This is an optimization exercise on Yosys and OpenROAD, whose aim is small area and a short achievable clock period, not a production implementation.
RTL that was checked went through simulation tests only; none was proved equivalent to the original.
The series may have gaps, and a smaller design here may also do less where the tests do not look.
The RTL of runs 2 to 4 was laid out without a check of its function.
Power and IR drop assume default switching activity.

`config.mk`:
```
export PLATFORM = sky130hd
export DESIGN_NAME = MIPS_cpu
export DESIGN_NICKNAME = MIPS_cpu
export VERILOG_FILES = /design/flow/design.v
export SDC_FILE = /design/flow/constraint.sdc
export NUM_CORES = 8
export LEC_CHECK = 0
export CAP_MARGIN = 30
export CORE_MARGIN = 2
export CORE_UTILIZATION = 35
export SLEW_MARGIN = 30
```
`constraint.sdc`:
```
create_clock -name core_clock -period 8.0 [get_ports {clock}]
set_input_delay 1.6000 -clock core_clock [delete_from_list [all_inputs] [get_ports {clock}]]
set_output_delay 1.6000 -clock core_clock [all_outputs]
set_load 0.01 [all_outputs]
```
`design.v`:
```
`timescale 1ns / 1ps
module MIPS_cpu(
    input clock,
    input reset,
    output [31:0] imem_addr,
    input [31:0] imem_rdata,
    output [31:0] dmem_addr,
    output [31:0] dmem_wdata,
    output dmem_we,
    input [31:0] dmem_rdata,
    output wb_en,
    output [4:0] wb_addr,
    output [31:0] wb_data
    );
    reg [31:0] pc1, pc2, pc3;
    reg [31:0] instr_reg;
    reg [21:0] control_signal1;
    reg [7:0] control_signal2;
    reg [31:0] valA_reg, valB_reg;
    reg [64:0] func_unit_reg;
    reg [3:0] status_bit_reg;
    wire [31:0] instr_wire, data_mem_out, func_unit_out, muxD_out, branch_add_out;
    wire [31:0] regFileA_out, regFileB_out, const_unit_out, muxA_out, muxB_out, muxC_out, pc1_to_2;
    wire [4:0] addrA_wire, addrB_wire, addrD_wire, fs;
    wire [1:0] muxD_wire, muxC_sel, bs;
    wire muxC_lsb, cs, rw, ps, mw, n_xor_v_status, muxA_sig_wire, muxB_sig_wire, z_out_wire, c_out_wire, n_out_wire, v_out_wire;
    assign imem_addr = pc1;
    assign instr_wire = imem_rdata;
    assign dmem_addr = valA_reg;
    assign dmem_wdata = valB_reg;
    assign dmem_we = control_signal1[10];
    assign data_mem_out = dmem_rdata;
    assign wb_en = control_signal2[7];
    assign wb_addr = control_signal2[6:2];
    assign wb_data = muxD_out;
    MIPS_constant_unit constant_unit(cs, instr_reg[14:0], const_unit_out);
    MIPS_Instr_Decode instr_decode(instr_reg, muxA_sig_wire, muxB_sig_wire, addrA_wire, addrB_wire, cs, rw,
                                   addrD_wire, muxD_wire, bs, ps, mw, fs);
    MIPS_function_unit func_unit(control_signal1[4:0], control_signal1[9:5], valA_reg, valB_reg, status_bit_reg[0],
                                 z_out_wire, n_out_wire, c_out_wire, v_out_wire, n_xor_v_status, func_unit_out);
    MIPS_registerFile reg_file(clock, reset, addrA_wire, addrB_wire, control_signal2[7], control_signal2[6:2],
                               muxD_out, regFileA_out, regFileB_out);
    mux_2_to_1_32bit muxA(regFileA_out, pc2, muxA_sig_wire, muxA_out),
                     muxB(regFileB_out, const_unit_out, muxB_sig_wire, muxB_out);
    mux_4_to_1_32bit muxC(pc1_to_2, branch_add_out, valA_reg, branch_add_out, muxC_sel, muxC_out),
                     muxD(func_unit_reg[63:32], func_unit_reg[31:0], {31'b0, func_unit_reg[64]}, {32'b0},
                          control_signal2[1:0], muxD_out);
    assign pc1_to_2 = pc1 + 32'b1;
    assign branch_add_out = pc3 + valB_reg;
    assign muxC_lsb = ((control_signal1[11] ^ z_out_wire) | control_signal1[13]) & control_signal1[12];
    assign muxC_sel = {control_signal1[13], muxC_lsb};
    always@(posedge clock) begin
        if(reset)
            {pc1, pc2, pc3, instr_reg, control_signal1, control_signal2, valA_reg, valB_reg, func_unit_reg} <= 0;
        else begin
            pc1 <= muxC_out;
            pc2 <= pc1_to_2;
            pc3 <= pc2;
            instr_reg <= instr_wire;
            control_signal1 <= {rw, addrD_wire, muxD_wire, bs, ps, mw, fs, instr_reg[4:0]};
            control_signal2 <= control_signal1[21:14];
            valA_reg <= muxA_out;
            valB_reg <= muxB_out;
            func_unit_reg <= {n_xor_v_status, func_unit_out, data_mem_out};
            status_bit_reg <= {z_out_wire, v_out_wire, n_out_wire, c_out_wire};
        end
    end
endmodule
`timescale 1ns / 1ps
module MIPS_Instr_Decode(
    input [31:0] instruction,
    output reg mux_A,
    output reg mux_B,
    output reg [4:0] addr_A,
    output reg [4:0] addr_B,
    output reg const_Select,
    output reg reg_Write,
    output reg [4:0] addr_D,
    output reg [1:0] mux_D,
    output reg [1:0] branch_Select,
    output reg polarity_Select,
    output reg mem_Write,
    output reg [4:0] func_Select
    );
    always @ (*) begin
        case(instruction[31:25])
            0:  begin
                    {reg_Write, mux_D, branch_Select, polarity_Select, mem_Write, func_Select, mux_B, mux_A, const_Select, addr_A, addr_B, addr_D} = 0;
                end
            1:  begin
                    addr_A = instruction[19:15];
                    addr_B = instruction[14:10];
                    addr_D = instruction[24:20];
                    mem_Write = 1;
                    {func_Select, reg_Write, mux_D, branch_Select, polarity_Select, mux_B, mux_A, const_Select} = 0; 
                end
            2:  begin
                    reg_Write = 1;
                    func_Select = 2;
                    addr_A = instruction[19:15];
                    addr_B = instruction[14:10];
                    addr_D = instruction[24:20];
                    {mux_D, branch_Select, polarity_Select, mem_Write, mux_B, mux_A, const_Select} = 0;
                end
            5:  begin
                    reg_Write = 1;
                    func_Select = 5;
                    addr_A = instruction[19:15];
                    addr_B = instruction[14:10];
                    addr_D = instruction[24:20];
                    {mux_D, branch_Select, polarity_Select, mem_Write, mux_B, mux_A, const_Select} = 0; 
                end
            7:  begin
                    addr_A = instruction[19:15];
                    addr_B = instruction[14:10];
                    addr_D = instruction[24:20];
                    branch_Select = 3;
                    mux_B = 1;
                    mux_A = 1;
                    const_Select = 1;
                    func_Select = 7;
                    reg_Write = 1;
                    {mem_Write, mux_D, polarity_Select} = 0;
                end
            8:  begin
                    reg_Write = 1;
                    func_Select = 8;
                    addr_A = instruction[19:15];
                    addr_B = instruction[14:10];
                    addr_D = instruction[24:20];
                    {mux_D, branch_Select, polarity_Select, mem_Write, mux_B, mux_A, const_Select} = 0;
                end
            10: begin
                    reg_Write = 1;
                    func_Select = 10;
                    addr_A = instruction[19:15];
                    addr_B = instruction[14:10];
                    addr_D = instruction[24:20];
                    {mux_D, branch_Select, polarity_Select, mem_Write, mux_B, mux_A, const_Select} = 0;
                end
            12: begin
                    reg_Write = 1;
                    func_Select = 12;
                    addr_A = instruction[19:15];
                    addr_B = instruction[14:10];
                    addr_D = instruction[24:20];
                    {mux_D, branch_Select, polarity_Select, mem_Write, mux_B, mux_A, const_Select} = 0;
                end
            32: begin
                    addr_A = instruction[19:15];
                    addr_B = instruction[14:10];
                    addr_D = instruction[24:20];
                    branch_Select = 1;
                    mux_B = 1;
                    const_Select = 1;
                    {mem_Write, mux_D, polarity_Select, mux_A, reg_Write, func_Select} = 0;
                end    
            33: begin
                    reg_Write = 1;
                    mux_D = 1;
                    addr_A = instruction[19:15];
                    addr_B = instruction[14:10];
                    addr_D = instruction[24:20];
                    {func_Select, branch_Select, polarity_Select, mem_Write, mux_B, mux_A, const_Select} = 0; 
                end
            34: begin
                    reg_Write = 1;
                    func_Select = 2;
                    mux_B = 1;
                    const_Select = 1;
                    addr_A = instruction[19:15];
                    addr_B = instruction[14:10];
                    addr_D = instruction[24:20];
                    {mux_D, branch_Select, polarity_Select, mem_Write, mux_A} = 0; 
                end
            35: begin
                    reg_Write = 1;
                    func_Select = 3;
                    mux_B = 1;
                    const_Select = 1;
                    addr_A = instruction[19:15];
                    addr_B = instruction[14:10];
                    addr_D = instruction[24:20];
                    {mux_D, branch_Select, polarity_Select, mem_Write, mux_A} = 0;
                end
            37: begin
                    reg_Write = 1;
                    func_Select = 5;
                    mux_B = 1;
                    const_Select = 1;
                    addr_A = instruction[19:15];
                    addr_B = instruction[14:10];
                    addr_D = instruction[24:20];
                    {mux_D, branch_Select, polarity_Select, mem_Write, mux_A} = 0; 
                end
            40: begin
                    reg_Write = 1;
                    func_Select = 8;
                    mux_B = 1;
                    addr_A = instruction[19:15];
                    addr_B = instruction[14:10];
                    addr_D = instruction[24:20];
                    {mux_D, branch_Select, polarity_Select, mem_Write, mux_A, const_Select} = 0;
                end
            42: begin
                    reg_Write = 1;
                    func_Select = 10;
                    mux_B = 1;
                    addr_A = instruction[19:15];
                    addr_B = instruction[14:10];
                    addr_D = instruction[24:20];
                    {mux_D, branch_Select, polarity_Select, mem_Write, mux_A, const_Select} = 0;
                end
            44: begin
                    reg_Write = 1;
                    func_Select = 12;
                    mux_B = 1;
                    addr_A = instruction[19:15];
                    addr_B = instruction[14:10];
                    addr_D = instruction[24:20];
                    {mux_D, branch_Select, polarity_Select, mem_Write, mux_A, const_Select} = 0;
                end  
            46: begin
                    reg_Write = 1;
                    func_Select = 14;
                    addr_A = instruction[19:15];
                    addr_B = instruction[14:10];
                    addr_D = instruction[24:20];
                    {mux_D, branch_Select, polarity_Select, mem_Write, mux_B, mux_A, const_Select} = 0;
                end
            48: begin
                    addr_A = instruction[19:15];
                    addr_B = instruction[14:10];
                    addr_D = instruction[24:20];
                    reg_Write = 1;
                    func_Select = 16;
                    {mem_Write, mux_D, branch_Select, polarity_Select, mux_B, mux_A, const_Select} = 0;
                end
            49: begin
                    addr_A = instruction[19:15];
                    addr_B = instruction[14:10];
                    addr_D = instruction[24:20];
                    reg_Write = 1;
                    func_Select = 17;
                    {mem_Write, mux_D, branch_Select, polarity_Select, mux_B, mux_A, const_Select} = 0;
                end
            50: begin
                    addr_A = instruction[19:15];
                    addr_B = instruction[14:10];
                    addr_D = instruction[24:20];
                    reg_Write = 1;
                    func_Select = 18;
                    {mem_Write, mux_D, branch_Select, polarity_Select, mux_B, mux_A, const_Select} = 0;
                end
            51: begin
                    addr_A = instruction[19:15];
                    addr_B = instruction[14:10];
                    addr_D = instruction[24:20];
                    reg_Write = 1;
                    func_Select = 19;
                    {mem_Write, mux_D, branch_Select, polarity_Select, mux_B, mux_A, const_Select} = 0;
                end   
            64: begin
                    addr_A = instruction[19:15];
                    addr_B = instruction[14:10];
                    addr_D = instruction[24:20];
                    reg_Write = 1;
                    {func_Select, mem_Write, mux_D, branch_Select, polarity_Select, mux_B, mux_A, const_Select} = 0; 
                end
            68: begin
                    addr_A = instruction[19:15];
                    addr_B = instruction[14:10];
                    addr_D = instruction[24:20];
                    branch_Select = 3;
                    mux_B = 1;
                    const_Select = 1;
                    {polarity_Select, reg_Write, func_Select, mem_Write, mux_D, mux_A} = 0;
                end     
            69: begin
                    reg_Write = 1;
                    func_Select = 5;
                    mux_B = 1;
                    addr_A = instruction[19:15];
                    addr_B = instruction[14:10];
                    addr_D = instruction[24:20];
                    {mux_D, branch_Select, polarity_Select, mem_Write, mux_A, const_Select} = 0;
                end
            96: begin
                    addr_A = instruction[19:15];
                    addr_B = instruction[14:10];
                    addr_D = instruction[24:20];
                    polarity_Select = 1;
                    branch_Select = 1;
                    mux_B = 1;
                    const_Select = 1;
                    {reg_Write, func_Select, mem_Write, mux_D, mux_A} = 0;
                end
            97: begin
                    addr_A = instruction[19:15];
                    addr_B = instruction[14:10];
                    addr_D = instruction[24:20];
                    branch_Select = 2;
                    {mem_Write, mux_D, func_Select, reg_Write, polarity_Select, mux_B, mux_A, const_Select} = 0;
                end     
            98: begin
                    reg_Write = 1;
                    func_Select = 2;
                    mux_B = 1;
                    addr_A = instruction[19:15];
                    addr_B = instruction[14:10];
                    addr_D = instruction[24:20];
                    {mux_D, branch_Select, polarity_Select, mem_Write, mux_A, const_Select} = 0;
                end   
            101:
                begin
                    reg_Write = 1;
                    func_Select = 5;
                    addr_A = instruction[19:15];
                    addr_B = instruction[14:10];
                    addr_D = instruction[24:20];
                    mux_D = 2;
                    {branch_Select, polarity_Select, mem_Write, mux_B, mux_A, const_Select} = 0;
                end
            127:
                begin
                    reg_Write = 1;
                    func_Select = 31;
                    addr_A = instruction[19:15];
                    addr_B = instruction[14:10];
                    addr_D = instruction[24:20];
                    mux_A = 1;
                    mux_B = 1;
                    const_Select = 1;
                    {mux_D, branch_Select, polarity_Select, mem_Write} = 0;
                end
            default:
                begin
                    {reg_Write, mux_D, branch_Select, polarity_Select, mem_Write, func_Select, mux_B, mux_A, const_Select, addr_A, addr_B, addr_D} = 0;
                end
        endcase
    end
endmodule
`timescale 1ns / 1ps
module MIPS_constant_unit(
    input const_sign,
    input [14:0] const_in,
    output reg [31:0] const_out
    );
    always @ (*) begin
        if (const_sign & const_in[14])
            const_out = {{17{1'b1}}, const_in};
        else
            const_out = {17'b0, const_in};
        end
endmodule
`timescale 1ns / 1ps
module MIPS_function_unit(
    input [4:0] shift,
    input [4:0] func_sel,
    input [31:0] in_A,
    input [31:0] in_B,
    input c_in,
    output z,
    output reg n,
    output reg c_out,
    output reg v,
    output n_xor_v_or_z,
    output reg [31:0] func_out
    );
    reg [31:0] not_B;
    reg [63:0] shift_right;
    always @ (*) begin
        v = 0;
        c_out = 0;
        shift_right = 64'b0;
        not_B = ~in_B + 1;
        if((!func_sel[4] & !func_sel[3] & func_sel[2] & func_sel[1] & func_sel[0]) | (~(|func_sel))) begin
            func_out = in_A;
            n = func_out[31];
        end
        else begin
            case(func_sel)  
                2:  begin
                        func_out = in_A + in_B;
                        v = (in_A[31] & in_B[31] & !func_out[31]) ? 1 :
                            (!in_A[31] & !in_B[31] & func_out[31]) ? 1 : 0;
                        c_out = ((in_A[31] | in_B[31]) & !func_out[31]) ? 1 : 0;
                        n = func_out[31];
                    end
                3:  begin
                        func_out = in_A + in_B + c_in;
                        v = (in_A[31] & in_B[31] & !func_out[31]) ? 1 :
                            (!in_A[31] & !in_B[31] & func_out[31]) ? 1 : 0;
                        c_out = ((in_A[31] | in_B[31]) & !func_out[31]) ? 1 : 0;
                        n = func_out[31];
                    end
                5:  begin
                        func_out = in_A + not_B;
                        n = func_out[31];
                        v = (in_A[31] & not_B[31] & !func_out[31]) ? 1 :
                            (!in_A[31] & !not_B[31] & func_out[31]) ? 1 : 0;
                        if(in_B[31] & (~(|in_B[30:0]))) begin
                            if(in_A[31])
                                v = 0;
                            else begin
                                v = 1;
                            end
                        end
                    end
                8:  begin
                        func_out = in_A & in_B;
                        n = func_out[31];
                    end 
                10: begin
                        func_out = in_A | in_B;
                        n = func_out[31];
                    end
                12: begin
                        func_out = in_A ^ in_B;
                        n = func_out[31];
                    end
                14: begin
                        func_out = ~in_A;
                        n = func_out[31];
                    end
                16: begin
                        shift_right = {32'b0, in_A} << shift;
                        c_out = shift_right[32];
                        func_out = shift_right[31:0];
                        n = func_out[31];
                    end
                17: begin
                        shift_right = {32'b0, in_A} << (6'd32 - shift);
                        c_out = shift_right[31];
                        func_out = shift_right[63:32];
                        n = func_out[31];
                    end
                18: begin
                        c_out = in_A[31];
                        func_out = {in_A[30:0], c_in};
                        n = func_out[31];
                    end
                19: begin
                        c_out = in_A[0];
                        func_out = {c_in, in_A[31:1]};
                        n = func_out[31];
                    end
                31: begin
                        func_out = in_A + in_B;
                        n = func_out[31];
                    end
                default:
                    begin
                        func_out = in_A;
                        n = func_out[31];
                    end
            endcase
        end
    end
    assign n_xor_v_or_z = (n ^ v) | z;
    assign z = !(|func_out);
endmodule
`timescale 1ns / 1ps
module MIPS_registerFile(
    input clk,
    input reset,
    input [4:0] aReg_select,
    input [4:0] bReg_select,
    input load_enable,
    input [4:0] dest_select,
    input [31:0] reg_data,
    output [31:0] operandA,
    output [31:0] operandB
    );
    wire [31:0] output_data [31:0];
    wire [31:0] load_split = {32{load_enable}};
    wire [31:0] load_signals = load_split & (32'b1 << dest_select);
    register_32bit register0 (clk, reset, load_signals[0] & 1'b0, reg_data, output_data[0]),
                   register1 (clk, reset, load_signals[1], reg_data, output_data[1]),
                   register2 (clk, reset, load_signals[2], reg_data, output_data[2]),
                   register3 (clk, reset, load_signals[3], reg_data, output_data[3]),
                   register4 (clk, reset, load_signals[4], reg_data, output_data[4]),
                   register5 (clk, reset, load_signals[5], reg_data, output_data[5]),
                   register6 (clk, reset, load_signals[6], reg_data, output_data[6]),
                   register7 (clk, reset, load_signals[7], reg_data, output_data[7]),
                   register8 (clk, reset, load_signals[8], reg_data, output_data[8]),
                   register9 (clk, reset, load_signals[9], reg_data, output_data[9]),
                   register10 (clk, reset, load_signals[10], reg_data, output_data[10]),
                   register11 (clk, reset, load_signals[11], reg_data, output_data[11]),
                   register12 (clk, reset, load_signals[12], reg_data, output_data[12]),
                   register13 (clk, reset, load_signals[13], reg_data, output_data[13]),
                   register14 (clk, reset, load_signals[14], reg_data, output_data[14]),
                   register15 (clk, reset, load_signals[15], reg_data, output_data[15]),
                   register16 (clk, reset, load_signals[16], reg_data, output_data[16]),
                   register17 (clk, reset, load_signals[17], reg_data, output_data[17]),
                   register18 (clk, reset, load_signals[18], reg_data, output_data[18]),
                   register19 (clk, reset, load_signals[19], reg_data, output_data[19]),
                   register20 (clk, reset, load_signals[20], reg_data, output_data[20]),
                   register21 (clk, reset, load_signals[21], reg_data, output_data[21]),
                   register22 (clk, reset, load_signals[22], reg_data, output_data[22]),
                   register23 (clk, reset, load_signals[23], reg_data, output_data[23]),
                   register24 (clk, reset, load_signals[24], reg_data, output_data[24]),
                   register25 (clk, reset, load_signals[25], reg_data, output_data[25]),
                   register26 (clk, reset, load_signals[26], reg_data, output_data[26]),
                   register27 (clk, reset, load_signals[27], reg_data, output_data[27]),
                   register28 (clk, reset, load_signals[28], reg_data, output_data[28]),
                   register29 (clk, reset, load_signals[29], reg_data, output_data[29]),
                   register30 (clk, reset, load_signals[30], reg_data, output_data[30]),
                   register31 (clk, reset, load_signals[31], reg_data, output_data[31]);
    wire bypassA = load_enable & (dest_select != 5'd0) & (dest_select == aReg_select);
    wire bypassB = load_enable & (dest_select != 5'd0) & (dest_select == bReg_select);
    assign operandA = bypassA ? reg_data : output_data[aReg_select];
    assign operandB = bypassB ? reg_data : output_data[bReg_select];
endmodule
`timescale 1ns / 1ps
module register_32bit(
    input clk,
    input reset,
    input write_enable,
    input [31:0] in_data,
    output reg [31:0] out_data
    );
    always @ (posedge clk) begin
        if(reset)
            out_data <= 0;
        else begin
            if(write_enable)
                out_data <= in_data;
        end
    end              
endmodule
`timescale 1ns / 1ps
module mux_2_to_1_32bit(
    input [31:0] r0,
    input [31:0] r1,
    input select,
    output [31:0] operand
    );
     assign operand = select ? r1 : r0;
endmodule
`timescale 1ns / 1ps
module mux_4_to_1_32bit(
    input [31:0] r0,
    input [31:0] r1,
    input [31:0] r2,
    input [31:0] r3,
    input [1:0] select,
    output [31:0] operand
    );
     assign operand = (select[1] & select[0]) ? r3 : 
                      (select[1] & !select[0]) ? r2 :
                      (!select[1] & select[0]) ? r1 : r0;
endmodule
```
`run.sh`:
```
#!/bin/bash
# synth_recipe.tcl (not shown) runs the flow's synth.tcl, then flattens the netlist and writes it again
# the make line also repeats each setting of config.mk as NAME=value (left out here)
make -C /OpenROAD-flow-scripts/flow DESIGN_CONFIG=/design/flow/config.mk WORK_HOME=/design/flow/orfs CLKGATE_MAP_FILE= SYNTH_SCRIPT=/design/flow/synth_recipe.tcl finish
```
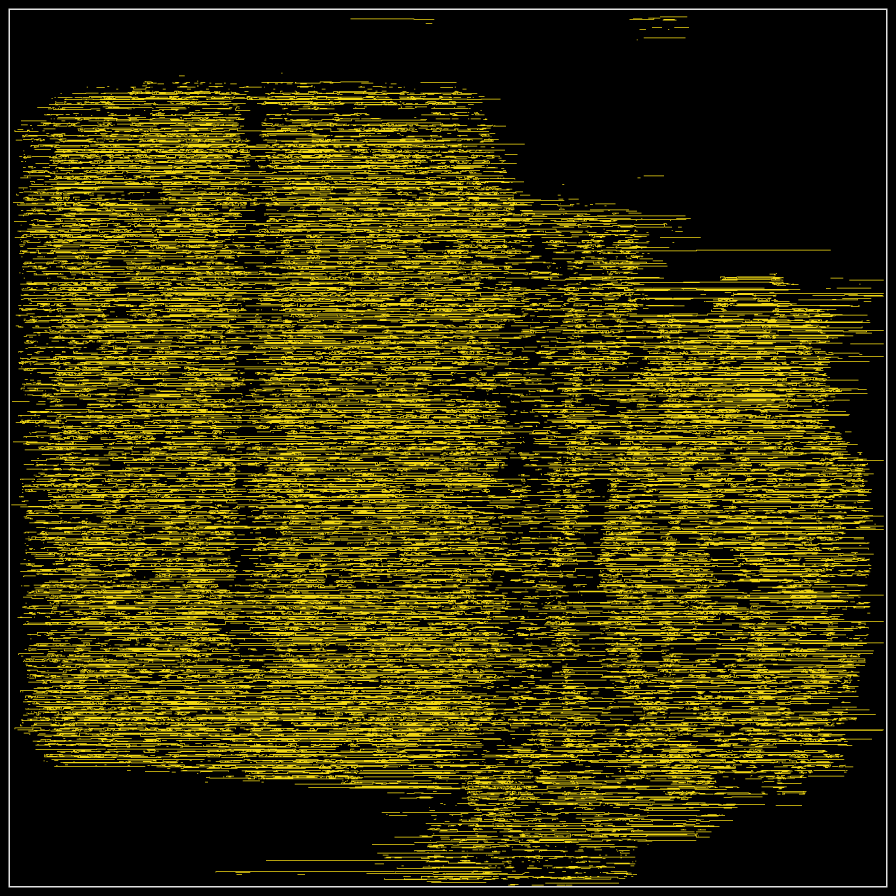
Run 1: signal wires on met1
The layer holds 35% of the routed length. The longest straight run is 115 µm. The wires run mostly horizontal. 8,644 nets have wire on it. The layer carries 134 mm of wire.
vias: 77,900
met1 Use GR: 0.423
WL final: 384,000 µm

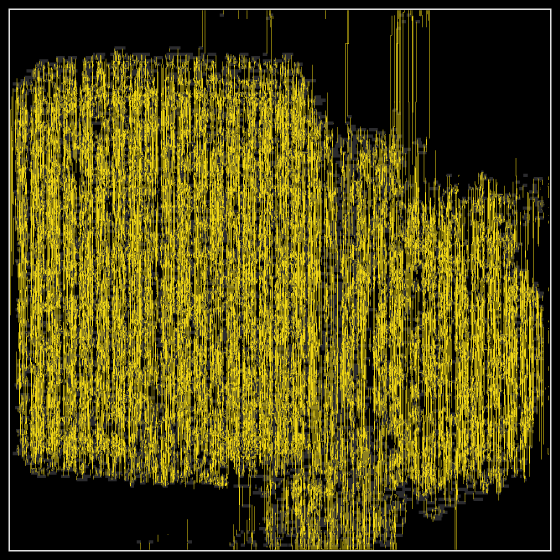
Run 1: metal 2
Cells faint in the background.
The layer carries 159 mm of wire. 7,047 nets have wire on it. The longest straight run is 171 µm. The layer holds 41% of the routed length.

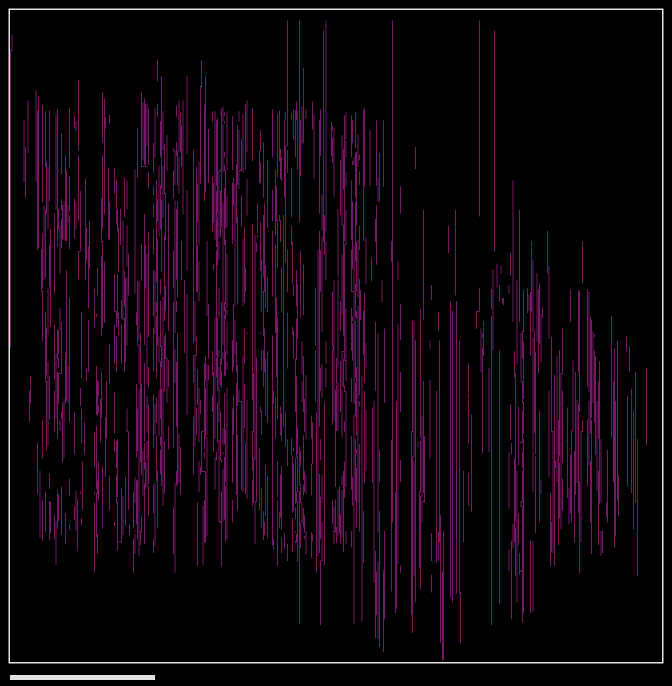
Run 1: the metal 4 layer
Scale bar: 100 µm.
The layer holds 9.4% of the routed length. The layer carries 36.1 mm of wire. The wires run mostly vertical. 387 nets have wire on it.

==> metrics.md, run 1 <==
| Metric | Value |
|---|---|
| WL/cell | `about 33 µm` |
| P_leak | `25.9 nW` |
| CP Data Required Time | `8680 ps` |
| TritonCTS clock tree | `yes` |
| Die area | `202,000 µm²` |
| Switch Pwr | `3.80 mW` |
| Share of layout cells above drive strength 1 | `0.0945` |
| Comb pwr share | `0.082` |
| Status | `complete, no violations` |
| Number of global-route vias before repair | `72,300` |
| Cell area after synthesis | `69,300 µm²` |
| Switching share of power | `0.264` |
| DR WL met2 | `roughly 160,000 µm` |
| Cells after synthesis | `9,138` |
| CP Buf/Inv Count | `2` |
| Worst vdd ir | `~150 µV` |
| Share of power burned in registers | `0.450` |
| Clock Pin Slew Worst Setup and Hold Paths | `60 ps` |
| Syn. warnings | `6` |
| Starting Density | `0.352` |
| Synth area leaders | `dfxtp_1 37%, nand2_1 12%, a21oi_1 8.5%, a22oi_1 6.1%, clkbuf_1 4.1%` |
| Final-layout fill cell count | `20,000` |
| Hold buffer count at CTS | `0` |
| Clock latency at the later pin of the worst-skew pair | `830 ps` |
| Fin nets | `9,192` |
| Register bit total from synthesis | `1,280` |
| Horiz. Die Dim | `449 µm` |
| Syn_nets | `9,350` |
| Slew headroom | `0.228` |
| Pint | `10.6 mW` |
| Crit-path most repeated cell | `or4_1` |
| Syn Area/Cell | `7.59 µm²` |
| Synth async-reset ratio | `0` |
| Met1 WL | `134,000 µm` |
| Slew at the pin closest to its max-slew limit | `1150 ps` |
| Post-synth cell types | `94` |
| Crit path capture type | `flop` |
| CP max FO | `14` |
| Total grt overflow | `0` |
| First-pass GRT wire length | `approximately 530,000 µm` |
| CP max stage delay | `870 ps` |
| CTS sink count | `~1,300` |
| DP Cell Count | `11,500` |
| Critical path type | `flop to flop` |
| Synth top area share | `0.369` |
| Clk_skew | `37.8 ps` |
| Critical path's slowest cell | `or4_1` |
| H-tree depth | `4` |
| CP cell instances | `inv_1 > ha_1 > nand4_1 > or4_1 > or4_1 > or4_1 > nand3b_1 > xnor2_1 > ha_1 > inv_1 > and3_1 > a31oi_1 > o2111ai_1 > nor4_1 > o31ai_1 > a21oi_1 > o21ai_0 > o22ai_1 > nand4_1 > or4_1 > nand3_4 > o221ai_1` |
| Final core utilization | `0.407` |
| Vias per cell | `6.64` |
| Post-route ant nets | `0` |
| HPWL after DPL | `about 240,000 µm` |
| Max reg flops | `65` |
| Die Height | `449 µm` |
| Top_reg_cell synth | `dfxtp_1` |
| Port bufs | `200` |
| Final RePlAce weighted congestion | `~1.1` |
## run 1: routing by layer
| metal | track usage | vias up |
|---|---|---|
| li1 | - | 32600 |
| met5 | 0.00189 | - |
| met1 | 0.423 | 36600 |
| met4 | 0.272 | 24 |
| met2 | 0.533 | 6703 |
| met3 | 0.129 | 2032 |
## run 1: power by group through the flow
stage                     combinational, mW  sequential (mW)  clock, mW
after global routing                   1.23             6.48       7.01
after CTS                              1.13             6.48       6.75
after detailed placement               1.12             6.62          0
after global placement                 1.12             6.62          0
final                                  1.18             6.48       6.74
after floorplan                       0.713             6.58          0
## run 1: worst reg2reg max path, stage by stage, from the launching register on
cell and delay (ps):
dfxtp_1 360, inv_1 200, ha_1 240, nand4_1 200
or4_1 590, or4_1 640, or4_1 570, nand3b_1 290
xnor2_1 170, ha_1 360, inv_1 110, and3_1 170
a31oi_1 200, o2111ai_1 270, nor4_1 340, o31ai_1 120
a21oi_1 320, o21ai_0 310, o22ai_1 280, nand4_1 430
or4_1 870, nand3_4 300, o221ai_1 190
## run 1: cells by family (layout without fill, tap and decap cells)
family,count (synthesis),after routing,synth area share
simple gates,3519,3520,0.219
xor+xnor,150,150,0.0190
other cells,0,11,0
mux,198,198,0.0359
compound gates,2879,2879,0.276
fa+ha+maj,146,146,0.0267
buf+inv,966,908,0.0539
flops,1280,1280,0.370
## run 1: layout make-up
type                    count  area (µm²)  area share
clock inverters            48         626     0.00781
repair buffers            529        4850      0.0605
clock buffers             198        4090      0.0510
multi-input cells        6893       41100       0.513
flip-flops and latches   1280       25600       0.320
diodes                     11        27.5    0.000344
well taps                2640        3300      0.0412
inverters                 133         499     0.00623
## run 1: layout by cell type (no fill, tap or decap), types with 42 or more instances in the layout
master              n
nor3_2             42
a211oi_1           78
clkbuf_16         144
nand3_1           169
a22oi_1           567
ha_1              143
a221oi_1          200
a31oi_1            65
mux2_2             43
a21oi_1          1177
nor3_1            113
xnor2_1            89
nor2b_1           136
nor4_1             58
nand2_1          2217
a22o_1            190
a222oi_1           63
inv_1             129
o21ai_0           172
nor2_1            321
xor2_1             58
nor2_4             77
mux2i_1           119
nand4_1           134
dfxtp_1          1272
buf_4             305
clkdlybuf4s50_1   199
## run 1: worst paths after layout
kind              slack [ps]                           start  cells after the start                             to
setup / recovery         320          valB_reg[1]$_SDFF_PP0_                     22             pc1[26]$_SDFF_PP0_
hold reg to reg          440  control_signal1[16]$_SDFF_PP0_                      1  control_signal2[2]$_SDFF_PP0_
setup reg to reg         320          valB_reg[1]$_SDFF_PP0_                     22             pc1[26]$_SDFF_PP0_
hold / removal           440  control_signal1[16]$_SDFF_PP0_                      1  control_signal2[2]$_SDFF_PP0_
## run 1: synthesized netlist by cell type, types with 19 or more instances
master / count
a221oi_1: 200
ha_1: 143
o221ai_1: 30
a22oi_1: 567
a222oi_1: 63
clkbuf_1: 759
nand2_1: 2231
o21a_1: 19
nand3_1: 177
or3_1: 24
a2bb2oi_1: 32
mux2_2: 43
buf_2: 19
a21oi_1: 1177
nor2_1: 400
a211oi_1: 78
o211ai_1: 30
and3_1: 39
and2_1: 34
nor3_1: 155
mux4_2: 35
or4_1: 24
a21o_1: 32
mux2i_1: 119
nand2b_1: 29
nor4_1: 76
nand4_1: 134
o21ai_0: 173
nor2b_1: 137
xor2_1: 59
a31oi_1: 67
o22ai_1: 35
inv_1: 131
dfxtp_1: 1279
a22o_1: 190
buf_1: 39
xnor2_1: 91
## run 1: through the flow
stage | setup slack, ps | cell area, µm²
finish | 318 | 80100
CTS | 260 | 79900
floorplan | 1530 | 69300
global placement | 297 | 74900
global route | -13.3 | 80100
detailed placement | 314 | 75100
## run 1: timing repair
| item | in CTS | in global routing |
|---|---|---|
| resized for setup | 0 | 4 |
| setup endpoints to repair | 0 | 29 |
| buffers inserted | 0 | 0 |
Run 1, final layout:
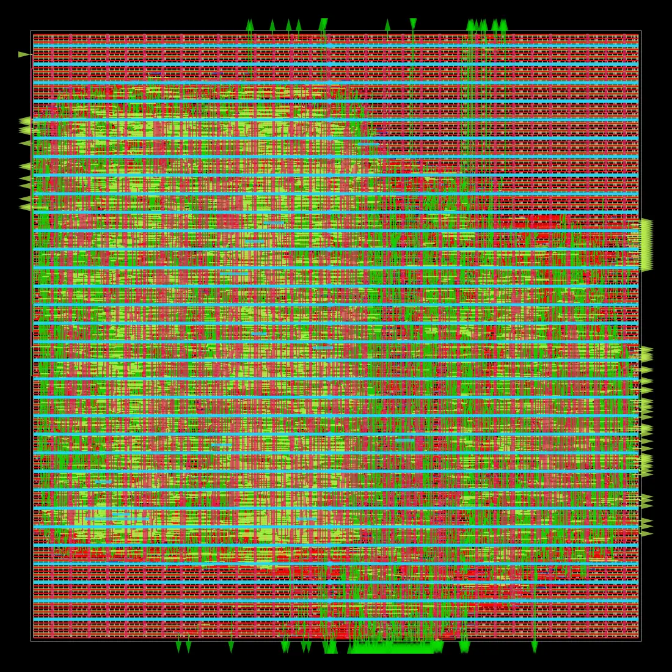

## Run 2: files that changed since run 1, shown whole
==> design.v <==
`timescale 1ns / 1ps
module MIPS_cpu(
    input clock,
    input reset,
    output [31:0] imem_addr,
    input [31:0] imem_rdata,
    output [31:0] dmem_addr,
    output [31:0] dmem_wdata,
    output dmem_we,
    input [31:0] dmem_rdata,
    output wb_en,
    output [4:0] wb_addr,
    output [31:0] wb_data
    );
    reg  [31:0] pc;           
    reg  [31:0] pc_d;         
    reg  [31:0] ir;           
    wire [31:0] pc_inc = pc + 32'd1;
    wire [31:0] pc_next;
    reg  [31:0] a_q, b_q;     
    reg         z_q;          
    reg  [4:0]  k_q;          
    reg         x_rw, x_we, x_ld, x_add, x_slt, x_cg, x_c1, x_cc;
    reg  [3:0]  x_tt;         
    reg         x_shl, x_shr, x_slc, x_src;
    reg         x_bz, x_bnz, x_jmp, x_jmr;
    reg  [4:0]  x_wa;
    reg         carry_q;
    reg         wb_en_q;
    reg  [4:0]  wb_addr_q;
    reg  [31:0] wb_data_q;
    assign imem_addr  = pc;
    assign dmem_addr  = a_q;
    assign dmem_wdata = b_q;
    assign dmem_we    = x_we;
    assign wb_en      = wb_en_q;
    assign wb_addr    = wb_addr_q;
    assign wb_data    = wb_data_q;
    always @(posedge clock) begin
        if (reset) begin
            pc <= 32'd0;
            ir <= 32'd0;
        end else begin
            pc <= pc_next;
            ir <= imem_rdata;
        end
        pc_d <= pc_inc;
    end
    wire [6:0]  op  = ir[31:25];
    wire [4:0]  fd  = ir[24:20];
    wire [4:0]  fa  = ir[19:15];
    wire [4:0]  fb  = ir[14:10];
    wire [14:0] imm = ir[14:0];
    wire o_st   = op == 7'd1;
    wire o_add  = op == 7'd2;
    wire o_sub  = op == 7'd5;
    wire o_jml  = op == 7'd7;
    wire o_and  = op == 7'd8;
    wire o_or   = op == 7'd10;
    wire o_xor  = op == 7'd12;
    wire o_bz   = op == 7'd32;
    wire o_ld   = op == 7'd33;
    wire o_adi  = op == 7'd34;
    wire o_adci = op == 7'd35;
    wire o_sbi  = op == 7'd37;
    wire o_ani  = op == 7'd40;
    wire o_ori  = op == 7'd42;
    wire o_xri  = op == 7'd44;
    wire o_not  = op == 7'd46;
    wire o_lsl  = op == 7'd48;
    wire o_lsr  = op == 7'd49;
    wire o_shlc = op == 7'd50;
    wire o_shrc = op == 7'd51;
    wire o_mov  = op == 7'd64;
    wire o_jmp  = op == 7'd68;
    wire o_siu  = op == 7'd69;
    wire o_bnz  = op == 7'd96;
    wire o_jmr  = op == 7'd97;
    wire o_aiu  = op == 7'd98;
    wire o_slt  = op == 7'd101;
    wire o_pcst = op == 7'd127;
    wire d_and = o_and | o_ani;
    wire d_or  = o_or  | o_ori;
    wire d_xor = o_xor | o_xri;
    wire d_pass = o_mov | o_jml;
    wire d_rw  = o_add | o_sub | o_jml | d_and | d_or | d_xor | o_ld | o_adi |
                 o_adci | o_sbi | o_not | o_lsl | o_lsr | o_shlc | o_shrc |
                 o_mov | o_siu | o_aiu | o_slt | o_pcst;
    wire use_pc  = o_jml | o_pcst | o_bz | o_bnz | o_jmp;
    wire imm_se  = o_jml | o_pcst | o_bz | o_bnz | o_jmp | o_adi | o_adci | o_sbi;
    wire use_imm = imm_se | o_ani | o_ori | o_xri | o_siu | o_aiu;
    wire inv_b   = o_sub | o_sbi | o_siu | o_slt;
    wire [31:0] immx = {{17{imm_se & imm[14]}}, imm};
    wire [31:0] rfa, rfb;
    MIPS_registerFile rf(clock, reset, fa, fb, wb_en_q, wb_addr_q, wb_data_q, rfa, rfb);
    wire byp_a = wb_en_q & (wb_addr_q != 5'd0) & (wb_addr_q == fa);
    wire byp_b = wb_en_q & (wb_addr_q != 5'd0) & (wb_addr_q == fb);
    wire [31:0] ra_v = byp_a ? wb_data_q : rfa;
    wire [31:0] rb_v = byp_b ? wb_data_q : rfb;
    wire [4:0] sh = imm[4:0];
    always @(posedge clock) begin
        a_q  <= use_pc ? pc_d : ra_v;
        b_q  <= (use_imm ? immx : rb_v) ^ {32{inv_b}};
        z_q  <= ~|ra_v;
        k_q  <= o_lsl ? sh : o_lsr ? (5'd0 - sh) : o_shlc ? 5'd1 : 5'd31;
        x_wa <= fd;
        if (reset) begin
            {x_rw, x_we, x_ld, x_add, x_slt, x_cg, x_c1, x_cc} <= 8'd0;
            x_tt <= 4'd0;
            {x_shl, x_shr, x_slc, x_src} <= 4'd0;
            {x_bz, x_bnz, x_jmp, x_jmr} <= 4'd0;
        end else begin
            x_rw  <= d_rw;
            x_we  <= o_st;
            x_ld  <= o_ld;
            x_add <= o_add | o_sub | o_adi | o_adci | o_sbi | o_siu | o_aiu | o_pcst;
            x_slt <= o_slt;
            x_cg  <= o_add | o_adi | o_adci | o_aiu;
            x_c1  <= o_sub | o_sbi | o_siu;
            x_cc  <= o_adci;
            x_tt  <= {d_and | d_or | d_pass, d_or | d_xor | d_pass, d_or | d_xor | o_not, o_not};
            x_shl <= o_lsl;
            x_shr <= o_lsr;
            x_slc <= o_shlc;
            x_src <= o_shrc;
            x_bz  <= o_bz;
            x_bnz <= o_bnz;
            x_jmp <= o_jmp | o_jml;
            x_jmr <= o_jmr;
        end
    end
    wire cin = x_c1 | (x_cc & carry_q);
    wire [33:0] s34 = {a_q[31], a_q, 1'b1} + {b_q[31], b_q, cin};
    wire [31:0] sum = s34[32:1];
    wire        le  = s34[33];    
    reg [31:0] lres;
    integer i;
    always @(*)
        for (i = 0; i < 32; i = i + 1)
            lres[i] = x_tt[{a_q[i], b_q[i]}];
    wire [31:0] r1  = k_q[0] ? {a_q[30:0], a_q[31]}    : a_q;
    wire [31:0] r2  = k_q[1] ? {r1[29:0],  r1[31:30]}  : r1;
    wire [31:0] r4  = k_q[2] ? {r2[27:0],  r2[31:28]}  : r2;
    wire [31:0] r8  = k_q[3] ? {r4[23:0],  r4[31:24]}  : r4;
    wire [31:0] rot = k_q[4] ? {r8[15:0],  r8[31:16]}  : r8;
    wire kz = k_q == 5'd0;
    reg [31:0] mask;
    always @(*)
        for (i = 0; i < 32; i = i + 1)
            mask[i] = x_shl ? (i >= k_q) : x_shr ? (kz | (i < k_q)) : (x_slc | x_src);
    wire [31:0] shm = rot & mask;
    wire [31:0] shres = {x_src ? carry_q : shm[31], shm[30:1], x_slc ? carry_q : shm[0]};
    wire x_sh = x_shl | x_shr | x_slc | x_src;
    wire [31:0] res = ({32{x_add}} & sum) | lres | ({32{x_sh}} & shres) | {31'd0, x_slt & le};
    wire cout = (x_cg & (a_q[31] | b_q[31]) & ~sum[31]) |
                (((x_shl | x_slc) & rot[0]) | ((x_shr | x_src) & rot[31])) & ~kz;
    wire taken = x_jmp | (x_bz & z_q) | (x_bnz & ~z_q);
    assign pc_next = taken ? sum : x_jmr ? a_q : pc_inc;
    always @(posedge clock) begin
        carry_q   <= cout;
        wb_addr_q <= x_wa;
        wb_data_q <= x_ld ? dmem_rdata : res;
        if (reset)
            wb_en_q <= 1'b0;
        else
            wb_en_q <= x_rw;
    end
endmodule
`timescale 1ns / 1ps
module MIPS_registerFile(
    input clk,
    input reset,
    input [4:0] aReg_select,
    input [4:0] bReg_select,
    input load_enable,
    input [4:0] dest_select,
    input [31:0] reg_data,
    output reg [31:0] operandA,
    output reg [31:0] operandB
    );
    wire [31:0] wdata = reg_data & {32{~reset}};
    wire [31:0] regs [0:31];
    assign regs[0] = 32'd0;
    genvar i;
    generate
        for (i = 1; i < 32; i = i + 1) begin : r
            reg [31:0] q;
            always @(posedge clk)
                if (reset | (load_enable & (dest_select == i)))
                    q <= wdata;
            assign regs[i] = q;
        end
    endgenerate
    integer j;
    always @(*) begin
        operandA = 32'd0;
        operandB = 32'd0;
        for (j = 1; j < 32; j = j + 1) begin
            operandA = operandA | (regs[j] & {32{aReg_select == j}});
            operandB = operandB | (regs[j] & {32{bReg_select == j}});
        end
    end
endmodule
==> config.mk <==
export PLATFORM = sky130hd
export DESIGN_NAME = MIPS_cpu
export DESIGN_NICKNAME = MIPS_cpu
export VERILOG_FILES = /design/flow/design.v
export SDC_FILE = /design/flow/constraint.sdc
export NUM_CORES = 8
export LEC_CHECK = 0
export CAP_MARGIN = 30
export CORE_MARGIN = 2
export CORE_UTILIZATION = 50
export SETUP_SLACK_MARGIN = 4.5
export SLEW_MARGIN = 30
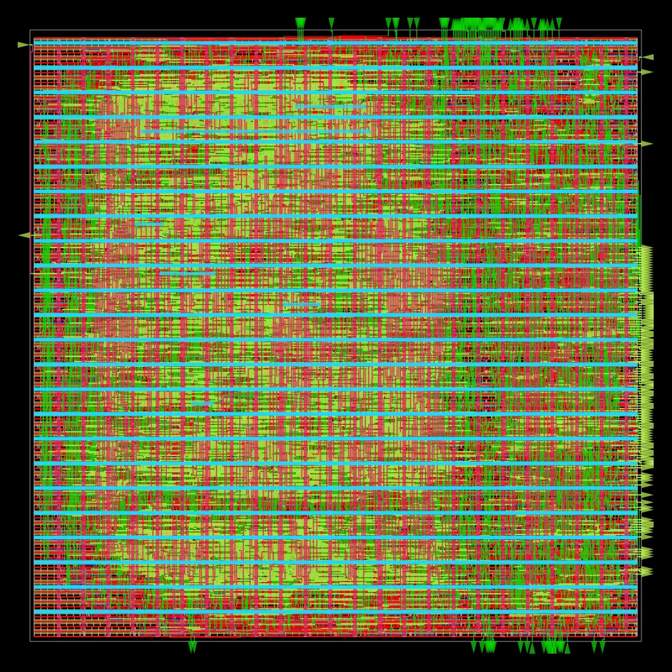
Run 2: final layout
WL final: 277,000 µm
# rows: 121
die area: 113,000 µm²

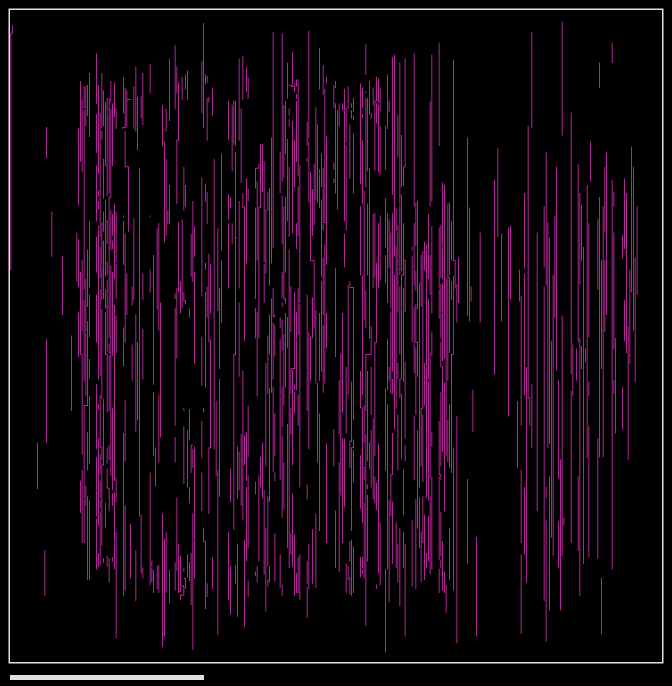
Run 2: the metal 4 layer
Scale bar: 100 µm.
vias: 48,100

==> run 2 against run 1 <==
Net effect: still clean; clock skew decreased by 5.5 ps; clock-buffer cell count decreased by 35; final cell count decreased by 48%; critical path type unchanged; critical endpoint is now z_q$_DFF_P_; largest power group is now sequential cells.
==> metrics.md, run 2 <==
| Metric | Value |
|---|---|
| Max Buffers Root-to-Sink | `3` |
| Die Height | `336 µm (-25%)` |
| Status | `complete, no violations` |
| Most frequent cells in the layout | `992 x edfxtp_1, 421 x a22oi_1, 242 x a221oi_1` |
| CTS sink count | `1,222 (-4.5%)` |
| Clock latency at the later pin of the worst-skew pair | `790 ps (-40 ps)` |
| Final RePlAce weighted congestion | `0.997 (-5.3%)` |
| Family with the most delay on the worst path | `simple AND/OR/NAND/NOR gates` |
| First-pass GRT wire length | `372,000 µm (-30%)` |
| Syn Area/Cell | `13.0 µm² (+71%)` |
| Post-synth EDFFs | `992` |
| XOR/XNOR Fraction of Synth Area | `0.0155 (-0.00340)` |
| Total grt overflow | `0 (unchanged)` |
| Synth async-reset ratio | `0 (unchanged)` |
| Syn_nets | `4,359 (-53%)` |
| Vias per cell | `7.94 (+20%)` |
| Post-synth top cells | `992 x edfxtp_1, 421 x a22oi_1, 260 x clkbuf_1, 244 x a221oi_1, 241 x a22o_1` |
| Total CTS buffers | `between 100 and 150` |
| Worst R2R Setup Slack | `4220 ps (+3900 ps)` |
| Syn. warnings | `2 (-4)` |
| Share of layout cells above drive strength 1 | `0.178 (+0.0831)` |
| Share of power burned in registers | `0.489 (+0.039)` |
| Worst setup margin | `4220 ps (+3900 ps)` |
| Max reg flops | `992 (+1400%)` |
| Largest net degree at the start of global routing | `74` |
| R2r startpoint | `ir[17]$_SDFF_PP0_` |
| CP Buf/Inv Count | `1 (-1)` |
| Core Footprint | `109,000 µm²` |
| Worst vdd ir | `207 µV (+37%)` |
| Cell area after synthesis | `55,200 µm² (-20%)` |
| Cells after synthesis | `4,257 (-53%)` |
| DP Cell Count | `5,761 (-50%)` |
| Met2 Use GR | `0.675 (+0.143)` |
| CP max FO | `22 (+8)` |
| Met1 Use GR | `0.585 (+0.162)` |
| Commonest non-fill, non-tap cell in the layout | `edfxtp_1` |
| Area fraction in compound gates after synthesis | `0.199 (-0.0768)` |
| Post-place setup slack | `3210 ps (+2900 ps)` |
| Starting Density | `0.506 (+0.154)` |
| Switching share of power | `0.274 (+0.00997)` |
| WL/cell | `45.8 µm (+40%)` |
| Most frequent cell after synthesis | `edfxtp_1` |
| Post-synth cell types | `78 (-17%)` |
| Post-route ant nets | `0 (unchanged)` |
| Horiz. Die Dim | `336 µm (-25%)` |
| Synth area leaders | `edfxtp_1 54%, dfxtp_1 8.3%, a22oi_1 5.7%, a221oi_1 3.9%, a22o_1 3.8%` |
| Crit path to | `z_q$_DFF_P_` |
| Setup crit start kind | `flop` |
| Switch Pwr | `4.34 mW (+14%)` |
| Synth top area share | `0.540 (+0.170)` |
| H-tree depth | `4 (unchanged)` |
| WP depth | `11 (-50%)` |
| Multiplexer area fraction after synthesis | `0.0433 (+0.00742)` |
| Global route hottest layer | `met2` |
| Synth Area in Adders | `0.00848 (-0.0182)` |
| Drt drc | `0` |
| # setup viols final | `0` |
| Crit-path most repeated cell | `nand4_1` |
| Clock Pin Slew Worst Setup and Hold Paths | `60 ps (about the same)` |
| P_leak | `23.0 nW (-11%)` |
| Largest family of logic cells by synthesized area | `compound AO/OA/AOI/OAI gates` |
| Slew at the pin closest to its max-slew limit | `1120 ps (-23.0 ps)` |
| Worst R2R Path Depth | `11 (-50%)` |
| Register bit total from synthesis | `1,222 (-4.5%)` |
| Crit Reg-Reg Endpoint | `z_q$_DFF_P_` |
| Port bufs | `200 (unchanged)` |
| CP cell instances | `or3b_2 > nor2_4 > buf_6 > a22o_1 > a221oi_1 > nand4_1 > nor3_1 > a21oi_1 > nor4_2 > nand4_1 > nor2_1` |
| CP max stage delay | `610 ps (-260 ps)` |
| Critical Path Start | `ir[17]$_SDFF_PP0_` |
| Top_reg_cell synth | `edfxtp_1` |
| Slew Viols, Final | `0` |
| Clk_skew | `32.3 ps (-5.52 ps)` |
| Sequential fraction of the synthesis area | `0.623` |
| Pint | `11.5 mW (+8.7%)` |
| Crit path capture type | `flop` |
| CP Data Required Time | `8640 ps (-40 ps)` |
| HPWL after DPL | `158,000 µm (-35%)` |
| Critical path's slowest cell | `or3b_2` |
| Setup TNS | `0 ps` |
| Initial antenna violation count | `12` |
| Comb pwr share | `0.118 (+0.036)` |
| Synth Area in Simple Gates | `0.0837 (-0.135)` |
| Fin nets | `4,570 (-50%)` |
| Slew headroom | `0.251 (+0.0234)` |
| Number of global-route vias before repair | `44,500 (-38%)` |
| Critical path type | `flop to flop` |
| Grt met3 use | `0.239 (+0.109)` |
| TritonCTS clock tree | `yes` |
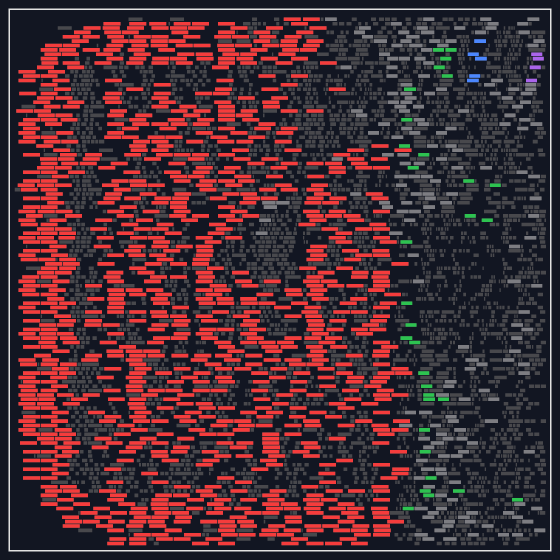
Run 2: register map, names as in the netlist
Other sequential cells in the stronger grey, the rest of the logic in the fainter grey.
Key: red = rf.r.q [flops 992]; purple = x_tt [flops 4, where upper right]; green = b_q [flops 32, where a vertical strip on the right]; blue = k_q [flops 5, where upper right]
Another 189 sequential cells are not coloured.
Register Area: 34,500 µm²
P_seq: 7.75 mW
Seq area share: 0.528

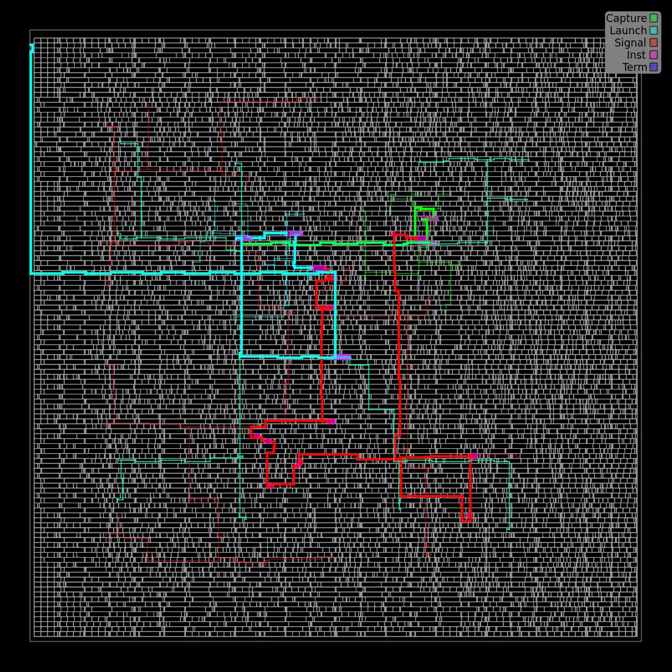
Run 2: the worst timing path
Final Non-Filler Cells: 6,057
minimum clock period: 3780 ps
final core utilization: 0.600

-- run 2: how the worst min path moves through the flow --
stage	start	to	slack, ps	cells after the start
2_1_floorplan	x_wa[0]$_DFF_P_	wb_addr_q[0]$_DFF_P_	310	0
3_3_place_gp	x_wa[0]$_DFF_P_	wb_addr_q[0]$_DFF_P_	310	0
3_5_place_dp	x_wa[4]$_DFF_P_	wb_addr_q[4]$_DFF_P_	310	0
4_1_cts	x_wa[0]$_DFF_P_	wb_addr_q[0]$_DFF_P_	310	0
5_1_grt	x_wa[0]$_DFF_P_	wb_addr_q[0]$_DFF_P_	320	0
6_report	x_wa[0]$_DFF_P_	wb_addr_q[0]$_DFF_P_	320	0
-- run 2: layout make-up --
cell class	instances	area, µm²
Multi-Input combinational cell	2655	20700
Sequential cell	1222	34500
Antenna cell	9	22.5
Inverter	48	180
Clock buffer	163	3520
Tap cell	1476	1850
Timing Repair Buffer	409	3790
Fill cell	8558	43700
Clock inverter	75	803
-- run 2: cells by family (layout without fill, tap and decap cells) --
family          after synthesis  after routing
flops                      1222           1222
buf+inv                     380            695
simple gates                917            917
compound gates             1450           1450
fa+ha+maj                    37             37
other cells                   0              9
xor+xnor                     98             98
mux                         153            153
-- run 2: per-stage QoR --
stage / hold WS [ps] / instance area, µm²
finish: 322 / 65400
global route: 321 / 65400
CTS: 315 / 65000
detailed placement: 312 / 59900
global placement: 310 / 59800
floorplan: 310 / 55200
-- run 2: power groups by stage --
| stage | Combinational [mW] | Clock, mW | Sequential, mW |
|---|---|---|---|
| floorplan | 0.870 | 0 | 7.65 |
| global placement | 1.71 | 0 | 7.84 |
| detailed placement | 1.71 | 0 | 7.84 |
| CTS | 1.75 | 6.22 | 7.72 |
| global route | 1.91 | 6.48 | 7.76 |
| finish | 1.87 | 6.24 | 7.75 |
-- run 2: timing repair --
action	4_1_cts	5_1_grt
hold buffers	0	0
endpoints found under the setup margin	146	71
pin swaps	15	7
buffers inserted	40	9
gates resized for setup	154	81
gates cloned	0	0
-- run 2: worst register-to-register path, stage by stage, from the launching register on --
cell and delay (ps):
dfxtp_2 440, or3b_2 610, nor2_4 430, buf_6 490
a22o_1 210, a221oi_1 70, nand4_1 170, nor3_1 60
a21oi_1 540, nor4_2 140, nand4_1 370, nor2_1 120
-- run 2: routing by layer --
| layer | wire (µm) | vias to the layer above |
|---|---|---|
| met1 | 90700 | 23000 |
| li1 | - | 17900 |
| met4 | 25500 | 12 |
| met3 | 49200 | 1647 |
| met5 | 231 | - |
| met2 | 112000 | 5538 |
Run 2, metal 2:
Cells faint in the background.
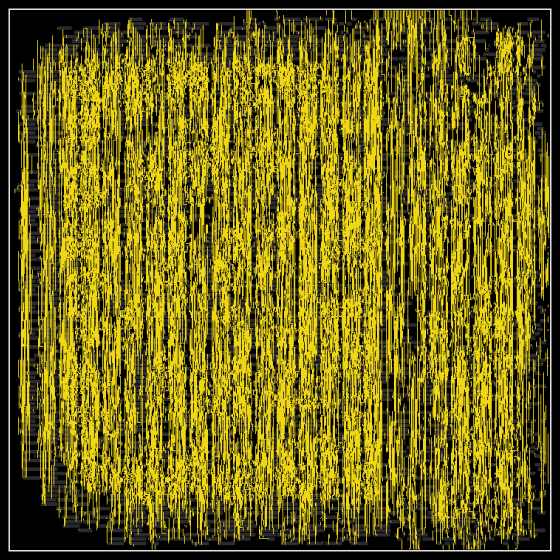

==> run 2 -> run 3 <==
--- a/design.v
+++ b/design.v
@@ -18,7 +18,6 @@
     wire [31:0] pc_inc = pc + 32'd1;
     wire [31:0] pc_next;
     reg  [31:0] a_q, b_q;     
-    reg         z_q;          
     reg  [4:0]  k_q;          
     reg         x_rw, x_we, x_ld, x_add, x_slt, x_cg, x_c1, x_cc;
     reg  [3:0]  x_tt;         
@@ -86,7 +85,8 @@
     wire d_rw  = o_add | o_sub | o_jml | d_and | d_or | d_xor | o_ld | o_adi |
                  o_adci | o_sbi | o_not | o_lsl | o_lsr | o_shlc | o_shrc |
                  o_mov | o_siu | o_aiu | o_slt | o_pcst;
-    wire use_pc  = o_jml | o_pcst | o_bz | o_bnz | o_jmp;
+    wire use_pc  = o_jml;
+    wire use_tgt = o_jml | o_pcst | o_bz | o_bnz | o_jmp;
     wire imm_se  = o_jml | o_pcst | o_bz | o_bnz | o_jmp | o_adi | o_adci | o_sbi;
     wire use_imm = imm_se | o_ani | o_ori | o_xri | o_siu | o_aiu;
     wire inv_b   = o_sub | o_sbi | o_siu | o_slt;
@@ -98,10 +98,10 @@
     wire [31:0] ra_v = byp_a ? wb_data_q : rfa;
     wire [31:0] rb_v = byp_b ? wb_data_q : rfb;
     wire [4:0] sh = imm[4:0];
+    wire [31:0] tgt = pc_d + immx;
     always @(posedge clock) begin
         a_q  <= use_pc ? pc_d : ra_v;
-        b_q  <= (use_imm ? immx : rb_v) ^ {32{inv_b}};
-        z_q  <= ~|ra_v;
+        b_q  <= use_tgt ? tgt : (use_imm ? immx : rb_v) ^ {32{inv_b}};
         k_q  <= o_lsl ? sh : o_lsr ? (5'd0 - sh) : o_shlc ? 5'd1 : 5'd31;
         x_wa <= fd;
         if (reset) begin
@@ -113,12 +113,12 @@
             x_rw  <= d_rw;
             x_we  <= o_st;
             x_ld  <= o_ld;
-            x_add <= o_add | o_sub | o_adi | o_adci | o_sbi | o_siu | o_aiu | o_pcst;
+            x_add <= o_add | o_sub | o_adi | o_adci | o_sbi | o_siu | o_aiu;
             x_slt <= o_slt;
             x_cg  <= o_add | o_adi | o_adci | o_aiu;
             x_c1  <= o_sub | o_sbi | o_siu;
             x_cc  <= o_adci;
-            x_tt  <= {d_and | d_or | d_pass, d_or | d_xor | d_pass, d_or | d_xor | o_not, o_not};
+            x_tt  <= {d_and | d_or | d_pass | o_pcst, d_or | d_xor | d_pass, d_or | d_xor | o_not | o_pcst, o_not};
             x_shl <= o_lsl;
             x_shr <= o_lsr;
             x_slc <= o_shlc;
@@ -154,8 +154,9 @@
     wire [31:0] res = ({32{x_add}} & sum) | lres | ({32{x_sh}} & shres) | {31'd0, x_slt & le};
     wire cout = (x_cg & (a_q[31] | b_q[31]) & ~sum[31]) |
                 (((x_shl | x_slc) & rot[0]) | ((x_shr | x_src) & rot[31])) & ~kz;
-    wire taken = x_jmp | (x_bz & z_q) | (x_bnz & ~z_q);
-    assign pc_next = taken ? sum : x_jmr ? a_q : pc_inc;
+    wire z = ~|a_q;
+    wire taken = x_jmp | (x_bz & z) | (x_bnz & ~z);
+    assign pc_next = taken ? b_q : x_jmr ? a_q : pc_inc;
     always @(posedge clock) begin
         carry_q   <= cout;
         wb_addr_q <= x_wa;
--- a/config.mk
+++ b/config.mk
@@ -8,5 +8,5 @@
 export CAP_MARGIN = 30
 export CORE_MARGIN = 2
 export CORE_UTILIZATION = 50
-export SETUP_SLACK_MARGIN = 4.5
+export SETUP_SLACK_MARGIN = 5
 export SLEW_MARGIN = 30
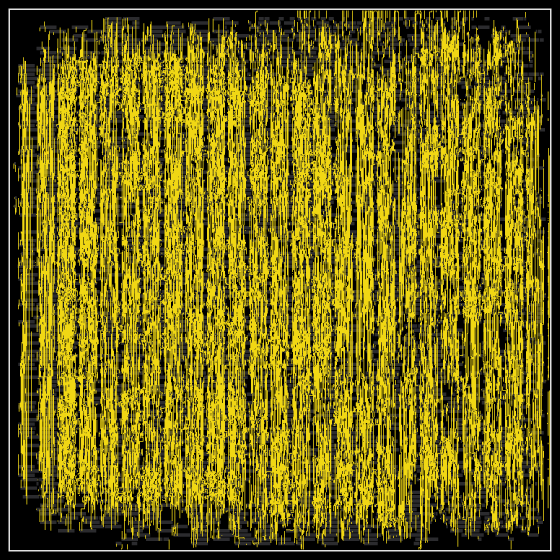
Run 3: metal 2
Cells faint in the background.
The layer holds 40% of the routed length. 4,487 nets have wire on it. The longest straight run is 157 µm.

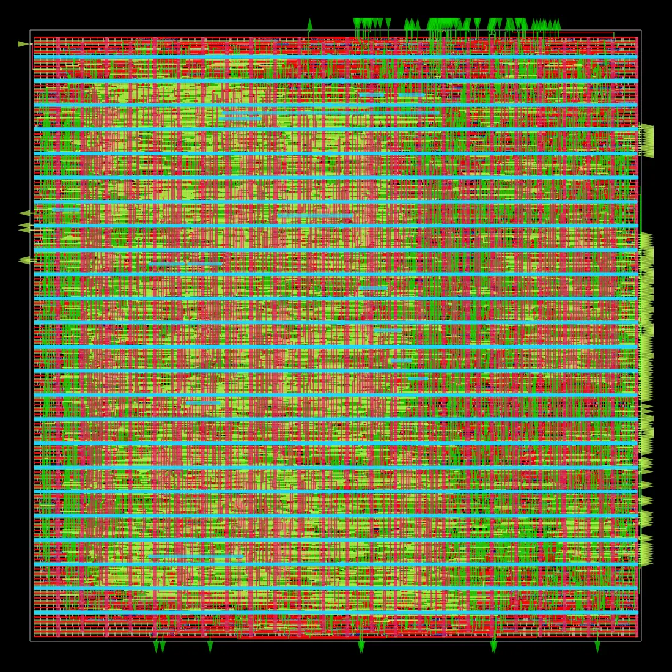
Run 3: final layout
final core utilization: 0.621
Die Height: 344 µm
Final Non-Filler Cells: 6,697
WL final: 300,000 µm

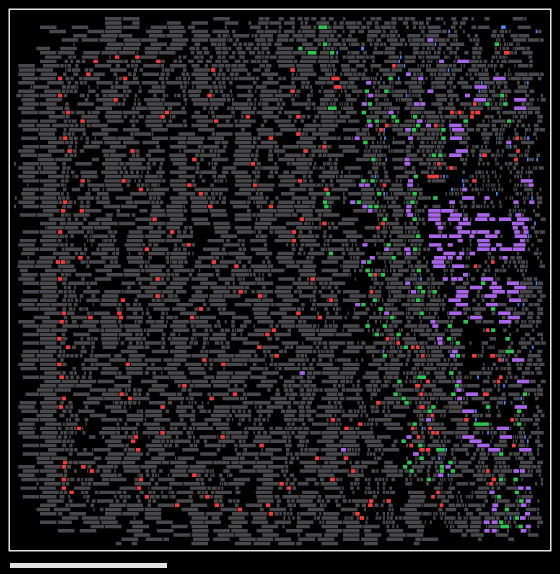
Run 3: selected gate families
Scale bar: 100 µm.
Key: blue = inv cells [cells 54, most used inv_1]; green = xor and xnor cells [cells 119, most used xnor2_1]; red = non-inverting ao/oa cells [cells 193, most used a22o_1, where all over the die]; purple = mux cells [cells 184, most used mux2i_1, where a vertical strip on the right]
commonest non-fill, non-tap cell in the layout: edfxtp_1
multi-input combinational area share: 0.339

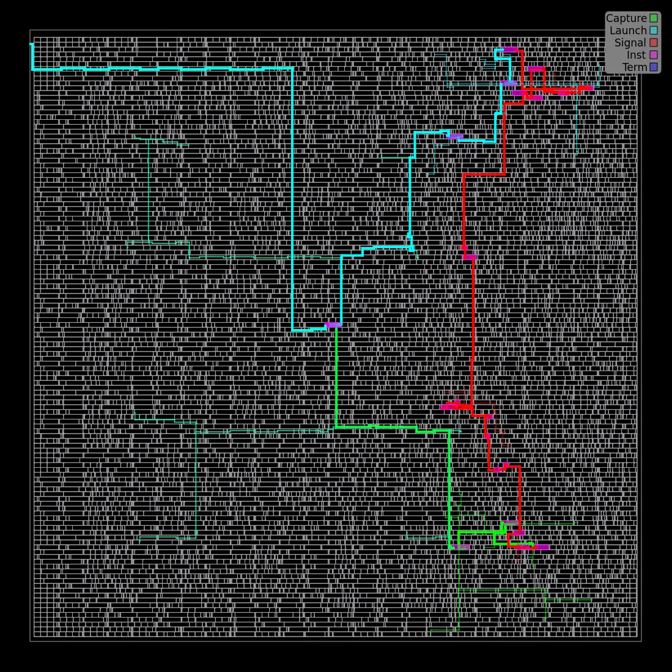
Run 3: the worst timing path
worst setup margin: 4500 ps
minimum clock period: 3500 ps
setup TNS: 0 ps

==> run 3 against run 2 <==
Net effect: combinational power rose by 24%; clock power barely moved; clock skew shrank 8.5 ps; first-iteration DRC count increased by 2.7%; final cell count is 11% higher; wire length grew 8.3%; die area up 4.8%; maximum frequency grew 7.8%; synthesized area is 4.8% higher; register-to-register slack improved by 270 ps; flip-flop and latch count fell by 1; setup slack improved by 270 ps.
==> metrics.md, run 3 <==
| Metric | Value |
|---|---|
| Die area | `118,000 µm² (+4.8%)` |
| Number of global-route vias before repair | `48,600 (+9.2%)` |
| Total grt overflow | `0 (unchanged)` |
| CP max FO | `7 (-68%)` |
| Share of layout cells above drive strength 1 | `0.255 (+0.0769)` |
| Syn Area/Cell | `12.3 µm² (-4.8%)` |
| Cell area after synthesis | `57,900 µm² (+4.8%)` |
| Crit-path most repeated cell | `a21oi_2` |
| Drt drc | `0 (unchanged)` |
| Placement Cell Area | `62,300 µm² (+4.0%)` |
| Slew headroom | `0.221 (-0.0296)` |
| First-pass GRT wire length | `398,000 µm (+7.0%)` |
| Synth async-reset ratio | `0 (unchanged)` |
| CP max stage delay | `420 ps (-190 ps)` |
| Clk_skew | `23.8 ps (-8.47 ps)` |
| Register Area | `34,900 µm² (+0.90%)` |
| Worst vdd ir | `218 µV (+5.4%)` |
| Syn_nets | `4,822 (+11%)` |
| Synth area leaders | `edfxtp_1 51%, dfxtp_1 7.9%, a22oi_1 7.7%, mux4_2 2.8%, a22o_1 2.0%` |
| Largest net degree at the start of global routing | `65 (-12%)` |
| Final instance area | `71,100 µm² (+8.7%)` |
| P_leak | `25.9 nW (+13%)` |
| Most frequent cells in the layout | `992 x edfxtp_1, 592 x a22oi_1, 286 x buf_4` |
| Crit path capture type | `flop` |
| Setup crit start kind | `flop` |
| Syn. warnings | `2 (unchanged)` |
| CP Data Required Time | `8650 ps (about the same)` |
| Horiz. Die Dim | `344 µm (+2.4%)` |
| Vias | `52,600 (+9.5%)` |
| Clock latency at the later pin of the worst-skew pair | `770 ps (-20 ps)` |
| Top_reg_cell synth | `edfxtp_1` |
| Fin nets | `5,200 (+14%)` |
| Slew at the pin closest to its max-slew limit | `1170 ps (+44.4 ps)` |
| Status | `complete, no violations` |
| CP cell instances | `or3_4 > nor3_4 > a311oi_4 > buf_12 > o31ai_4 > and2_4 > buf_12 > ha_4 > a21o_1 > a21o_1 > a21oi_2 > o21ai_2 > a21oi_2 > a21oi_2 > o41ai_2 > xor2_1 > mux2i_1` |
| Core Footprint | `115,000 µm² (+4.9%)` |
| Final-layout fill cell count | `8,822 (+3.1%)` |
| Starting Density | `0.505 (about the same)` |
| Hold buffer count at CTS | `0 (unchanged)` |
| Max Buffers Root-to-Sink | `3 (unchanged)` |
| Post-synth EDFFs | `992 (unchanged)` |
| Max reg flops | `992 (unchanged)` |
| Sequential fraction of the synthesis area | `0.594 (-0.0290)` |
| H-tree depth | `4 (unchanged)` |
| Cells after synthesis | `4,688 (+10%)` |
| Area of the multi-input gates | `24,100 µm² (+16%)` |
| Register bit total from synthesis | `1,221 (-0.082%)` |
| # rows | `124 (+2.5%)` |
| Post-synth top cells | `992 x edfxtp_1, 593 x a22oi_1, 285 x nand2_1, 229 x dfxtp_1, 226 x nor2_1` |
| Most frequent cell after synthesis | `edfxtp_1` |
| Slew Viols, Final | `0 (unchanged)` |
run 3: changes by cell type after synthesis, moves of 35 or more:
cell	delta
a21oi_1	-36
nand2_1	+139
a31oi_1	+38
mux2i_1	+35
nand3_1	+68
a221oi_1	-116
buf_2	+89
a22oi_1	+172
a22o_1	-110
clkbuf_1	-70
run 3: layout make-up:
type                       instances  share of cell area
sequential                      1221               0.490
multi-input combinational       3058               0.339
timing repair buffer             597              0.0789
clock buffer                     169              0.0506
tap                             1512              0.0266
clock inverter                    71              0.0110
inverter                          54             0.00297
antenna                           15            0.000528
run 3: report_power, final:
part,switching [mW],total (mW),internal [mW]
clock,2.70,6.27,3.57
combinational,1.49,2.32,0.831
sequential,0.354,7.65,7.30
run 3: stage by stage:
step / util / hold WS (ps) / std cells
final: 0.621 / 323 / 6697
after global routing: 0.621 / 329 / 6683
after CTS: 0.611 / 325 / 6641
after detailed placement: 0.544 / 312 / 6194
after global placement: 0.544 / 310 / 6193
after floorplan: - / 310 / 4688
run 3: cells by family after synthesis:
kind of cell	after synthesis	synth area share
AOI/OAI and AO/OA	1470	0.188
xor gates and xnor gates	119	0.0181
adders and majority gates	69	0.0151
buffers and inverters	412	0.0312
DFF	1221	0.594
muxes	184	0.0484
and+or+nand+nor	1213	0.105
run 3: worst paths after layout:
kind	start	to	slack [ps]	cells after the start
min reg2reg	x_wa[1]$_DFF_P_	wb_addr_q[1]$_DFF_P_	320	0
min	x_wa[1]$_DFF_P_	wb_addr_q[1]$_DFF_P_	320	0
max reg2reg	ir[27]$_SDFF_PP0_	b_q[28]$_DFF_P_	4500	17
max	ir[27]$_SDFF_PP0_	b_q[28]$_DFF_P_	4500	17
run 3: routing by layer:
metal,track usage,vias up,routed length (µm)
li1,-,19700,-
met1,0.585,25200,96900
met2,0.687,5864,121000
met3,0.226,1848,51200
met4,0.386,28,31100
met5,0.00962,-,373
run 3: what timing repair did:
item                                    in CTS  in global routing
gates resized for setup                    983                171
gates cloned                                 5                  3
pin swaps                                   62                 41
setup buffers                              202                 36
endpoints found under the setup margin    1341                497
run 3: critical path, delay by kind of cell (launching register included):
kind	cells	cell delay, ps
DFF	1	360
AOI/OAI and AO/OA	9	1400
and+or+nand+nor	3	850
muxes	1	80
xor gates and xnor gates	1	170
adders and majority gates	1	230
buffers and inverters	2	290
Run 3, register map, names as in the netlist:
Other sequential cells in the stronger grey, the rest of the logic in the fainter grey.
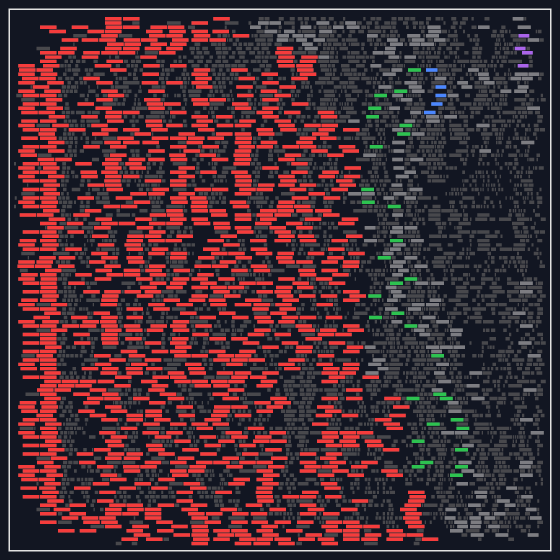

==> run 3 -> run 4 <==
--- a/design.v
+++ b/design.v
@@ -15,16 +15,18 @@
     reg  [31:0] pc;           
     reg  [31:0] pc_d;         
     reg  [31:0] ir;           
+    reg         byp_a, byp_b;  
     wire [31:0] pc_inc = pc + 32'd1;
     wire [31:0] pc_next;
     reg  [31:0] a_q, b_q;     
     reg  [4:0]  k_q;          
-    reg         x_rw, x_we, x_ld, x_add, x_slt, x_cg, x_c1, x_cc;
+    reg         x_rw, x_we, x_ld, x_add, x_slt, x_cg;
     reg  [3:0]  x_tt;         
     reg         x_shl, x_shr, x_slc, x_src;
     reg         x_bz, x_bnz, x_jmp, x_jmr;
     reg  [4:0]  x_wa;
     reg         carry_q;
+    reg         cin_q;        
     reg         wb_en_q;
     reg  [4:0]  wb_addr_q;
     reg  [31:0] wb_data_q;
@@ -39,9 +41,13 @@
         if (reset) begin
             pc <= 32'd0;
             ir <= 32'd0;
+            byp_a <= 1'b0;
+            byp_b <= 1'b0;
         end else begin
             pc <= pc_next;
             ir <= imem_rdata;
+            byp_a <= x_rw & (x_wa != 5'd0) & (x_wa == imem_rdata[19:15]);
+            byp_b <= x_rw & (x_wa != 5'd0) & (x_wa == imem_rdata[14:10]);
         end
         pc_d <= pc_inc;
     end
@@ -91,21 +97,19 @@
     wire use_imm = imm_se | o_ani | o_ori | o_xri | o_siu | o_aiu;
     wire inv_b   = o_sub | o_sbi | o_siu | o_slt;
     wire [31:0] immx = {{17{imm_se & imm[14]}}, imm};
-    wire [31:0] rfa, rfb;
-    MIPS_registerFile rf(clock, reset, fa, fb, wb_en_q, wb_addr_q, wb_data_q, rfa, rfb);
-    wire byp_a = wb_en_q & (wb_addr_q != 5'd0) & (wb_addr_q == fa);
-    wire byp_b = wb_en_q & (wb_addr_q != 5'd0) & (wb_addr_q == fb);
-    wire [31:0] ra_v = byp_a ? wb_data_q : rfa;
-    wire [31:0] rb_v = byp_b ? wb_data_q : rfb;
+    wire        use_rb  = ~use_tgt & ~use_imm;
+    wire [31:0] ra_v, rb_v;
+    MIPS_registerFile rf(clock, reset, fa, fb, byp_a, byp_b, wb_en_q, wb_addr_q, wb_data_q, ra_v, rb_v);
     wire [4:0] sh = imm[4:0];
-    wire [31:0] tgt = pc_d + immx;
+    wire [31:0] tgt = pc_d + {{17{imm[14]}}, imm};
+    wire [31:0] b_other = use_tgt ? tgt : immx ^ {32{inv_b}};
     always @(posedge clock) begin
         a_q  <= use_pc ? pc_d : ra_v;
-        b_q  <= use_tgt ? tgt : (use_imm ? immx : rb_v) ^ {32{inv_b}};
+        b_q  <= use_rb ? rb_v ^ {32{inv_b}} : b_other;
         k_q  <= o_lsl ? sh : o_lsr ? (5'd0 - sh) : o_shlc ? 5'd1 : 5'd31;
         x_wa <= fd;
         if (reset) begin
-            {x_rw, x_we, x_ld, x_add, x_slt, x_cg, x_c1, x_cc} <= 8'd0;
+            {x_rw, x_we, x_ld, x_add, x_slt, x_cg} <= 6'd0;
             x_tt <= 4'd0;
             {x_shl, x_shr, x_slc, x_src} <= 4'd0;
             {x_bz, x_bnz, x_jmp, x_jmr} <= 4'd0;
@@ -116,8 +120,6 @@
             x_add <= o_add | o_sub | o_adi | o_adci | o_sbi | o_siu | o_aiu;
             x_slt <= o_slt;
             x_cg  <= o_add | o_adi | o_adci | o_aiu;
-            x_c1  <= o_sub | o_sbi | o_siu;
-            x_cc  <= o_adci;
             x_tt  <= {d_and | d_or | d_pass | o_pcst, d_or | d_xor | d_pass, d_or | d_xor | o_not | o_pcst, o_not};
             x_shl <= o_lsl;
             x_shr <= o_lsr;
@@ -129,7 +131,7 @@
             x_jmr <= o_jmr;
         end
     end
-    wire cin = x_c1 | (x_cc & carry_q);
+    wire cin = cin_q;
     wire [33:0] s34 = {a_q[31], a_q, 1'b1} + {b_q[31], b_q, cin};
     wire [31:0] sum = s34[32:1];
     wire        le  = s34[33];    
@@ -155,12 +157,14 @@
     wire cout = (x_cg & (a_q[31] | b_q[31]) & ~sum[31]) |
                 (((x_shl | x_slc) & rot[0]) | ((x_shr | x_src) & rot[31])) & ~kz;
     wire z = ~|a_q;
+    wire [31:0] wbd = x_ld ? dmem_rdata : res;
     wire taken = x_jmp | (x_bz & z) | (x_bnz & ~z);
     assign pc_next = taken ? b_q : x_jmr ? a_q : pc_inc;
     always @(posedge clock) begin
         carry_q   <= cout;
+        cin_q     <= (o_sub | o_sbi | o_siu) | (o_adci & cout);
         wb_addr_q <= x_wa;
-        wb_data_q <= x_ld ? dmem_rdata : res;
+        wb_data_q <= wbd;
         if (reset)
             wb_en_q <= 1'b0;
         else
@@ -173,6 +177,8 @@
     input reset,
     input [4:0] aReg_select,
     input [4:0] bReg_select,
+    input bypA,                 
+    input bypB,                 
     input load_enable,
     input [4:0] dest_select,
     input [31:0] reg_data,
@@ -181,24 +187,27 @@
     );
     wire [31:0] wdata = reg_data & {32{~reset}};
     wire [31:0] regs [0:31];
+    wire [31:0] wen;
     assign regs[0] = 32'd0;
+    assign wen[0] = 1'b0;
     genvar i;
     generate
         for (i = 1; i < 32; i = i + 1) begin : r
             reg [31:0] q;
+            assign wen[i] = load_enable & (dest_select == i);
             always @(posedge clk)
-                if (reset | (load_enable & (dest_select == i)))
+                if (reset | wen[i])
                     q <= wdata;
             assign regs[i] = q;
         end
     endgenerate
     integer j;
     always @(*) begin
-        operandA = 32'd0;
-        operandB = 32'd0;
+        operandA = reg_data & {32{bypA}};
+        operandB = reg_data & {32{bypB}};
         for (j = 1; j < 32; j = j + 1) begin
-            operandA = operandA | (regs[j] & {32{aReg_select == j}});
-            operandB = operandB | (regs[j] & {32{bReg_select == j}});
+            operandA = operandA | (regs[j] & {32{(aReg_select == j) & ~bypA}});
+            operandB = operandB | (regs[j] & {32{(bReg_select == j) & ~bypB}});
         end
     end
 endmodule
--- a/config.mk
+++ b/config.mk
@@ -7,6 +7,8 @@
 export LEC_CHECK = 0
 export CAP_MARGIN = 30
 export CORE_MARGIN = 2
-export CORE_UTILIZATION = 50
+export CORE_UTILIZATION = 45
+export CTS_CLUSTER_DIAMETER = 100
+export CTS_CLUSTER_SIZE = 20
 export SETUP_SLACK_MARGIN = 5
 export SLEW_MARGIN = 30
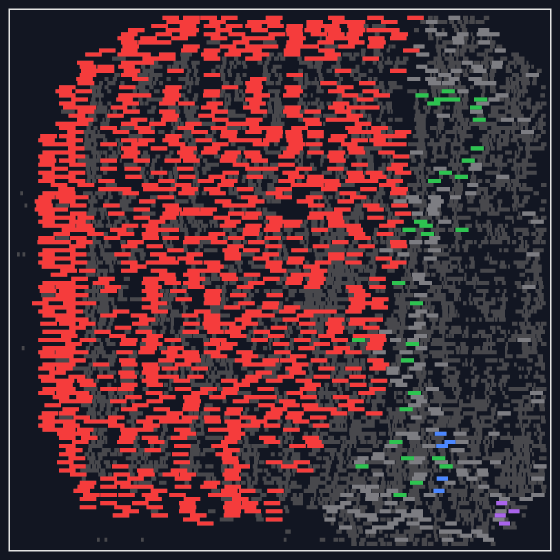
Run 4: register map, names as in the netlist
Other sequential cells in the stronger grey, the rest of the logic in the fainter grey.
Key: green = b_q [flops 32, where a vertical strip on the right]; red = rf.r.q [flops 992]; purple = x_tt [flops 4, where lower right]; blue = k_q [flops 5, where lower right]
Seq area share: 0.515
Register Area: 34,900 µm²
final core utilization: 0.538

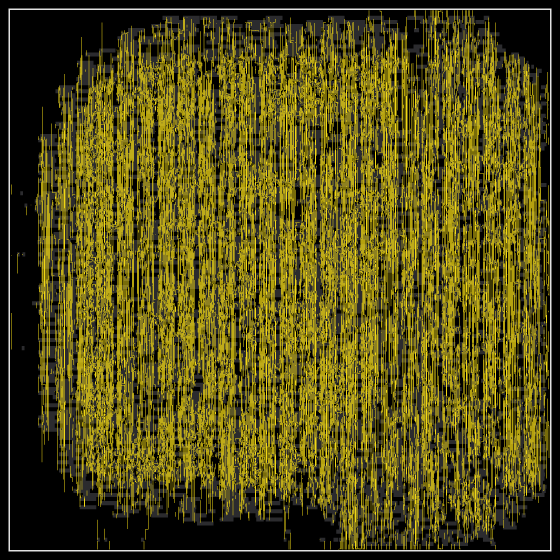
Run 4: metal 2
Cells faint in the background.
The layer holds 41% of the routed length. 4,285 nets have wire on it. The longest straight run is 150 µm.
vias: 51,700
met2 Use GR: 0.635
WL final: 298,000 µm

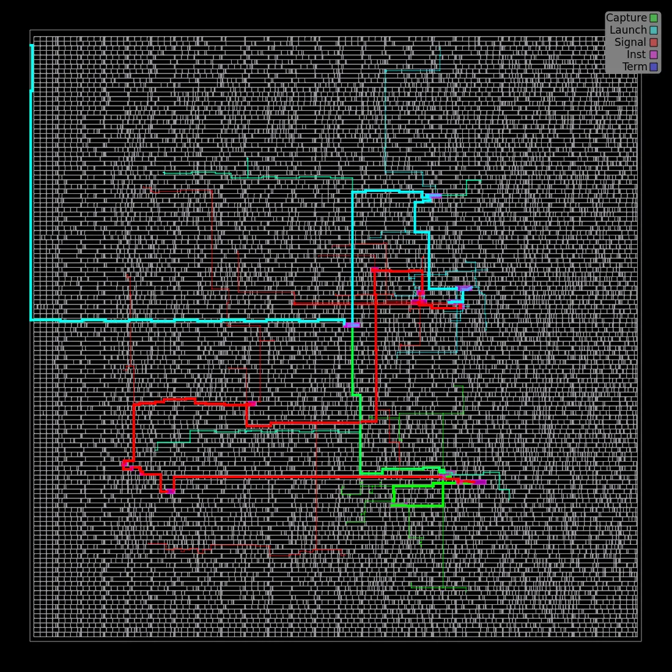
Run 4: the worst timing path
Final Non-Filler Cells: 6,516
minimum clock period: 3170 ps
worst setup margin: 4830 ps

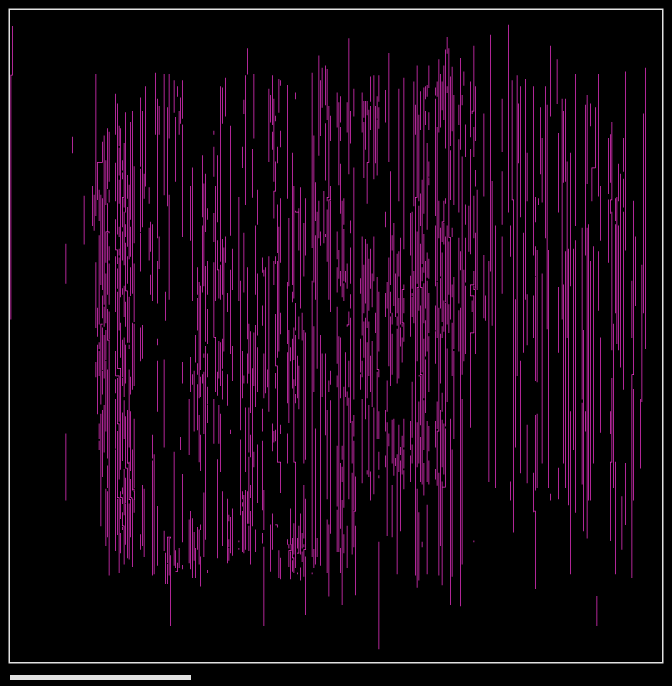
Run 4: the metal 4 layer
Scale bar: 100 µm.
The layer carries 27.8 mm of wire. 356 nets have wire on it.

==> run 4 against run 3 <==
Net effect: die area rose by 9.5%; largest cell class unchanged; still clean on timing, DRC and antenna; via count shrank 1.8%; maximum frequency is 11% higher; critical path depth shrank 6.
==> metrics.md, run 4 <==
| Metric | Value |
|---|---|
| Status | `complete, no violations` |
| CP max FO | `14 (+7)` |
| P_leak | `24.4 nW (-6.0%)` |
| Core Footprint | `126,000 µm² (+9.8%)` |
| Clk pwr share | `0.290 (-0.096)` |
| Top_reg_cell synth | `edfxtp_1` |
| # rows | `130 (+4.8%)` |
| Share of power burned in registers | `0.553 (+0.082)` |
| Clk_skew | `36.7 ps (+12.8 ps)` |
| Fin nets | `4,961 (-4.6%)` |
| Synth top area share | `0.522` |
| WL/cell | `between 40 and 50 µm` |
| Initial antenna violation count | `16` |
| Number of global-route vias before repair | `47,700 (-1.9%)` |
| CTS sink count | `~1,200` |
| Horiz. Die Dim | `360 µm (+4.7%)` |
| Slew Viols, Final | `0 (unchanged)` |
| Family with the most delay on the worst path | `simple AND/OR/NAND/NOR gates` |
| Syn. warnings | `2 (unchanged)` |
| First-pass GRT wire length | `398,000 µm (+0.18%)` |
| Crit path capture type | `flop` |
| Root buffer cell | `clkbuf_16` |
| Setup TNS | `0 ps (unchanged)` |
| Arr. time, crit path | `3750 ps` |
| Initial DRC Count | `11,000` |
| PwrDens | `206 nW/µm²` |
| Placement Cell Area | `61,700 µm² (-0.96%)` |
| H-tree depth | `3 (-1)` |
| DP Cell Count | `6,219 (+0.40%)` |
| Post-route ant nets | `0` |
| GRT Overall Usage | `0.444` |
| Die Height | `360 µm (+4.7%)` |
| Fin crit share | `0.396` |
| Cell area after synthesis | `57,100 µm² (-1.3%)` |
| Synth area leaders | `edfxtp_1 52%, a22oi_1 9.0%, dfxtp_1 8.1%, mux4_2 2.9%, a221oi_1 2.9%` |
| Post-synth cell types | `between 70 and 80` |
| Max Buffers Root-to-Sink | `3 (unchanged)` |
| Clock Pin Slew Worst Setup and Hold Paths | `100 ps` |
| HPWL after DPL | `approximately 170,000 µm` |
| Slew headroom | `0.271 (+0.0492)` |
| Syn_nets | `4,703 (-2.5%)` |
| Critical path type | `flop to flop` |
| Starting Density | `0.454 (-0.0512)` |
| CP Data Required Time | `8580 ps (-70 ps)` |
| Cells after synthesis | `4,569 (-2.5%)` |
| RSZ-0062 raised after global routing | `yes` |
| Commonest non-fill, non-tap cell in the layout | `edfxtp_1` |
| Max reg flops | `992 (unchanged)` |
| Port bufs | `200` |
| Router iterations before antenna repair | `12` |
| Comb pwr share | `0.157 (+0.014)` |
| CP cell instances | `buf_4 > nor4b_4 > and3_4 > buf_6 > buf_6 > a22oi_1 > nand3_1 > nor3_1 > a31oi_2 > xnor2_1 > mux2i_1` |
| Most frequent cell after synthesis | `edfxtp_1` |
| TritonCTS clock tree | `yes` |
| Drt drc | `0 (unchanged)` |
| Worst vdd ir | `143 µV (-34%)` |
| Switching share of power | `0.293 (+0.0133)` |
| Total CTS buffers | `73` |
| Fmax | `315 MHz` |
| CP max stage delay | `560 ps (+140 ps)` |
| Share of layout cells above drive strength 1 | `0.213 (-0.0417)` |
| Critical path's slowest cell | `a31oi_2` |
| Synth-to-layout area growth | `18.5%` |
| Total grt overflow | `0 (unchanged)` |
| # setup viols final | `0` |
| Area leader, netlist | `edfxtp_1` |
| Die area | `130,000 µm² (+9.5%)` |
| Syn Area/Cell | `12.5 µm² (+1.2%)` |
| Sequential fraction of the synthesis area | `0.602 (+0.00830)` |
| Clock latency at the later pin of the worst-skew pair | `720 ps (-50 ps)` |
| Synth async-reset ratio | `0 (unchanged)` |
| Final RePlAce weighted congestion | `roughly 1` |
| Max Cap Viol | `0` |
| Pint | `9.86 mW (-16%)` |
| Most frequent cells in the layout | `992 x edfxtp_1, 679 x a22oi_1, 287 x nand2_1` |
| Post-synth top cells | `992 x edfxtp_1, 684 x a22oi_1, 309 x nand2_1, 262 x clkbuf_1, 230 x dfxtp_1` |
| Worst min-delay path category | `flop to flop` |
| Post-place setup slack | `3630 ps` |
| Register bit total from synthesis | `1,222 (+0.082%)` |
| CP Buf/Inv Count | `3 (+1)` |
| # IOs | `roughly 200` |
| Setup crit start kind | `flop` |
| Final hold violations | `0` |
| Vias per cell | `around 7.9` |
| Largest net degree at the start of global routing | `68 (+4.6%)` |
| Post-synth EDFFs | `992 (unchanged)` |
| Crit-path most repeated cell | `buf_6` |
| Final instance area | `67,700 µm² (-4.8%)` |
| Slew at the pin closest to its max-slew limit | `1090 ps (-73.8 ps)` |
| Switch Pwr | `4.09 mW (-10%)` |
## run 4: worst paths after layout
check                                        from         endpoint  slack [ps]  cells past startpoint
worst min register to register  ir[22]$_SDFF_PP0_  x_wa[2]$_DFF_P_         330                      0
worst min-delay path            ir[22]$_SDFF_PP0_  x_wa[2]$_DFF_P_         330                      0
worst max register to register   byp_b$_SDFF_PP0_   b_q[6]$_DFF_P_        4830                     11
worst max-delay path             byp_b$_SDFF_PP0_   b_q[6]$_DFF_P_        4830                     11
## run 4: area by class of cell
cell class / count / area, µm²
Fill cell: 10500 / 58000
Sequential cell: 1222 / 34900
Multi-Input combinational cell: 2954 / 23500
Timing Repair Buffer: 529 / 4960
Tap cell: 1650 / 2060
Clock buffer: 90 / 1940
Inverter: 47 / 179
Clock inverter: 11 / 166
Antenna cell: 13 / 32.5
## run 4: logic make-up (layout without fill, tap and decap cells)
logic type / Yosys count / in the layout / share of synthesized area
AO/OA/AOI/OAI: 1520 / 1520 / 0.199
flip-flops: 1222 / 1222 / 0.602
AND/OR/NAND/NOR: 1095 / 1096 / 0.0949
buffers and inverters: 394 / 677 / 0.0268
multiplexers: 147 / 147 / 0.0425
XOR/XNOR: 123 / 123 / 0.0189
adder cells (fa/ha/maj): 68 / 68 / 0.0152
other: 0 / 13 / 0
## run 4: power by group through the flow
| stage | clock network (mW) | logic, mW | registers, mW |
|---|---|---|---|
| floorplan | 0 | 0.874 | 7.66 |
| global placement | 0 | 1.68 | 7.90 |
| detailed placement | 0 | 1.69 | 7.90 |
| CTS | 3.99 | 1.98 | 7.68 |
| global route | 4.21 | 2.22 | 7.73 |
| finish | 4.04 | 2.19 | 7.72 |
## run 4: stage by stage
step	hold slack [ps]	power [mW]
finish	330	13.9
global route	338	14.2
CTS	329	13.7
detailed placement	312	9.58
global placement	313	9.58
floorplan	310	8.54
## run 4: per-layer routing
metal | global-route usage | up-vias | routed length, µm
li1 | - | 19000 | -
met1 | 0.521 | 25000 | 96100
met2 | 0.635 | 5919 | 121000
met3 | 0.223 | 1808 | 52600
met4 | 0.297 | 19 | 27800
met5 | 0.0178 | - | 663
## run 4: repair_timing
action / 4_1_cts / 5_1_grt
resized for setup: 750 / 203
endpoints found under the setup margin: 1628 / 572
hold buffers: 0 / 0
buffers inserted: 126 / 55
gates cloned: 1 / 1
pin swaps: 52 / 67
Run 4, selected gate families:
Scale bar: 100 µm.
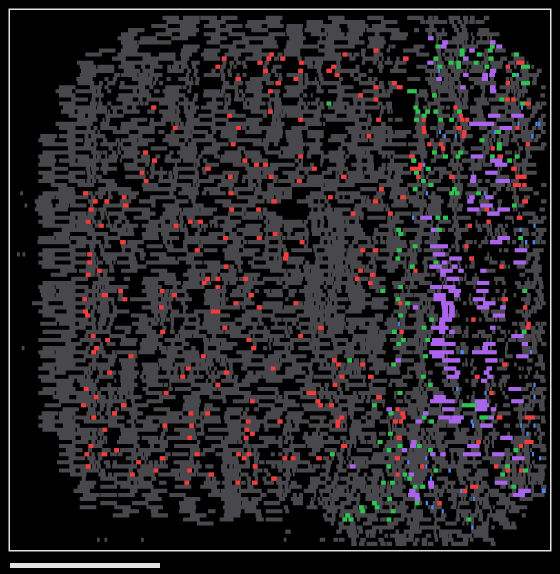

==> run 4 -> run 5 <==
--- a/design.v
+++ b/design.v
@@ -16,7 +16,14 @@
     reg  [31:0] pc_d;         
     reg  [31:0] ir;           
     reg         byp_a, byp_b;  
-    wire [31:0] pc_inc = pc + 32'd1;
+    reg  [31:0] ones;         
+    integer n;
+    always @(*) begin
+        ones = {pc[30:0], 1'b1};
+        for (n = 1; n < 32; n = n * 2)
+            ones = ones & ((ones << n) | ((32'd1 << n) - 32'd1));
+    end
+    wire [31:0] pc_inc = pc ^ ones;
     wire [31:0] pc_next;
     reg  [31:0] a_q, b_q;     
     reg  [4:0]  k_q;          
@@ -98,8 +105,10 @@
     wire inv_b   = o_sub | o_sbi | o_siu | o_slt;
     wire [31:0] immx = {{17{imm_se & imm[14]}}, imm};
     wire        use_rb  = ~use_tgt & ~use_imm;
-    wire [31:0] ra_v, rb_v;
-    MIPS_registerFile rf(clock, reset, fa, fb, byp_a, byp_b, wb_en_q, wb_addr_q, wb_data_q, ra_v, rb_v);
+    wire [31:0] ra_n, rb_n;
+    MIPS_registerFile rf(clock, reset, fa, fb, byp_a, byp_b, wb_en_q, wb_addr_q, wb_data_q, ra_n, rb_n);
+    wire [31:0] ra_v = ~ra_n;
+    wire [31:0] rb_v = ~rb_n;
     wire [4:0] sh = imm[4:0];
     wire [31:0] tgt = pc_d + {{17{imm[14]}}, imm};
     wire [31:0] b_other = use_tgt ? tgt : immx ^ {32{inv_b}};
@@ -153,11 +162,11 @@
     wire [31:0] shm = rot & mask;
     wire [31:0] shres = {x_src ? carry_q : shm[31], shm[30:1], x_slc ? carry_q : shm[0]};
     wire x_sh = x_shl | x_shr | x_slc | x_src;
-    wire [31:0] res = ({32{x_add}} & sum) | lres | ({32{x_sh}} & shres) | {31'd0, x_slt & le};
+    wire [31:0] res_other = lres | ({32{x_sh}} & shres) | {31'd0, x_slt & le};
     wire cout = (x_cg & (a_q[31] | b_q[31]) & ~sum[31]) |
                 (((x_shl | x_slc) & rot[0]) | ((x_shr | x_src) & rot[31])) & ~kz;
     wire z = ~|a_q;
-    wire [31:0] wbd = x_ld ? dmem_rdata : res;
+    wire [31:0] wbd = x_add ? sum : x_ld ? dmem_rdata : res_other;
     wire taken = x_jmp | (x_bz & z) | (x_bnz & ~z);
     assign pc_next = taken ? b_q : x_jmr ? a_q : pc_inc;
     always @(posedge clock) begin
@@ -177,37 +186,74 @@
     input reset,
     input [4:0] aReg_select,
     input [4:0] bReg_select,
-    input bypA,                 
-    input bypB,                 
+    input bypA,
+    input bypB,
     input load_enable,
     input [4:0] dest_select,
     input [31:0] reg_data,
-    output reg [31:0] operandA,
-    output reg [31:0] operandB
+    output [31:0] operandA_n,
+    output [31:0] operandB_n
     );
     wire [31:0] wdata = reg_data & {32{~reset}};
-    wire [31:0] regs [0:31];
-    wire [31:0] wen;
-    assign regs[0] = 32'd0;
-    assign wen[0] = 1'b0;
-    genvar i;
+    wire [31:0] regs [1:31];
+    genvar i, b;
     generate
         for (i = 1; i < 32; i = i + 1) begin : r
             reg [31:0] q;
-            assign wen[i] = load_enable & (dest_select == i);
             always @(posedge clk)
-                if (reset | wen[i])
+                if (reset | (load_enable & (dest_select == i)))
                     q <= wdata;
             assign regs[i] = q;
         end
     endgenerate
-    integer j;
-    always @(*) begin
-        operandA = reg_data & {32{bypA}};
-        operandB = reg_data & {32{bypB}};
-        for (j = 1; j < 32; j = j + 1) begin
-            operandA = operandA | (regs[j] & {32{(aReg_select == j) & ~bypA}});
-            operandB = operandB | (regs[j] & {32{(bReg_select == j) & ~bypB}});
-        end
-    end
-endmodule
+    wire [31:0] sa, sb;
+    generate
+        for (i = 1; i < 32; i = i + 1) begin : s
+            assign sa[i-1] = (aReg_select == i) & ~bypA;
+            assign sb[i-1] = (bReg_select == i) & ~bypB;
+        end
+    endgenerate
+    assign sa[31] = bypA;
+    assign sb[31] = bypB;
+    generate
+        for (b = 0; b < 32; b = b + 1) begin : rd
+            wire [31:0] col;
+            for (i = 1; i < 32; i = i + 1) begin : c
+                assign col[i-1] = regs[i][b];
+            end
+            assign col[31] = reg_data[b];
+            rf_read32 pa(col, sa, operandA_n[b]);
+            rf_read32 pb(col, sb, operandB_n[b]);
+        end
+    endgenerate
+endmodule
+module rf_read32(input [31:0] d, input [31:0] s, output yn);
+    wire [10:0] n;
+    genvar k;
+    generate
+        for (k = 0; k < 10; k = k + 1) begin : g
+            rf_aoi222 a(d[3*k], s[3*k], d[3*k+1], s[3*k+1], d[3*k+2], s[3*k+2], n[k]);
+        end
+    endgenerate
+    rf_aoi22 l(d[30], s[30], d[31], s[31], n[10]);
+    wire o1, o2, o3;
+    rf_nand4 x1(n[0], n[1], n[2], n[3], o1);
+    rf_nand4 x2(n[4], n[5], n[6], n[7], o2);
+    rf_nand3 x3(n[8], n[9], n[10], o3);
+    rf_nor3  x4(o1, o2, o3, yn);
+endmodule
+module rf_aoi222(input a1, input a2, input b1, input b2, input c1, input c2, output y);
+    assign y = ~((a1 & a2) | (b1 & b2) | (c1 & c2));
+endmodule
+module rf_aoi22(input a1, input a2, input b1, input b2, output y);
+    assign y = ~((a1 & a2) | (b1 & b2));
+endmodule
+module rf_nand4(input a, input b, input c, input d, output y);
+    assign y = ~(a & b & c & d);
+endmodule
+module rf_nand3(input a, input b, input c, output y);
+    assign y = ~(a & b & c);
+endmodule
+module rf_nor3(input a, input b, input c, output y);
+    assign y = ~(a | b | c);
+endmodule
--- a/config.mk
+++ b/config.mk
@@ -12,3 +12,4 @@
 export CTS_CLUSTER_SIZE = 20
 export SETUP_SLACK_MARGIN = 5
 export SLEW_MARGIN = 30
+export SYNTH_HIERARCHICAL = 1
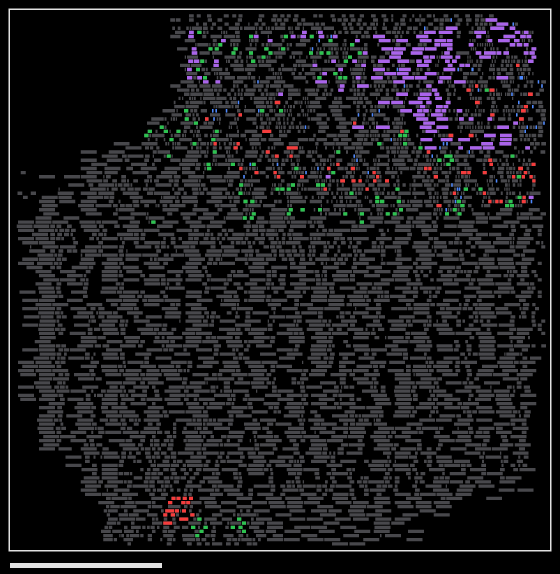
Run 5: selected gate families
Scale bar: 100 µm.
Key: blue = inv cells [cells 55, most used inv_1]; red = non-inverting ao/oa cells [cells 81, most used a21o_1, where all over the die]; green = xor and xnor cells [cells 117, most used xnor2_1]; purple = mux cells [cells 164, most used mux4_2]
Final Non-Filler Cells: 6,163
multi-input combinational area share: 0.336

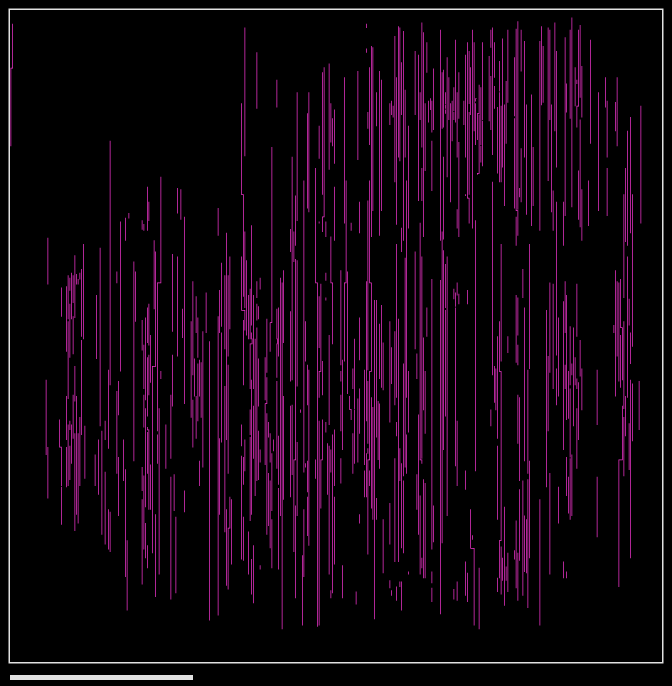
Run 5: the metal 4 layer
Scale bar: 100 µm.
vias: 48,000
WL final: 262,000 µm

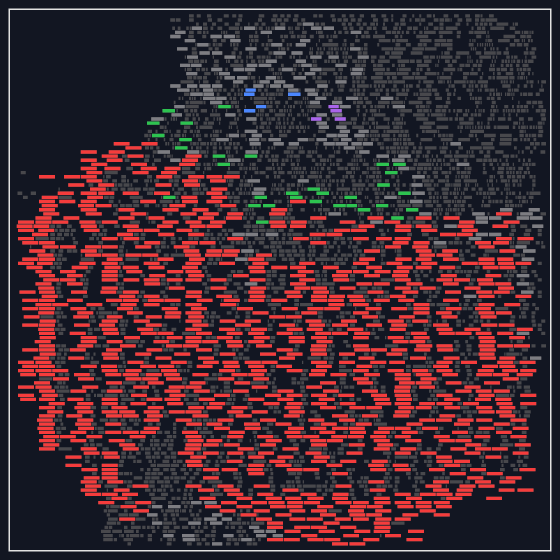
Run 5: register map, names as in the netlist
Other sequential cells in the stronger grey, the rest of the logic in the fainter grey.
P_seq: 7.66 mW
Register Area: 34,800 µm²
Seq area share: 0.527
final core utilization: 0.536

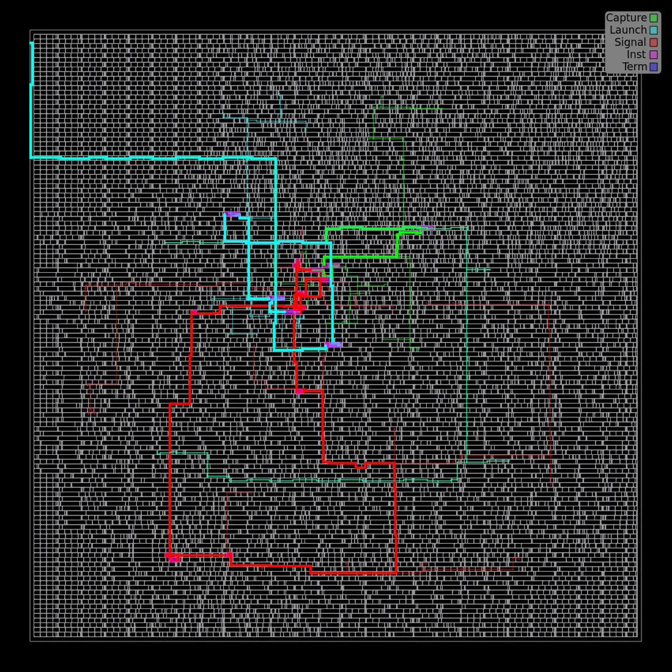
Run 5: the worst timing path
minimum clock period: 3090 ps
worst setup margin: 4910 ps

==> run 5 against run 4 <==
Net effect: non-clock buffer count is 1 lower; via count is 7.2% lower; wire length is 12% lower; final cell count is 5.4% lower; first-iteration DRC count is 13% higher; register-to-register slack better by 80 ps; setup slack better by 78 ps; critical path depth stayed put; clock power is 1% lower; total power is 0.47% lower; design area is 2.4% lower; critical endpoint is now b_q[11]$_DFF_P_; largest cell class unchanged.
==> metrics.md, run 5 <==
| Metric | Value |
|---|---|
| # IOs | `201 (unchanged)` |
| WL/cell | `42.5 µm (-7.1%)` |
| Hold EP | `x_wa[4]$_DFF_P_` |
| Die area | `127,000 µm² (-2.3%)` |
| Final hold violations | `0 (unchanged)` |
| Worst R2R Path Depth | `11 (unchanged)` |
| Share of layout cells above drive strength 1 | `0.234 (+0.0209)` |
| Fmax | `323 MHz (+2.5%)` |
| Post-synth EDFFs | `992 (unchanged)` |
| Number of global-route vias before repair | `44,800 (-6.2%)` |
| Syn_nets | `4,139 (-12%)` |
| Comb pwr share | `0.161 (+0.004)` |
| TritonCTS clock tree | `yes` |
| Slew headroom | `0.294 (+0.0237)` |
| Largest net degree at the start of global routing | `77 (+13%)` |
| Crit path capture type | `flop` |
| Slew at the pin closest to its max-slew limit | `1050 ps (-40.2 ps)` |
| Setup crit start kind | `flop` |
| Die Height | `356 µm (-1.1%)` |
| GRT Overall Usage | `0.397 (-0.0466)` |
| Sequential fraction of the synthesis area | `0.616 (+0.0142)` |
| Total CTS buffers | `72 (-1.4%)` |
| Min-delay src | `ir[24]$_SDFF_PP0_` |
| Syn. warnings | `8 (+6)` |
| Final instance area | `66,100 µm² (-2.4%)` |
| Max Cap Viol | `0 (unchanged)` |
| Switching share of power | `0.290 (-0.00343)` |
| Synth-to-layout area growth | `18.4% (about the same)` |
| Root buffer cell | `clkbuf_16` |
| Largest family of logic cells by synthesized area | `compound AO/OA/AOI/OAI gates` |
| Syn Area/Cell | `13.9 µm² (+11%)` |
| CP max FO | `22 (+8)` |
| Hold buffer count at CTS | `0 (unchanged)` |
| Fin nets | `4,601 (-7.3%)` |
| Area leader, netlist | `edfxtp_1` |
| CP Data Required Time | `8600 ps (+20 ps)` |
| Commonest non-fill, non-tap cell in the layout | `edfxtp_1` |
| Final RePlAce weighted congestion | `0.942 (-6.8%)` |
| Multiplexer area fraction after synthesis | `0.0466 (+0.00412)` |
| Drt drc | `0 (unchanged)` |
| Hold Path Cell Cnt | `0 (unchanged)` |
| CTS sink count | `1,222 (unchanged)` |
| PwrDens | `210 nW/µm² (+2.0%)` |
| Pint | `9.86 mW (about the same)` |
| Clk pwr share | `0.286 (-0.004)` |
| Status | `complete, no violations` |
| Setup TNS | `0 ps (unchanged)` |
| Vias per cell | `7.78 (-1.9%)` |
| Clock Pin Slew Worst Setup and Hold Paths | `90 ps (about the same)` |
| Port bufs | `200 (unchanged)` |
| First-pass GRT wire length | `349,000 µm (-12%)` |
| Worst vdd ir | `172 µV (+20%)` |
| H-tree depth | `3 (unchanged)` |
| Initial DRC Count | `12,500 (+13%)` |
==> run 5: changes by cell type after synthesis, moves of 64 or more <==
cell      previous run  this run
nand2_1            309       153
a22oi_2              0        64
a222oi_1             0       640
clkbuf_1           262       102
a22oi_1            684         2
a221oi_1           187         8
nor3_2               0        65
a22o_1             152         2
==> run 5: final cells by class <==
cell class | count | area, µm²
diodes | 9 | 22.5
flip-flops and latches | 1222 | 34800
multi-input cells | 2588 | 22200
repair inverters | 1 | 5.00
inverters | 54 | 206
clock buffers | 116 | 2010
fillers | 10300 | 57200
well taps | 1637 | 2050
clock inverters | 8 | 136
repair buffers | 528 | 4660
==> run 5: power groups by stage <==
stage	registers, mW	logic, mW	clock network [mW]
final	7.66	2.24	3.98
after CTS	7.64	2.06	3.96
after global placement	7.88	1.69	0
after floorplan	7.66	0.905	0
after detailed placement	7.89	1.70	0
after global routing	7.68	2.27	4.19
==> run 5: worst max-delay path by stage <==
stage,cells past startpoint,startpoint,end,slack [ps]
5_1_grt,11,ir[12]$_SDFF_PP0_,b_q[11]$_DFF_P_,4920
3_3_place_gp,10,a_q[0]$_DFF_P_,cin_q$_DFF_P_,4000
4_1_cts,11,a_q[0]$_DFF_P_,cin_q$_DFF_P_,4940
6_report,11,ir[12]$_SDFF_PP0_,b_q[11]$_DFF_P_,4910
3_5_place_dp,10,a_q[0]$_DFF_P_,cin_q$_DFF_P_,4000
2_1_floorplan,3,reset,rf.r[11].q[0]$_DFFE_PP_,4750
==> run 5: logic make-up (layout without fill, tap and decap cells) <==
kind of cell,Yosys count,in the layout
xor+xnor,117,117
flops,1222,1222
simple gates,982,982
other cells,0,9
buf+inv,195,707
mux,164,164
compound gates,1257,1257
fa+ha+maj,68,68
==> run 5: per-module statistics from Yosys, one instance, submodules excluded, excerpt <==
module             flops+latches  cells inside
MIPS_registerFile            992          1171
MIPS_cpu                     230          1874
rf_aoi22                       0             1
rf_aoi222                      0             1
rf_nor3                        0             1
rf_nand4                       0             1
rf_nand3                       0             1
==> run 5: worst max-delay path, stage by stage (launching register included) <==
cell,delay (ps)
dfxtp_4,470
nand4bb_2,310
nor2_2,50
buf_4,210
buf_6,250
a222oi_1,500
nand4_1,230
nor3_4,400
nor2_2,130
a21oi_2,170
xnor2_1,130
o21ai_0,100
==> run 5: stage by stage <==
step	hold WS (ps)	power, mW	setup WS [ps]	util
2_1_floorplan	310	8.57	4750	-
3_3_place_gp	310	9.58	4000	0.494
3_5_place_dp	315	9.59	4000	0.495
4_1_cts	329	13.7	4940	0.528
5_1_grt	335	14.1	4920	0.536
6_report	330	13.9	4910	0.536
==> run 5: per-layer routing <==
layer / up-vias / routed length [µm] / GRT usage
li1: 18400 / - / -
met1: 23400 / 86200 / 0.494
met2: 4894 / 109000 / 0.574
met3: 1248 / 43400 / 0.146
met4: 20 / 23000 / 0.277
met5: - / 227 / 0.00630
==> run 5: what timing repair did <==
item / 4_1_cts / 5_1_grt
cloned: 1 / 2
buffers inserted: 150 / 38
endpoints found under the setup margin: 253 / 123
pin swaps: 19 / 44
gates resized for setup: 550 / 153
Run 5, final layout:
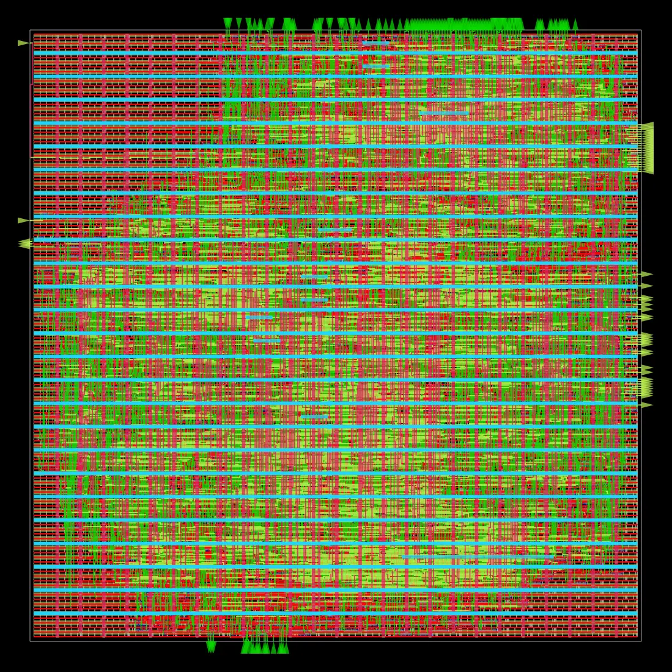

==> run 5 -> run 6 <==
--- a/design.v
+++ b/design.v
@@ -15,7 +15,7 @@
     reg  [31:0] pc;           
     reg  [31:0] pc_d;         
     reg  [31:0] ir;           
-    reg         byp_a, byp_b;  
+    reg  [31:0] sel_a, sel_b;  
     reg  [31:0] ones;         
     integer n;
     always @(*) begin
@@ -44,24 +44,32 @@
     assign wb_en      = wb_en_q;
     assign wb_addr    = wb_addr_q;
     assign wb_data    = wb_data_q;
+    function [31:0] onehot(input [4:0] r);
+        reg byp;
+        integer k;
+        begin
+            byp = x_rw & (x_wa != 5'd0) & (x_wa == r);
+            for (k = 1; k < 32; k = k + 1)
+                onehot[k-1] = (r == k) & ~byp;
+            onehot[31] = byp;
+        end
+    endfunction
     always @(posedge clock) begin
         if (reset) begin
             pc <= 32'd0;
             ir <= 32'd0;
-            byp_a <= 1'b0;
-            byp_b <= 1'b0;
+            sel_a <= 32'd0;
+            sel_b <= 32'd0;
         end else begin
             pc <= pc_next;
             ir <= imem_rdata;
-            byp_a <= x_rw & (x_wa != 5'd0) & (x_wa == imem_rdata[19:15]);
-            byp_b <= x_rw & (x_wa != 5'd0) & (x_wa == imem_rdata[14:10]);
+            sel_a <= onehot(imem_rdata[19:15]);
+            sel_b <= onehot(imem_rdata[14:10]);
         end
         pc_d <= pc_inc;
     end
     wire [6:0]  op  = ir[31:25];
     wire [4:0]  fd  = ir[24:20];
-    wire [4:0]  fa  = ir[19:15];
-    wire [4:0]  fb  = ir[14:10];
     wire [14:0] imm = ir[14:0];
     wire o_st   = op == 7'd1;
     wire o_add  = op == 7'd2;
@@ -106,7 +114,7 @@
     wire [31:0] immx = {{17{imm_se & imm[14]}}, imm};
     wire        use_rb  = ~use_tgt & ~use_imm;
     wire [31:0] ra_n, rb_n;
-    MIPS_registerFile rf(clock, reset, fa, fb, byp_a, byp_b, wb_en_q, wb_addr_q, wb_data_q, ra_n, rb_n);
+    MIPS_registerFile rf(clock, reset, sel_a, sel_b, wb_en_q, wb_addr_q, wb_data_q, ra_n, rb_n);
     wire [31:0] ra_v = ~ra_n;
     wire [31:0] rb_v = ~rb_n;
     wire [4:0] sh = imm[4:0];
@@ -184,10 +192,8 @@
 module MIPS_registerFile(
     input clk,
     input reset,
-    input [4:0] aReg_select,
-    input [4:0] bReg_select,
-    input bypA,
-    input bypB,
+    input [31:0] selA,
+    input [31:0] selB,
     input load_enable,
     input [4:0] dest_select,
     input [31:0] reg_data,
@@ -206,15 +212,6 @@
             assign regs[i] = q;
         end
     endgenerate
-    wire [31:0] sa, sb;
-    generate
-        for (i = 1; i < 32; i = i + 1) begin : s
-            assign sa[i-1] = (aReg_select == i) & ~bypA;
-            assign sb[i-1] = (bReg_select == i) & ~bypB;
-        end
-    endgenerate
-    assign sa[31] = bypA;
-    assign sb[31] = bypB;
     generate
         for (b = 0; b < 32; b = b + 1) begin : rd
             wire [31:0] col;
@@ -222,8 +219,8 @@
                 assign col[i-1] = regs[i][b];
             end
             assign col[31] = reg_data[b];
-            rf_read32 pa(col, sa, operandA_n[b]);
-            rf_read32 pb(col, sb, operandB_n[b]);
+            rf_read32 pa(col, selA, operandA_n[b]);
+            rf_read32 pb(col, selB, operandB_n[b]);
         end
     endgenerate
 endmodule
==> flow/run.sh (new file) <==
#!/bin/bash
# Layout flow: the standard flow (standard.sh), run in two parts.
#  1. synthesis, unchanged;
#  2. floorplan to final layout with the delay cells (dlygate*, clkdlybuf*,
#     dlymetal*) added to the platform's don't-use list, so that port
#     buffers and repair buffers are plain buffers that timing repair can
#     resize.
# Each part's full output goes to its own log file here.
set -euo pipefail
DU="$(cat flow/dont_use.txt)"
bash standard.sh synth > synth.log 2>&1
bash standard.sh "DONT_USE_CELLS=$DU" finish > layout.log 2>&1
==> flow/dont_use.txt (new file) <==
sky130_fd_sc_hd__probe_p_8 sky130_fd_sc_hd__probec_p_8 sky130_fd_sc_hd__lpflow_bleeder_1 sky130_fd_sc_hd__lpflow_clkbufkapwr_1 sky130_fd_sc_hd__lpflow_clkbufkapwr_16 sky130_fd_sc_hd__lpflow_clkbufkapwr_2 sky130_fd_sc_hd__lpflow_clkbufkapwr_4 sky130_fd_sc_hd__lpflow_clkbufkapwr_8 sky130_fd_sc_hd__lpflow_clkinvkapwr_1 sky130_fd_sc_hd__lpflow_clkinvkapwr_16 sky130_fd_sc_hd__lpflow_clkinvkapwr_2 sky130_fd_sc_hd__lpflow_clkinvkapwr_4 sky130_fd_sc_hd__lpflow_clkinvkapwr_8 sky130_fd_sc_hd__lpflow_decapkapwr_12 sky130_fd_sc_hd__lpflow_decapkapwr_3 sky130_fd_sc_hd__lpflow_decapkapwr_4 sky130_fd_sc_hd__lpflow_decapkapwr_6 sky130_fd_sc_hd__lpflow_decapkapwr_8 sky130_fd_sc_hd__lpflow_inputiso0n_1 sky130_fd_sc_hd__lpflow_inputiso0p_1 sky130_fd_sc_hd__lpflow_inputiso1n_1 sky130_fd_sc_hd__lpflow_inputiso1p_1 sky130_fd_sc_hd__lpflow_inputisolatch_1 sky130_fd_sc_hd__lpflow_isobufsrc_1 sky130_fd_sc_hd__lpflow_isobufsrc_16 sky130_fd_sc_hd__lpflow_isobufsrc_2 sky130_fd_sc_hd__lpflow_isobufsrc_4 sky130_fd_sc_hd__lpflow_isobufsrc_8 sky130_fd_sc_hd__lpflow_isobufsrckapwr_16 sky130_fd_sc_hd__lpflow_lsbuf_lh_hl_isowell_tap_1 sky130_fd_sc_hd__lpflow_lsbuf_lh_hl_isowell_tap_2 sky130_fd_sc_hd__lpflow_lsbuf_lh_hl_isowell_tap_4 sky130_fd_sc_hd__lpflow_lsbuf_lh_isowell_4 sky130_fd_sc_hd__lpflow_lsbuf_lh_isowell_tap_1 sky130_fd_sc_hd__lpflow_lsbuf_lh_isowell_tap_2 sky130_fd_sc_hd__lpflow_lsbuf_lh_isowell_tap_4 sky130_fd_sc_hd__clkdlybuf4s15_1 sky130_fd_sc_hd__clkdlybuf4s15_2 sky130_fd_sc_hd__clkdlybuf4s18_1 sky130_fd_sc_hd__clkdlybuf4s18_2 sky130_fd_sc_hd__clkdlybuf4s25_1 sky130_fd_sc_hd__clkdlybuf4s25_2 sky130_fd_sc_hd__clkdlybuf4s50_1 sky130_fd_sc_hd__clkdlybuf4s50_2 sky130_fd_sc_hd__dlygate4sd1_1 sky130_fd_sc_hd__dlygate4sd2_1 sky130_fd_sc_hd__dlygate4sd3_1 sky130_fd_sc_hd__dlymetal6s2s_1 sky130_fd_sc_hd__dlymetal6s4s_1 sky130_fd_sc_hd__dlymetal6s6s_1
==> standard.sh (new file) <==
#!/bin/bash
# synth_recipe.tcl (not shown) runs the flow's synth.tcl, then flattens the netlist and writes it again
# the make line also repeats each setting of config.mk as NAME=value (left out here)
make -C /OpenROAD-flow-scripts/flow DESIGN_CONFIG=/design/flow/config.mk WORK_HOME=/design/flow/orfs CLKGATE_MAP_FILE= SYNTH_SCRIPT=/design/flow/synth_recipe.tcl "${@:-finish}"
removed: run.sh
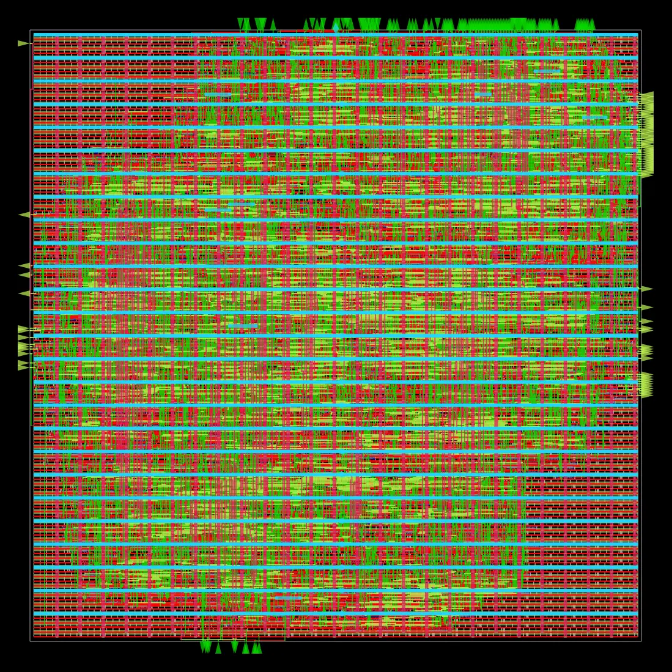
Run 6: final layout
Die Height: 359 µm
final core utilization: 0.509
Final Non-Filler Cells: 6,167
WL final: 228,000 µm

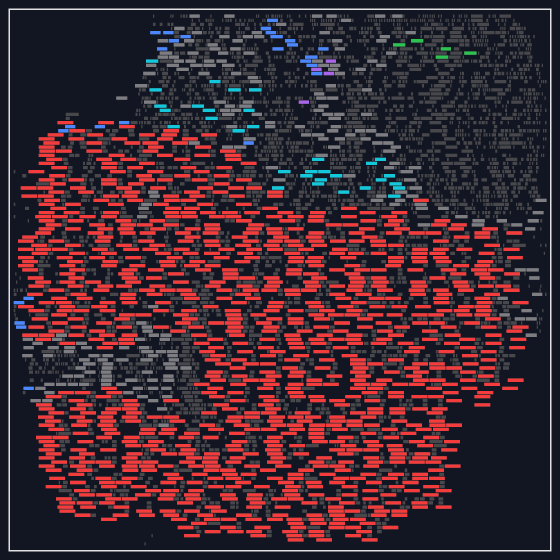
Run 6: register map, names as in the netlist
Other sequential cells in the stronger grey, the rest of the logic in the fainter grey.
Key: blue = ir [flops 27]; green = k_q [flops 5, where upper right]; purple = x_tt [flops 4, where top centre]; red = rf.r.q [flops 992]; cyan = b_q [flops 32, where top centre]

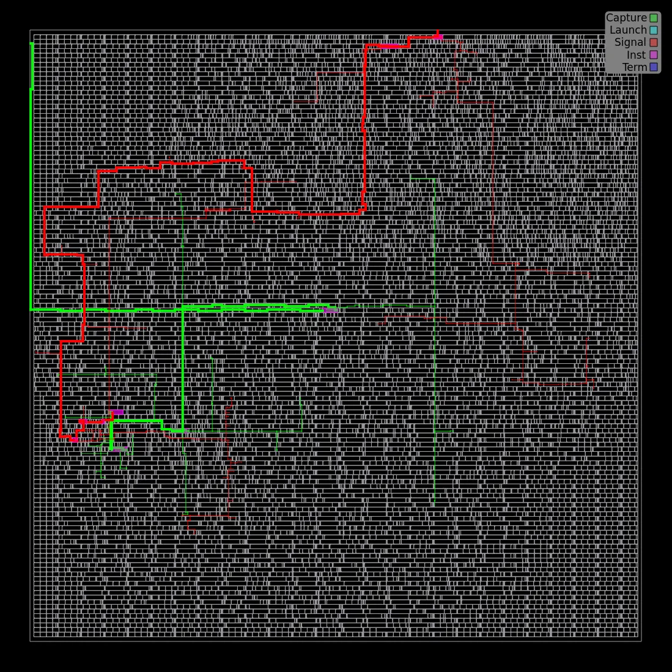
Run 6: the worst timing path
minimum clock period: 3110 ps
worst setup margin: 4890 ps

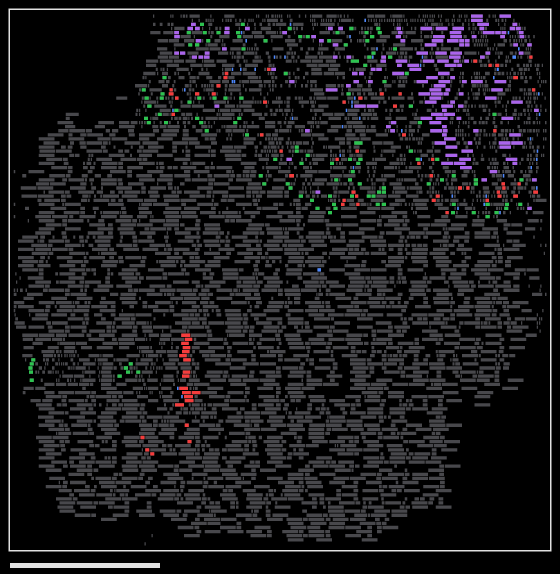
Run 6: selected gate families
Scale bar: 100 µm.
multi-input combinational area share: 0.334

==> run 6 against run 5 <==
Net effect: largest power group unchanged; combinational power fell by 44%; total power decreased by 4.7%; critical path depth decreased by 5; sequential power grew 3.9%; final cell count about the same.
==> metrics.md, run 6 <==
| Metric | Value |
|---|---|
| Syn Area/Cell | `13.8 µm² (-0.72%)` |
| Vias per cell | `7.33 (-5.8%)` |
| H-tree depth | `3 (unchanged)` |
| Final hold violations | `0 (unchanged)` |
| Largest net degree at the start of global routing | `92 (+19%)` |
| Fin nets | `4,595 (-0.13%)` |
| Top routing layer in use | `met5` |
| DR WL met2 | `96,000 µm (-12%)` |
| Initial DRC Count | `10,200 (-18%)` |
| Setup crit start kind | `input pin` |
| Number of global-route vias before repair | `41,500 (-7.3%)` |
| Commonest non-fill, non-tap cell in the layout | `edfxtp_1` |
| Post-synth EDFFs | `992 (unchanged)` |
| First-pass GRT wire length | `313,000 µm (-10%)` |
| Min-delay src | `ir[22]$_SDFF_PP0_` |
| Final-layout fill cell count | `10,700 (+3.7%)` |
| WL/cell | `36.9 µm (-13%)` |
| Hold Path Cell Cnt | `0 (unchanged)` |
| Slew at the pin closest to its max-slew limit | `1120 ps (+61.3 ps)` |
| Status | `complete, no violations` |
| Vias | `45,200 (-5.7%)` |
| Crit Reg-Reg Endpoint | `wb_data_q[10]$_DFF_P_` |
| Synth-to-layout area growth | `12.4%` |
| Fmax | `321 MHz (-0.59%)` |
| Total CTS buffers | `74 (+2.8%)` |
| TritonCTS clock tree | `yes` |
| Root buffer cell | `clkbuf_16` |
| Wire length on met3 | `31,300 µm (-28%)` |
| Max Cap Viol | `0 (unchanged)` |
| # IOs | `201 (unchanged)` |
| Die area | `129,000 µm² (+1.7%)` |
| GRT Overall Usage | `0.338 (-0.0593)` |
| Port bufs | `200 (unchanged)` |
| Met1 WL | `86,000 µm (-0.25%)` |
| Clock latency at the later pin of the worst-skew pair | `700 ps` |
| CP Data Required Time | `8600 ps (about the same)` |
| Final RePlAce weighted congestion | `0.976 (+3.6%)` |
| Clock Pin Slew Worst Setup and Hold Paths | `80 ps (about the same)` |
| Slew headroom | `0.255 (-0.0388)` |
| Area leader, netlist | `edfxtp_1` |
| Syn. warnings | `8 (unchanged)` |
| CP max FO | `46 (+110%)` |
| Syn_nets | `4,237 (+2.4%)` |
| Setup TNS | `0 ps (unchanged)` |
| Hold buffer count at CTS | `0 (unchanged)` |
| Share of layout cells above drive strength 1 | `0.172 (-0.0618)` |
| PwrDens | `207 nW/µm² (-1.2%)` |
| Worst R2R Path Depth | `9 (-2)` |
| Drt drc | `0 (unchanged)` |
run 6: cell types whose count changed after synthesis, moves of 11 or more:
cell and change:
a211oi_1 +12, xor2_1 +13, xnor2_1 -11, nor2_1 -36
a21oi_1 -14, a21o_1 -13, mux2_2 -11, o21ai_1 -13
o21ai_0 +59, dfxtp_1 +57, o21bai_1 -14, nand2_1 +113
run 6: through the flow:
stage	cells	worst slack, ps	total power [mW]	hold WS, ps	instance area (µm²)
2_1_floorplan	4103	4420	8.55	310	56800
3_3_place_gp	5949	3070	9.20	315	59900
3_5_place_dp	5950	3070	9.23	313	60100
4_1_cts	6123	4820	13.2	332	63200
5_1_grt	6165	4950	13.6	334	63800
6_report	6167	4890	13.2	333	63800
run 6: modules after synthesis, one instance, submodules excluded, a selection:
module             flip-flops and latches  cell area, µm²
rf_nand4                                0            6.26
rf_nand3                                0            5.00
MIPS_registerFile                     992           30400
rf_aoi22                                0            12.5
MIPS_cpu                              287           17400
rf_nor3                                 0            10.0
rf_aoi222                               0            10.0
run 6: layout make-up:
type	count	area, µm²	area share
Inverter	49	191	0.00300
Timing Repair inverter	1	5.00	0.0000785
Tap cell	1650	2060	0.0324
Sequential cell	1279	35900	0.563
Timing Repair Buffer	413	2130	0.0334
Clock inverter	7	100	0.00157
Clock buffer	121	2060	0.0323
Antenna cell	4	10.0	0.000157
Multi-Input combinational cell	2643	21300	0.334
run 6: cell families (layout without fill, tap and decap cells):
kind of cell / after synthesis / count (layout) / synth area share
DFF: 1279 / 1279 / 0.626
AOI/OAI and AO/OA: 1241 / 1250 / 0.186
and+or+nand+nor: 1051 / 1051 / 0.0983
buffers and inverters: 190 / 591 / 0.0136
muxes: 154 / 154 / 0.0419
xor gates and xnor gates: 120 / 120 / 0.0187
adders and majority gates: 68 / 68 / 0.0153
other: 0 / 4 / 0
run 6: repair_timing:
item                       4_1_cts  5_1_grt
setup buffers                   37       33
pin swaps                       11       17
gates resized for setup        302       78
setup endpoints to repair     1548      238
gates cloned                     8        3
run 6: where the power goes:
part           leakage, nW  switching, mW  internal [mW]
Sequential            12.6          0.445           7.52
Clock                 1.03           2.21           1.79
Combinational         8.08          0.843          0.422
Total                 21.8           3.50           9.73
run 6: critical path, cell delays in order:
cell	delay [ps]
clkbuf_8	280
buf_16	260
nor2b_2	730
nand3_1	180
or2_2	330
nor3_1	150
run 6: worst max-delay path by stage:
stage                         start                       end
3_3_place_gp                  reset  rf.r[24].q[30]$_DFFE_PP_
2_1_floorplan  wb_addr_q[3]$_DFF_P_   rf.r[26].q[0]$_DFFE_PP_
6_report                      reset      sel_b[27]$_SDFF_PP0_
4_1_cts                       reset   rf.r[7].q[18]$_DFFE_PP_
3_5_place_dp                  reset  rf.r[13].q[29]$_DFFE_PP_
5_1_grt             a_q[15]$_DFF_P_      wb_data_q[0]$_DFF_P_
run 6: routing by layer:
metal,up-vias,global-route usage
li1,18400,-
met1,22600,0.469
met2,3668,0.489
met3,502,0.0794
met4,16,0.188
met5,-,0.00333
Run 6, the metal 4 layer:
Scale bar: 100 µm.
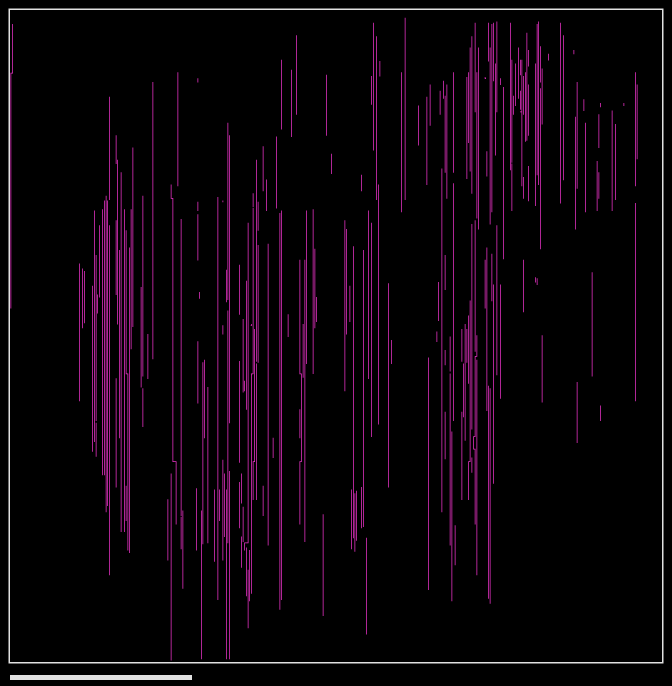

==> run 6 -> run 7 <==
--- a/design.v
+++ b/design.v
@@ -57,15 +57,14 @@
     always @(posedge clock) begin
         if (reset) begin
             pc <= 32'd0;
-            ir <= 32'd0;
-            sel_a <= 32'd0;
-            sel_b <= 32'd0;
+            ir[31:25] <= 7'd0;
         end else begin
             pc <= pc_next;
-            ir <= imem_rdata;
-            sel_a <= onehot(imem_rdata[19:15]);
-            sel_b <= onehot(imem_rdata[14:10]);
-        end
+            ir[31:25] <= imem_rdata[31:25];
+        end
+        ir[24:0] <= imem_rdata[24:0];
+        sel_a <= onehot(imem_rdata[19:15]);
+        sel_b <= onehot(imem_rdata[14:10]);
         pc_d <= pc_inc;
     end
     wire [6:0]  op  = ir[31:25];
--- a/config.mk
+++ b/config.mk
@@ -7,7 +7,7 @@
 export LEC_CHECK = 0
 export CAP_MARGIN = 30
 export CORE_MARGIN = 2
-export CORE_UTILIZATION = 45
+export CORE_UTILIZATION = 55
 export CTS_CLUSTER_DIAMETER = 100
 export CTS_CLUSTER_SIZE = 20
 export SETUP_SLACK_MARGIN = 5
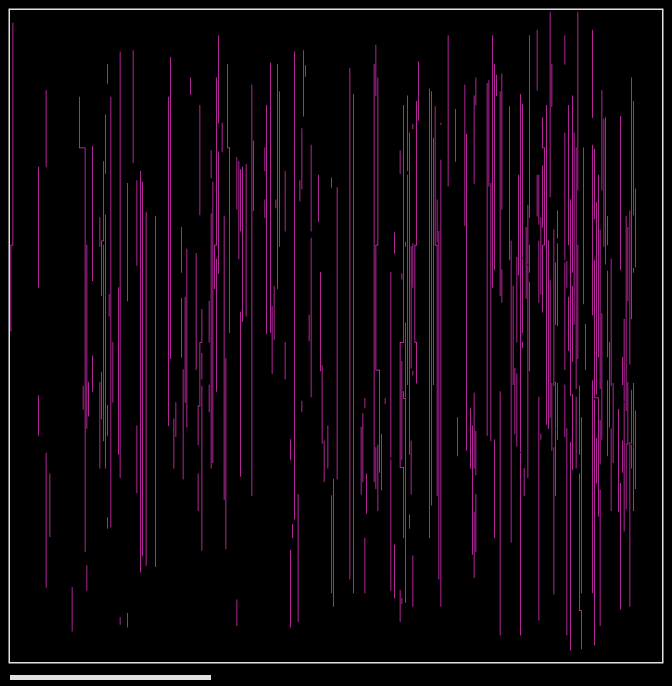
Run 7: the metal 4 layer
Scale bar: 100 µm.
The layer holds 7.9% of the routed length. The layer carries 18,100 µm of wire. 223 nets have wire on it. The longest straight run is 254 µm. The wires run mostly vertical.

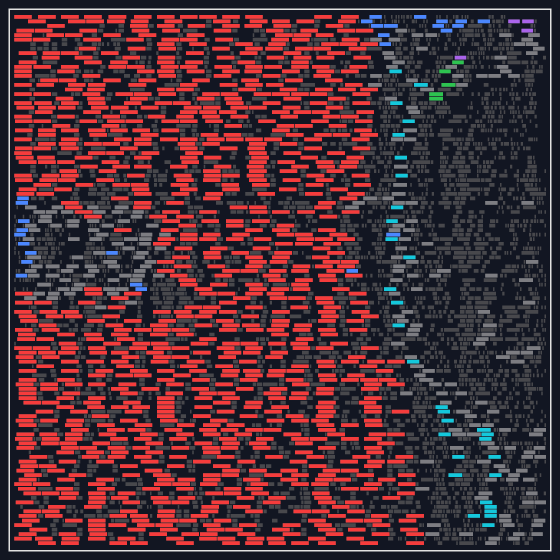
Run 7: register map, names as in the netlist
Other sequential cells in the stronger grey, the rest of the logic in the fainter grey.
Key: red = rf.r.q [flops 992]; cyan = b_q [flops 32, where a vertical strip on the right]; blue = ir [flops 27]; green = k_q [flops 5, where upper right]; purple = x_tt [flops 4, where upper right]
Register Area: 35,800 µm²
final core utilization: 0.626
Seq area share: 0.564
P_seq: 8.06 mW

==> run 7 against run 6 <==
Net effect: wire length is 0.20% higher; first-iteration DRC count down 4.3%; critical path type is now flop to flop; setup slack gained 59 ps.
==> metrics.md, run 7 <==
| Metric | Value |
|---|---|
| Die area | `105,000 µm² (-19%)` |
| Root buffer cell | `clkbuf_16` |
| Syn_nets | `4,133 (-2.5%)` |
| Status | `complete, no violations` |
| Multi-input combinational area share | `0.330 (-0.00447)` |
| Inverters | `44 (-12%)` |
| CP Data Required Time | `8550 ps (-50 ps)` |
| CP max FO | `17 (-63%)` |
| DP Cell Count | `5,589 (-6.1%)` |
| CP cell instances | `buf_2 > a222oi_1 > nand4_1 > nor3_2 > o21ai_0` |
| Dominant class by area | `flip-flops and latches` |
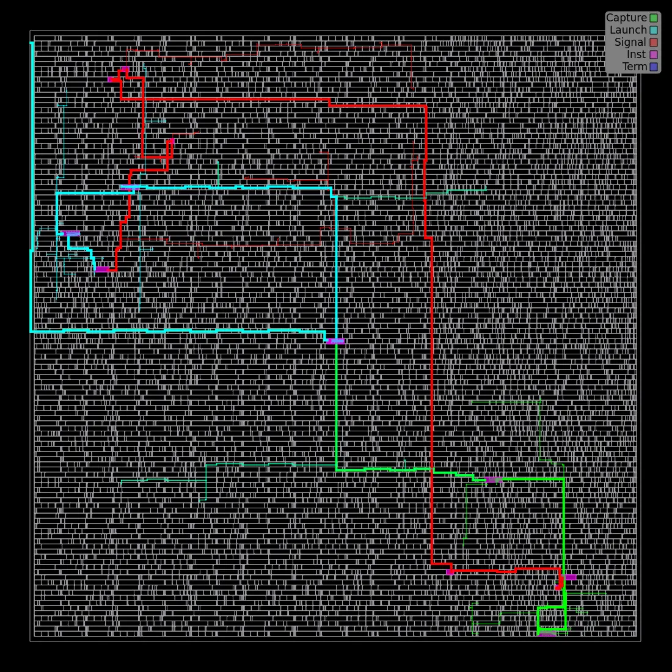
Run 7: the worst timing path
worst setup margin: 4950 ps
Final Non-Filler Cells: 5,828

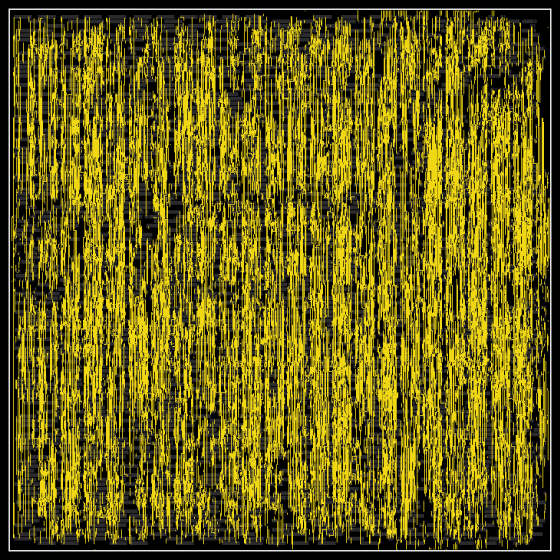
Run 7: metal 2
Cells faint in the background.
The layer carries 99.0 mm of wire. The wires run mostly vertical. The layer holds 43% of the routed length. The longest straight run is 252 µm. 4,097 nets have wire on it.

run 7: power by group:
| group | total, mW | internal (mW) | switching [mW] | leakage (nW) |
|---|---|---|---|---|
| registers | 8.06 | 7.60 | 0.456 | 12.7 |
| clock network | 4.08 | 1.83 | 2.25 | 1.06 |
| logic | 1.90 | 0.636 | 1.27 | 8.14 |
| total | 14.0 | 10.1 | 3.98 | 21.9 |
run 7: per-module statistics from Yosys (local to each module, per instance), excerpt:
module             cell area [µm²]  times used
MIPS_cpu                     16800           1
MIPS_registerFile            30400           1
rf_aoi22                      12.5          64
rf_aoi222                     10.0         640
rf_nand3                      5.00          64
rf_nand4                      6.26         128
rf_nor3                       10.0          64

-- afterwards: timing with drivers on the ports --
No port has a modelled driver above. Below, the same layouts with a new extraction and two added sets of constraints. Step 1, drivers: a clkbuf_16 drives clock and a buf_2 each remaining input, both assumed. Step 2 also shifts input and output timing later by t, the mid clock arrival at the registers, as if the neighbouring blocks saw the same clock. a / b / c = ideal / step 1 / step 2; a / b = the first two.
run	t (ns)	setup WS [ns]
run 1	0.903	0.318 / 0.318 / 0.318
run 2	0.849	4.222 / 4.222 / 3.639
run 3	0.835	4.495 / 4.495 / 4.158
run 4	0.776	4.829 / 4.829 / 4.214
run 5	0.775	4.907 / 4.907 / 4.249
run 6	0.753	4.888 / 4.918 / 4.179
run 7	0.754	4.947 / 4.938 / 4.271
After both steps every run listed still meets setup and hold.
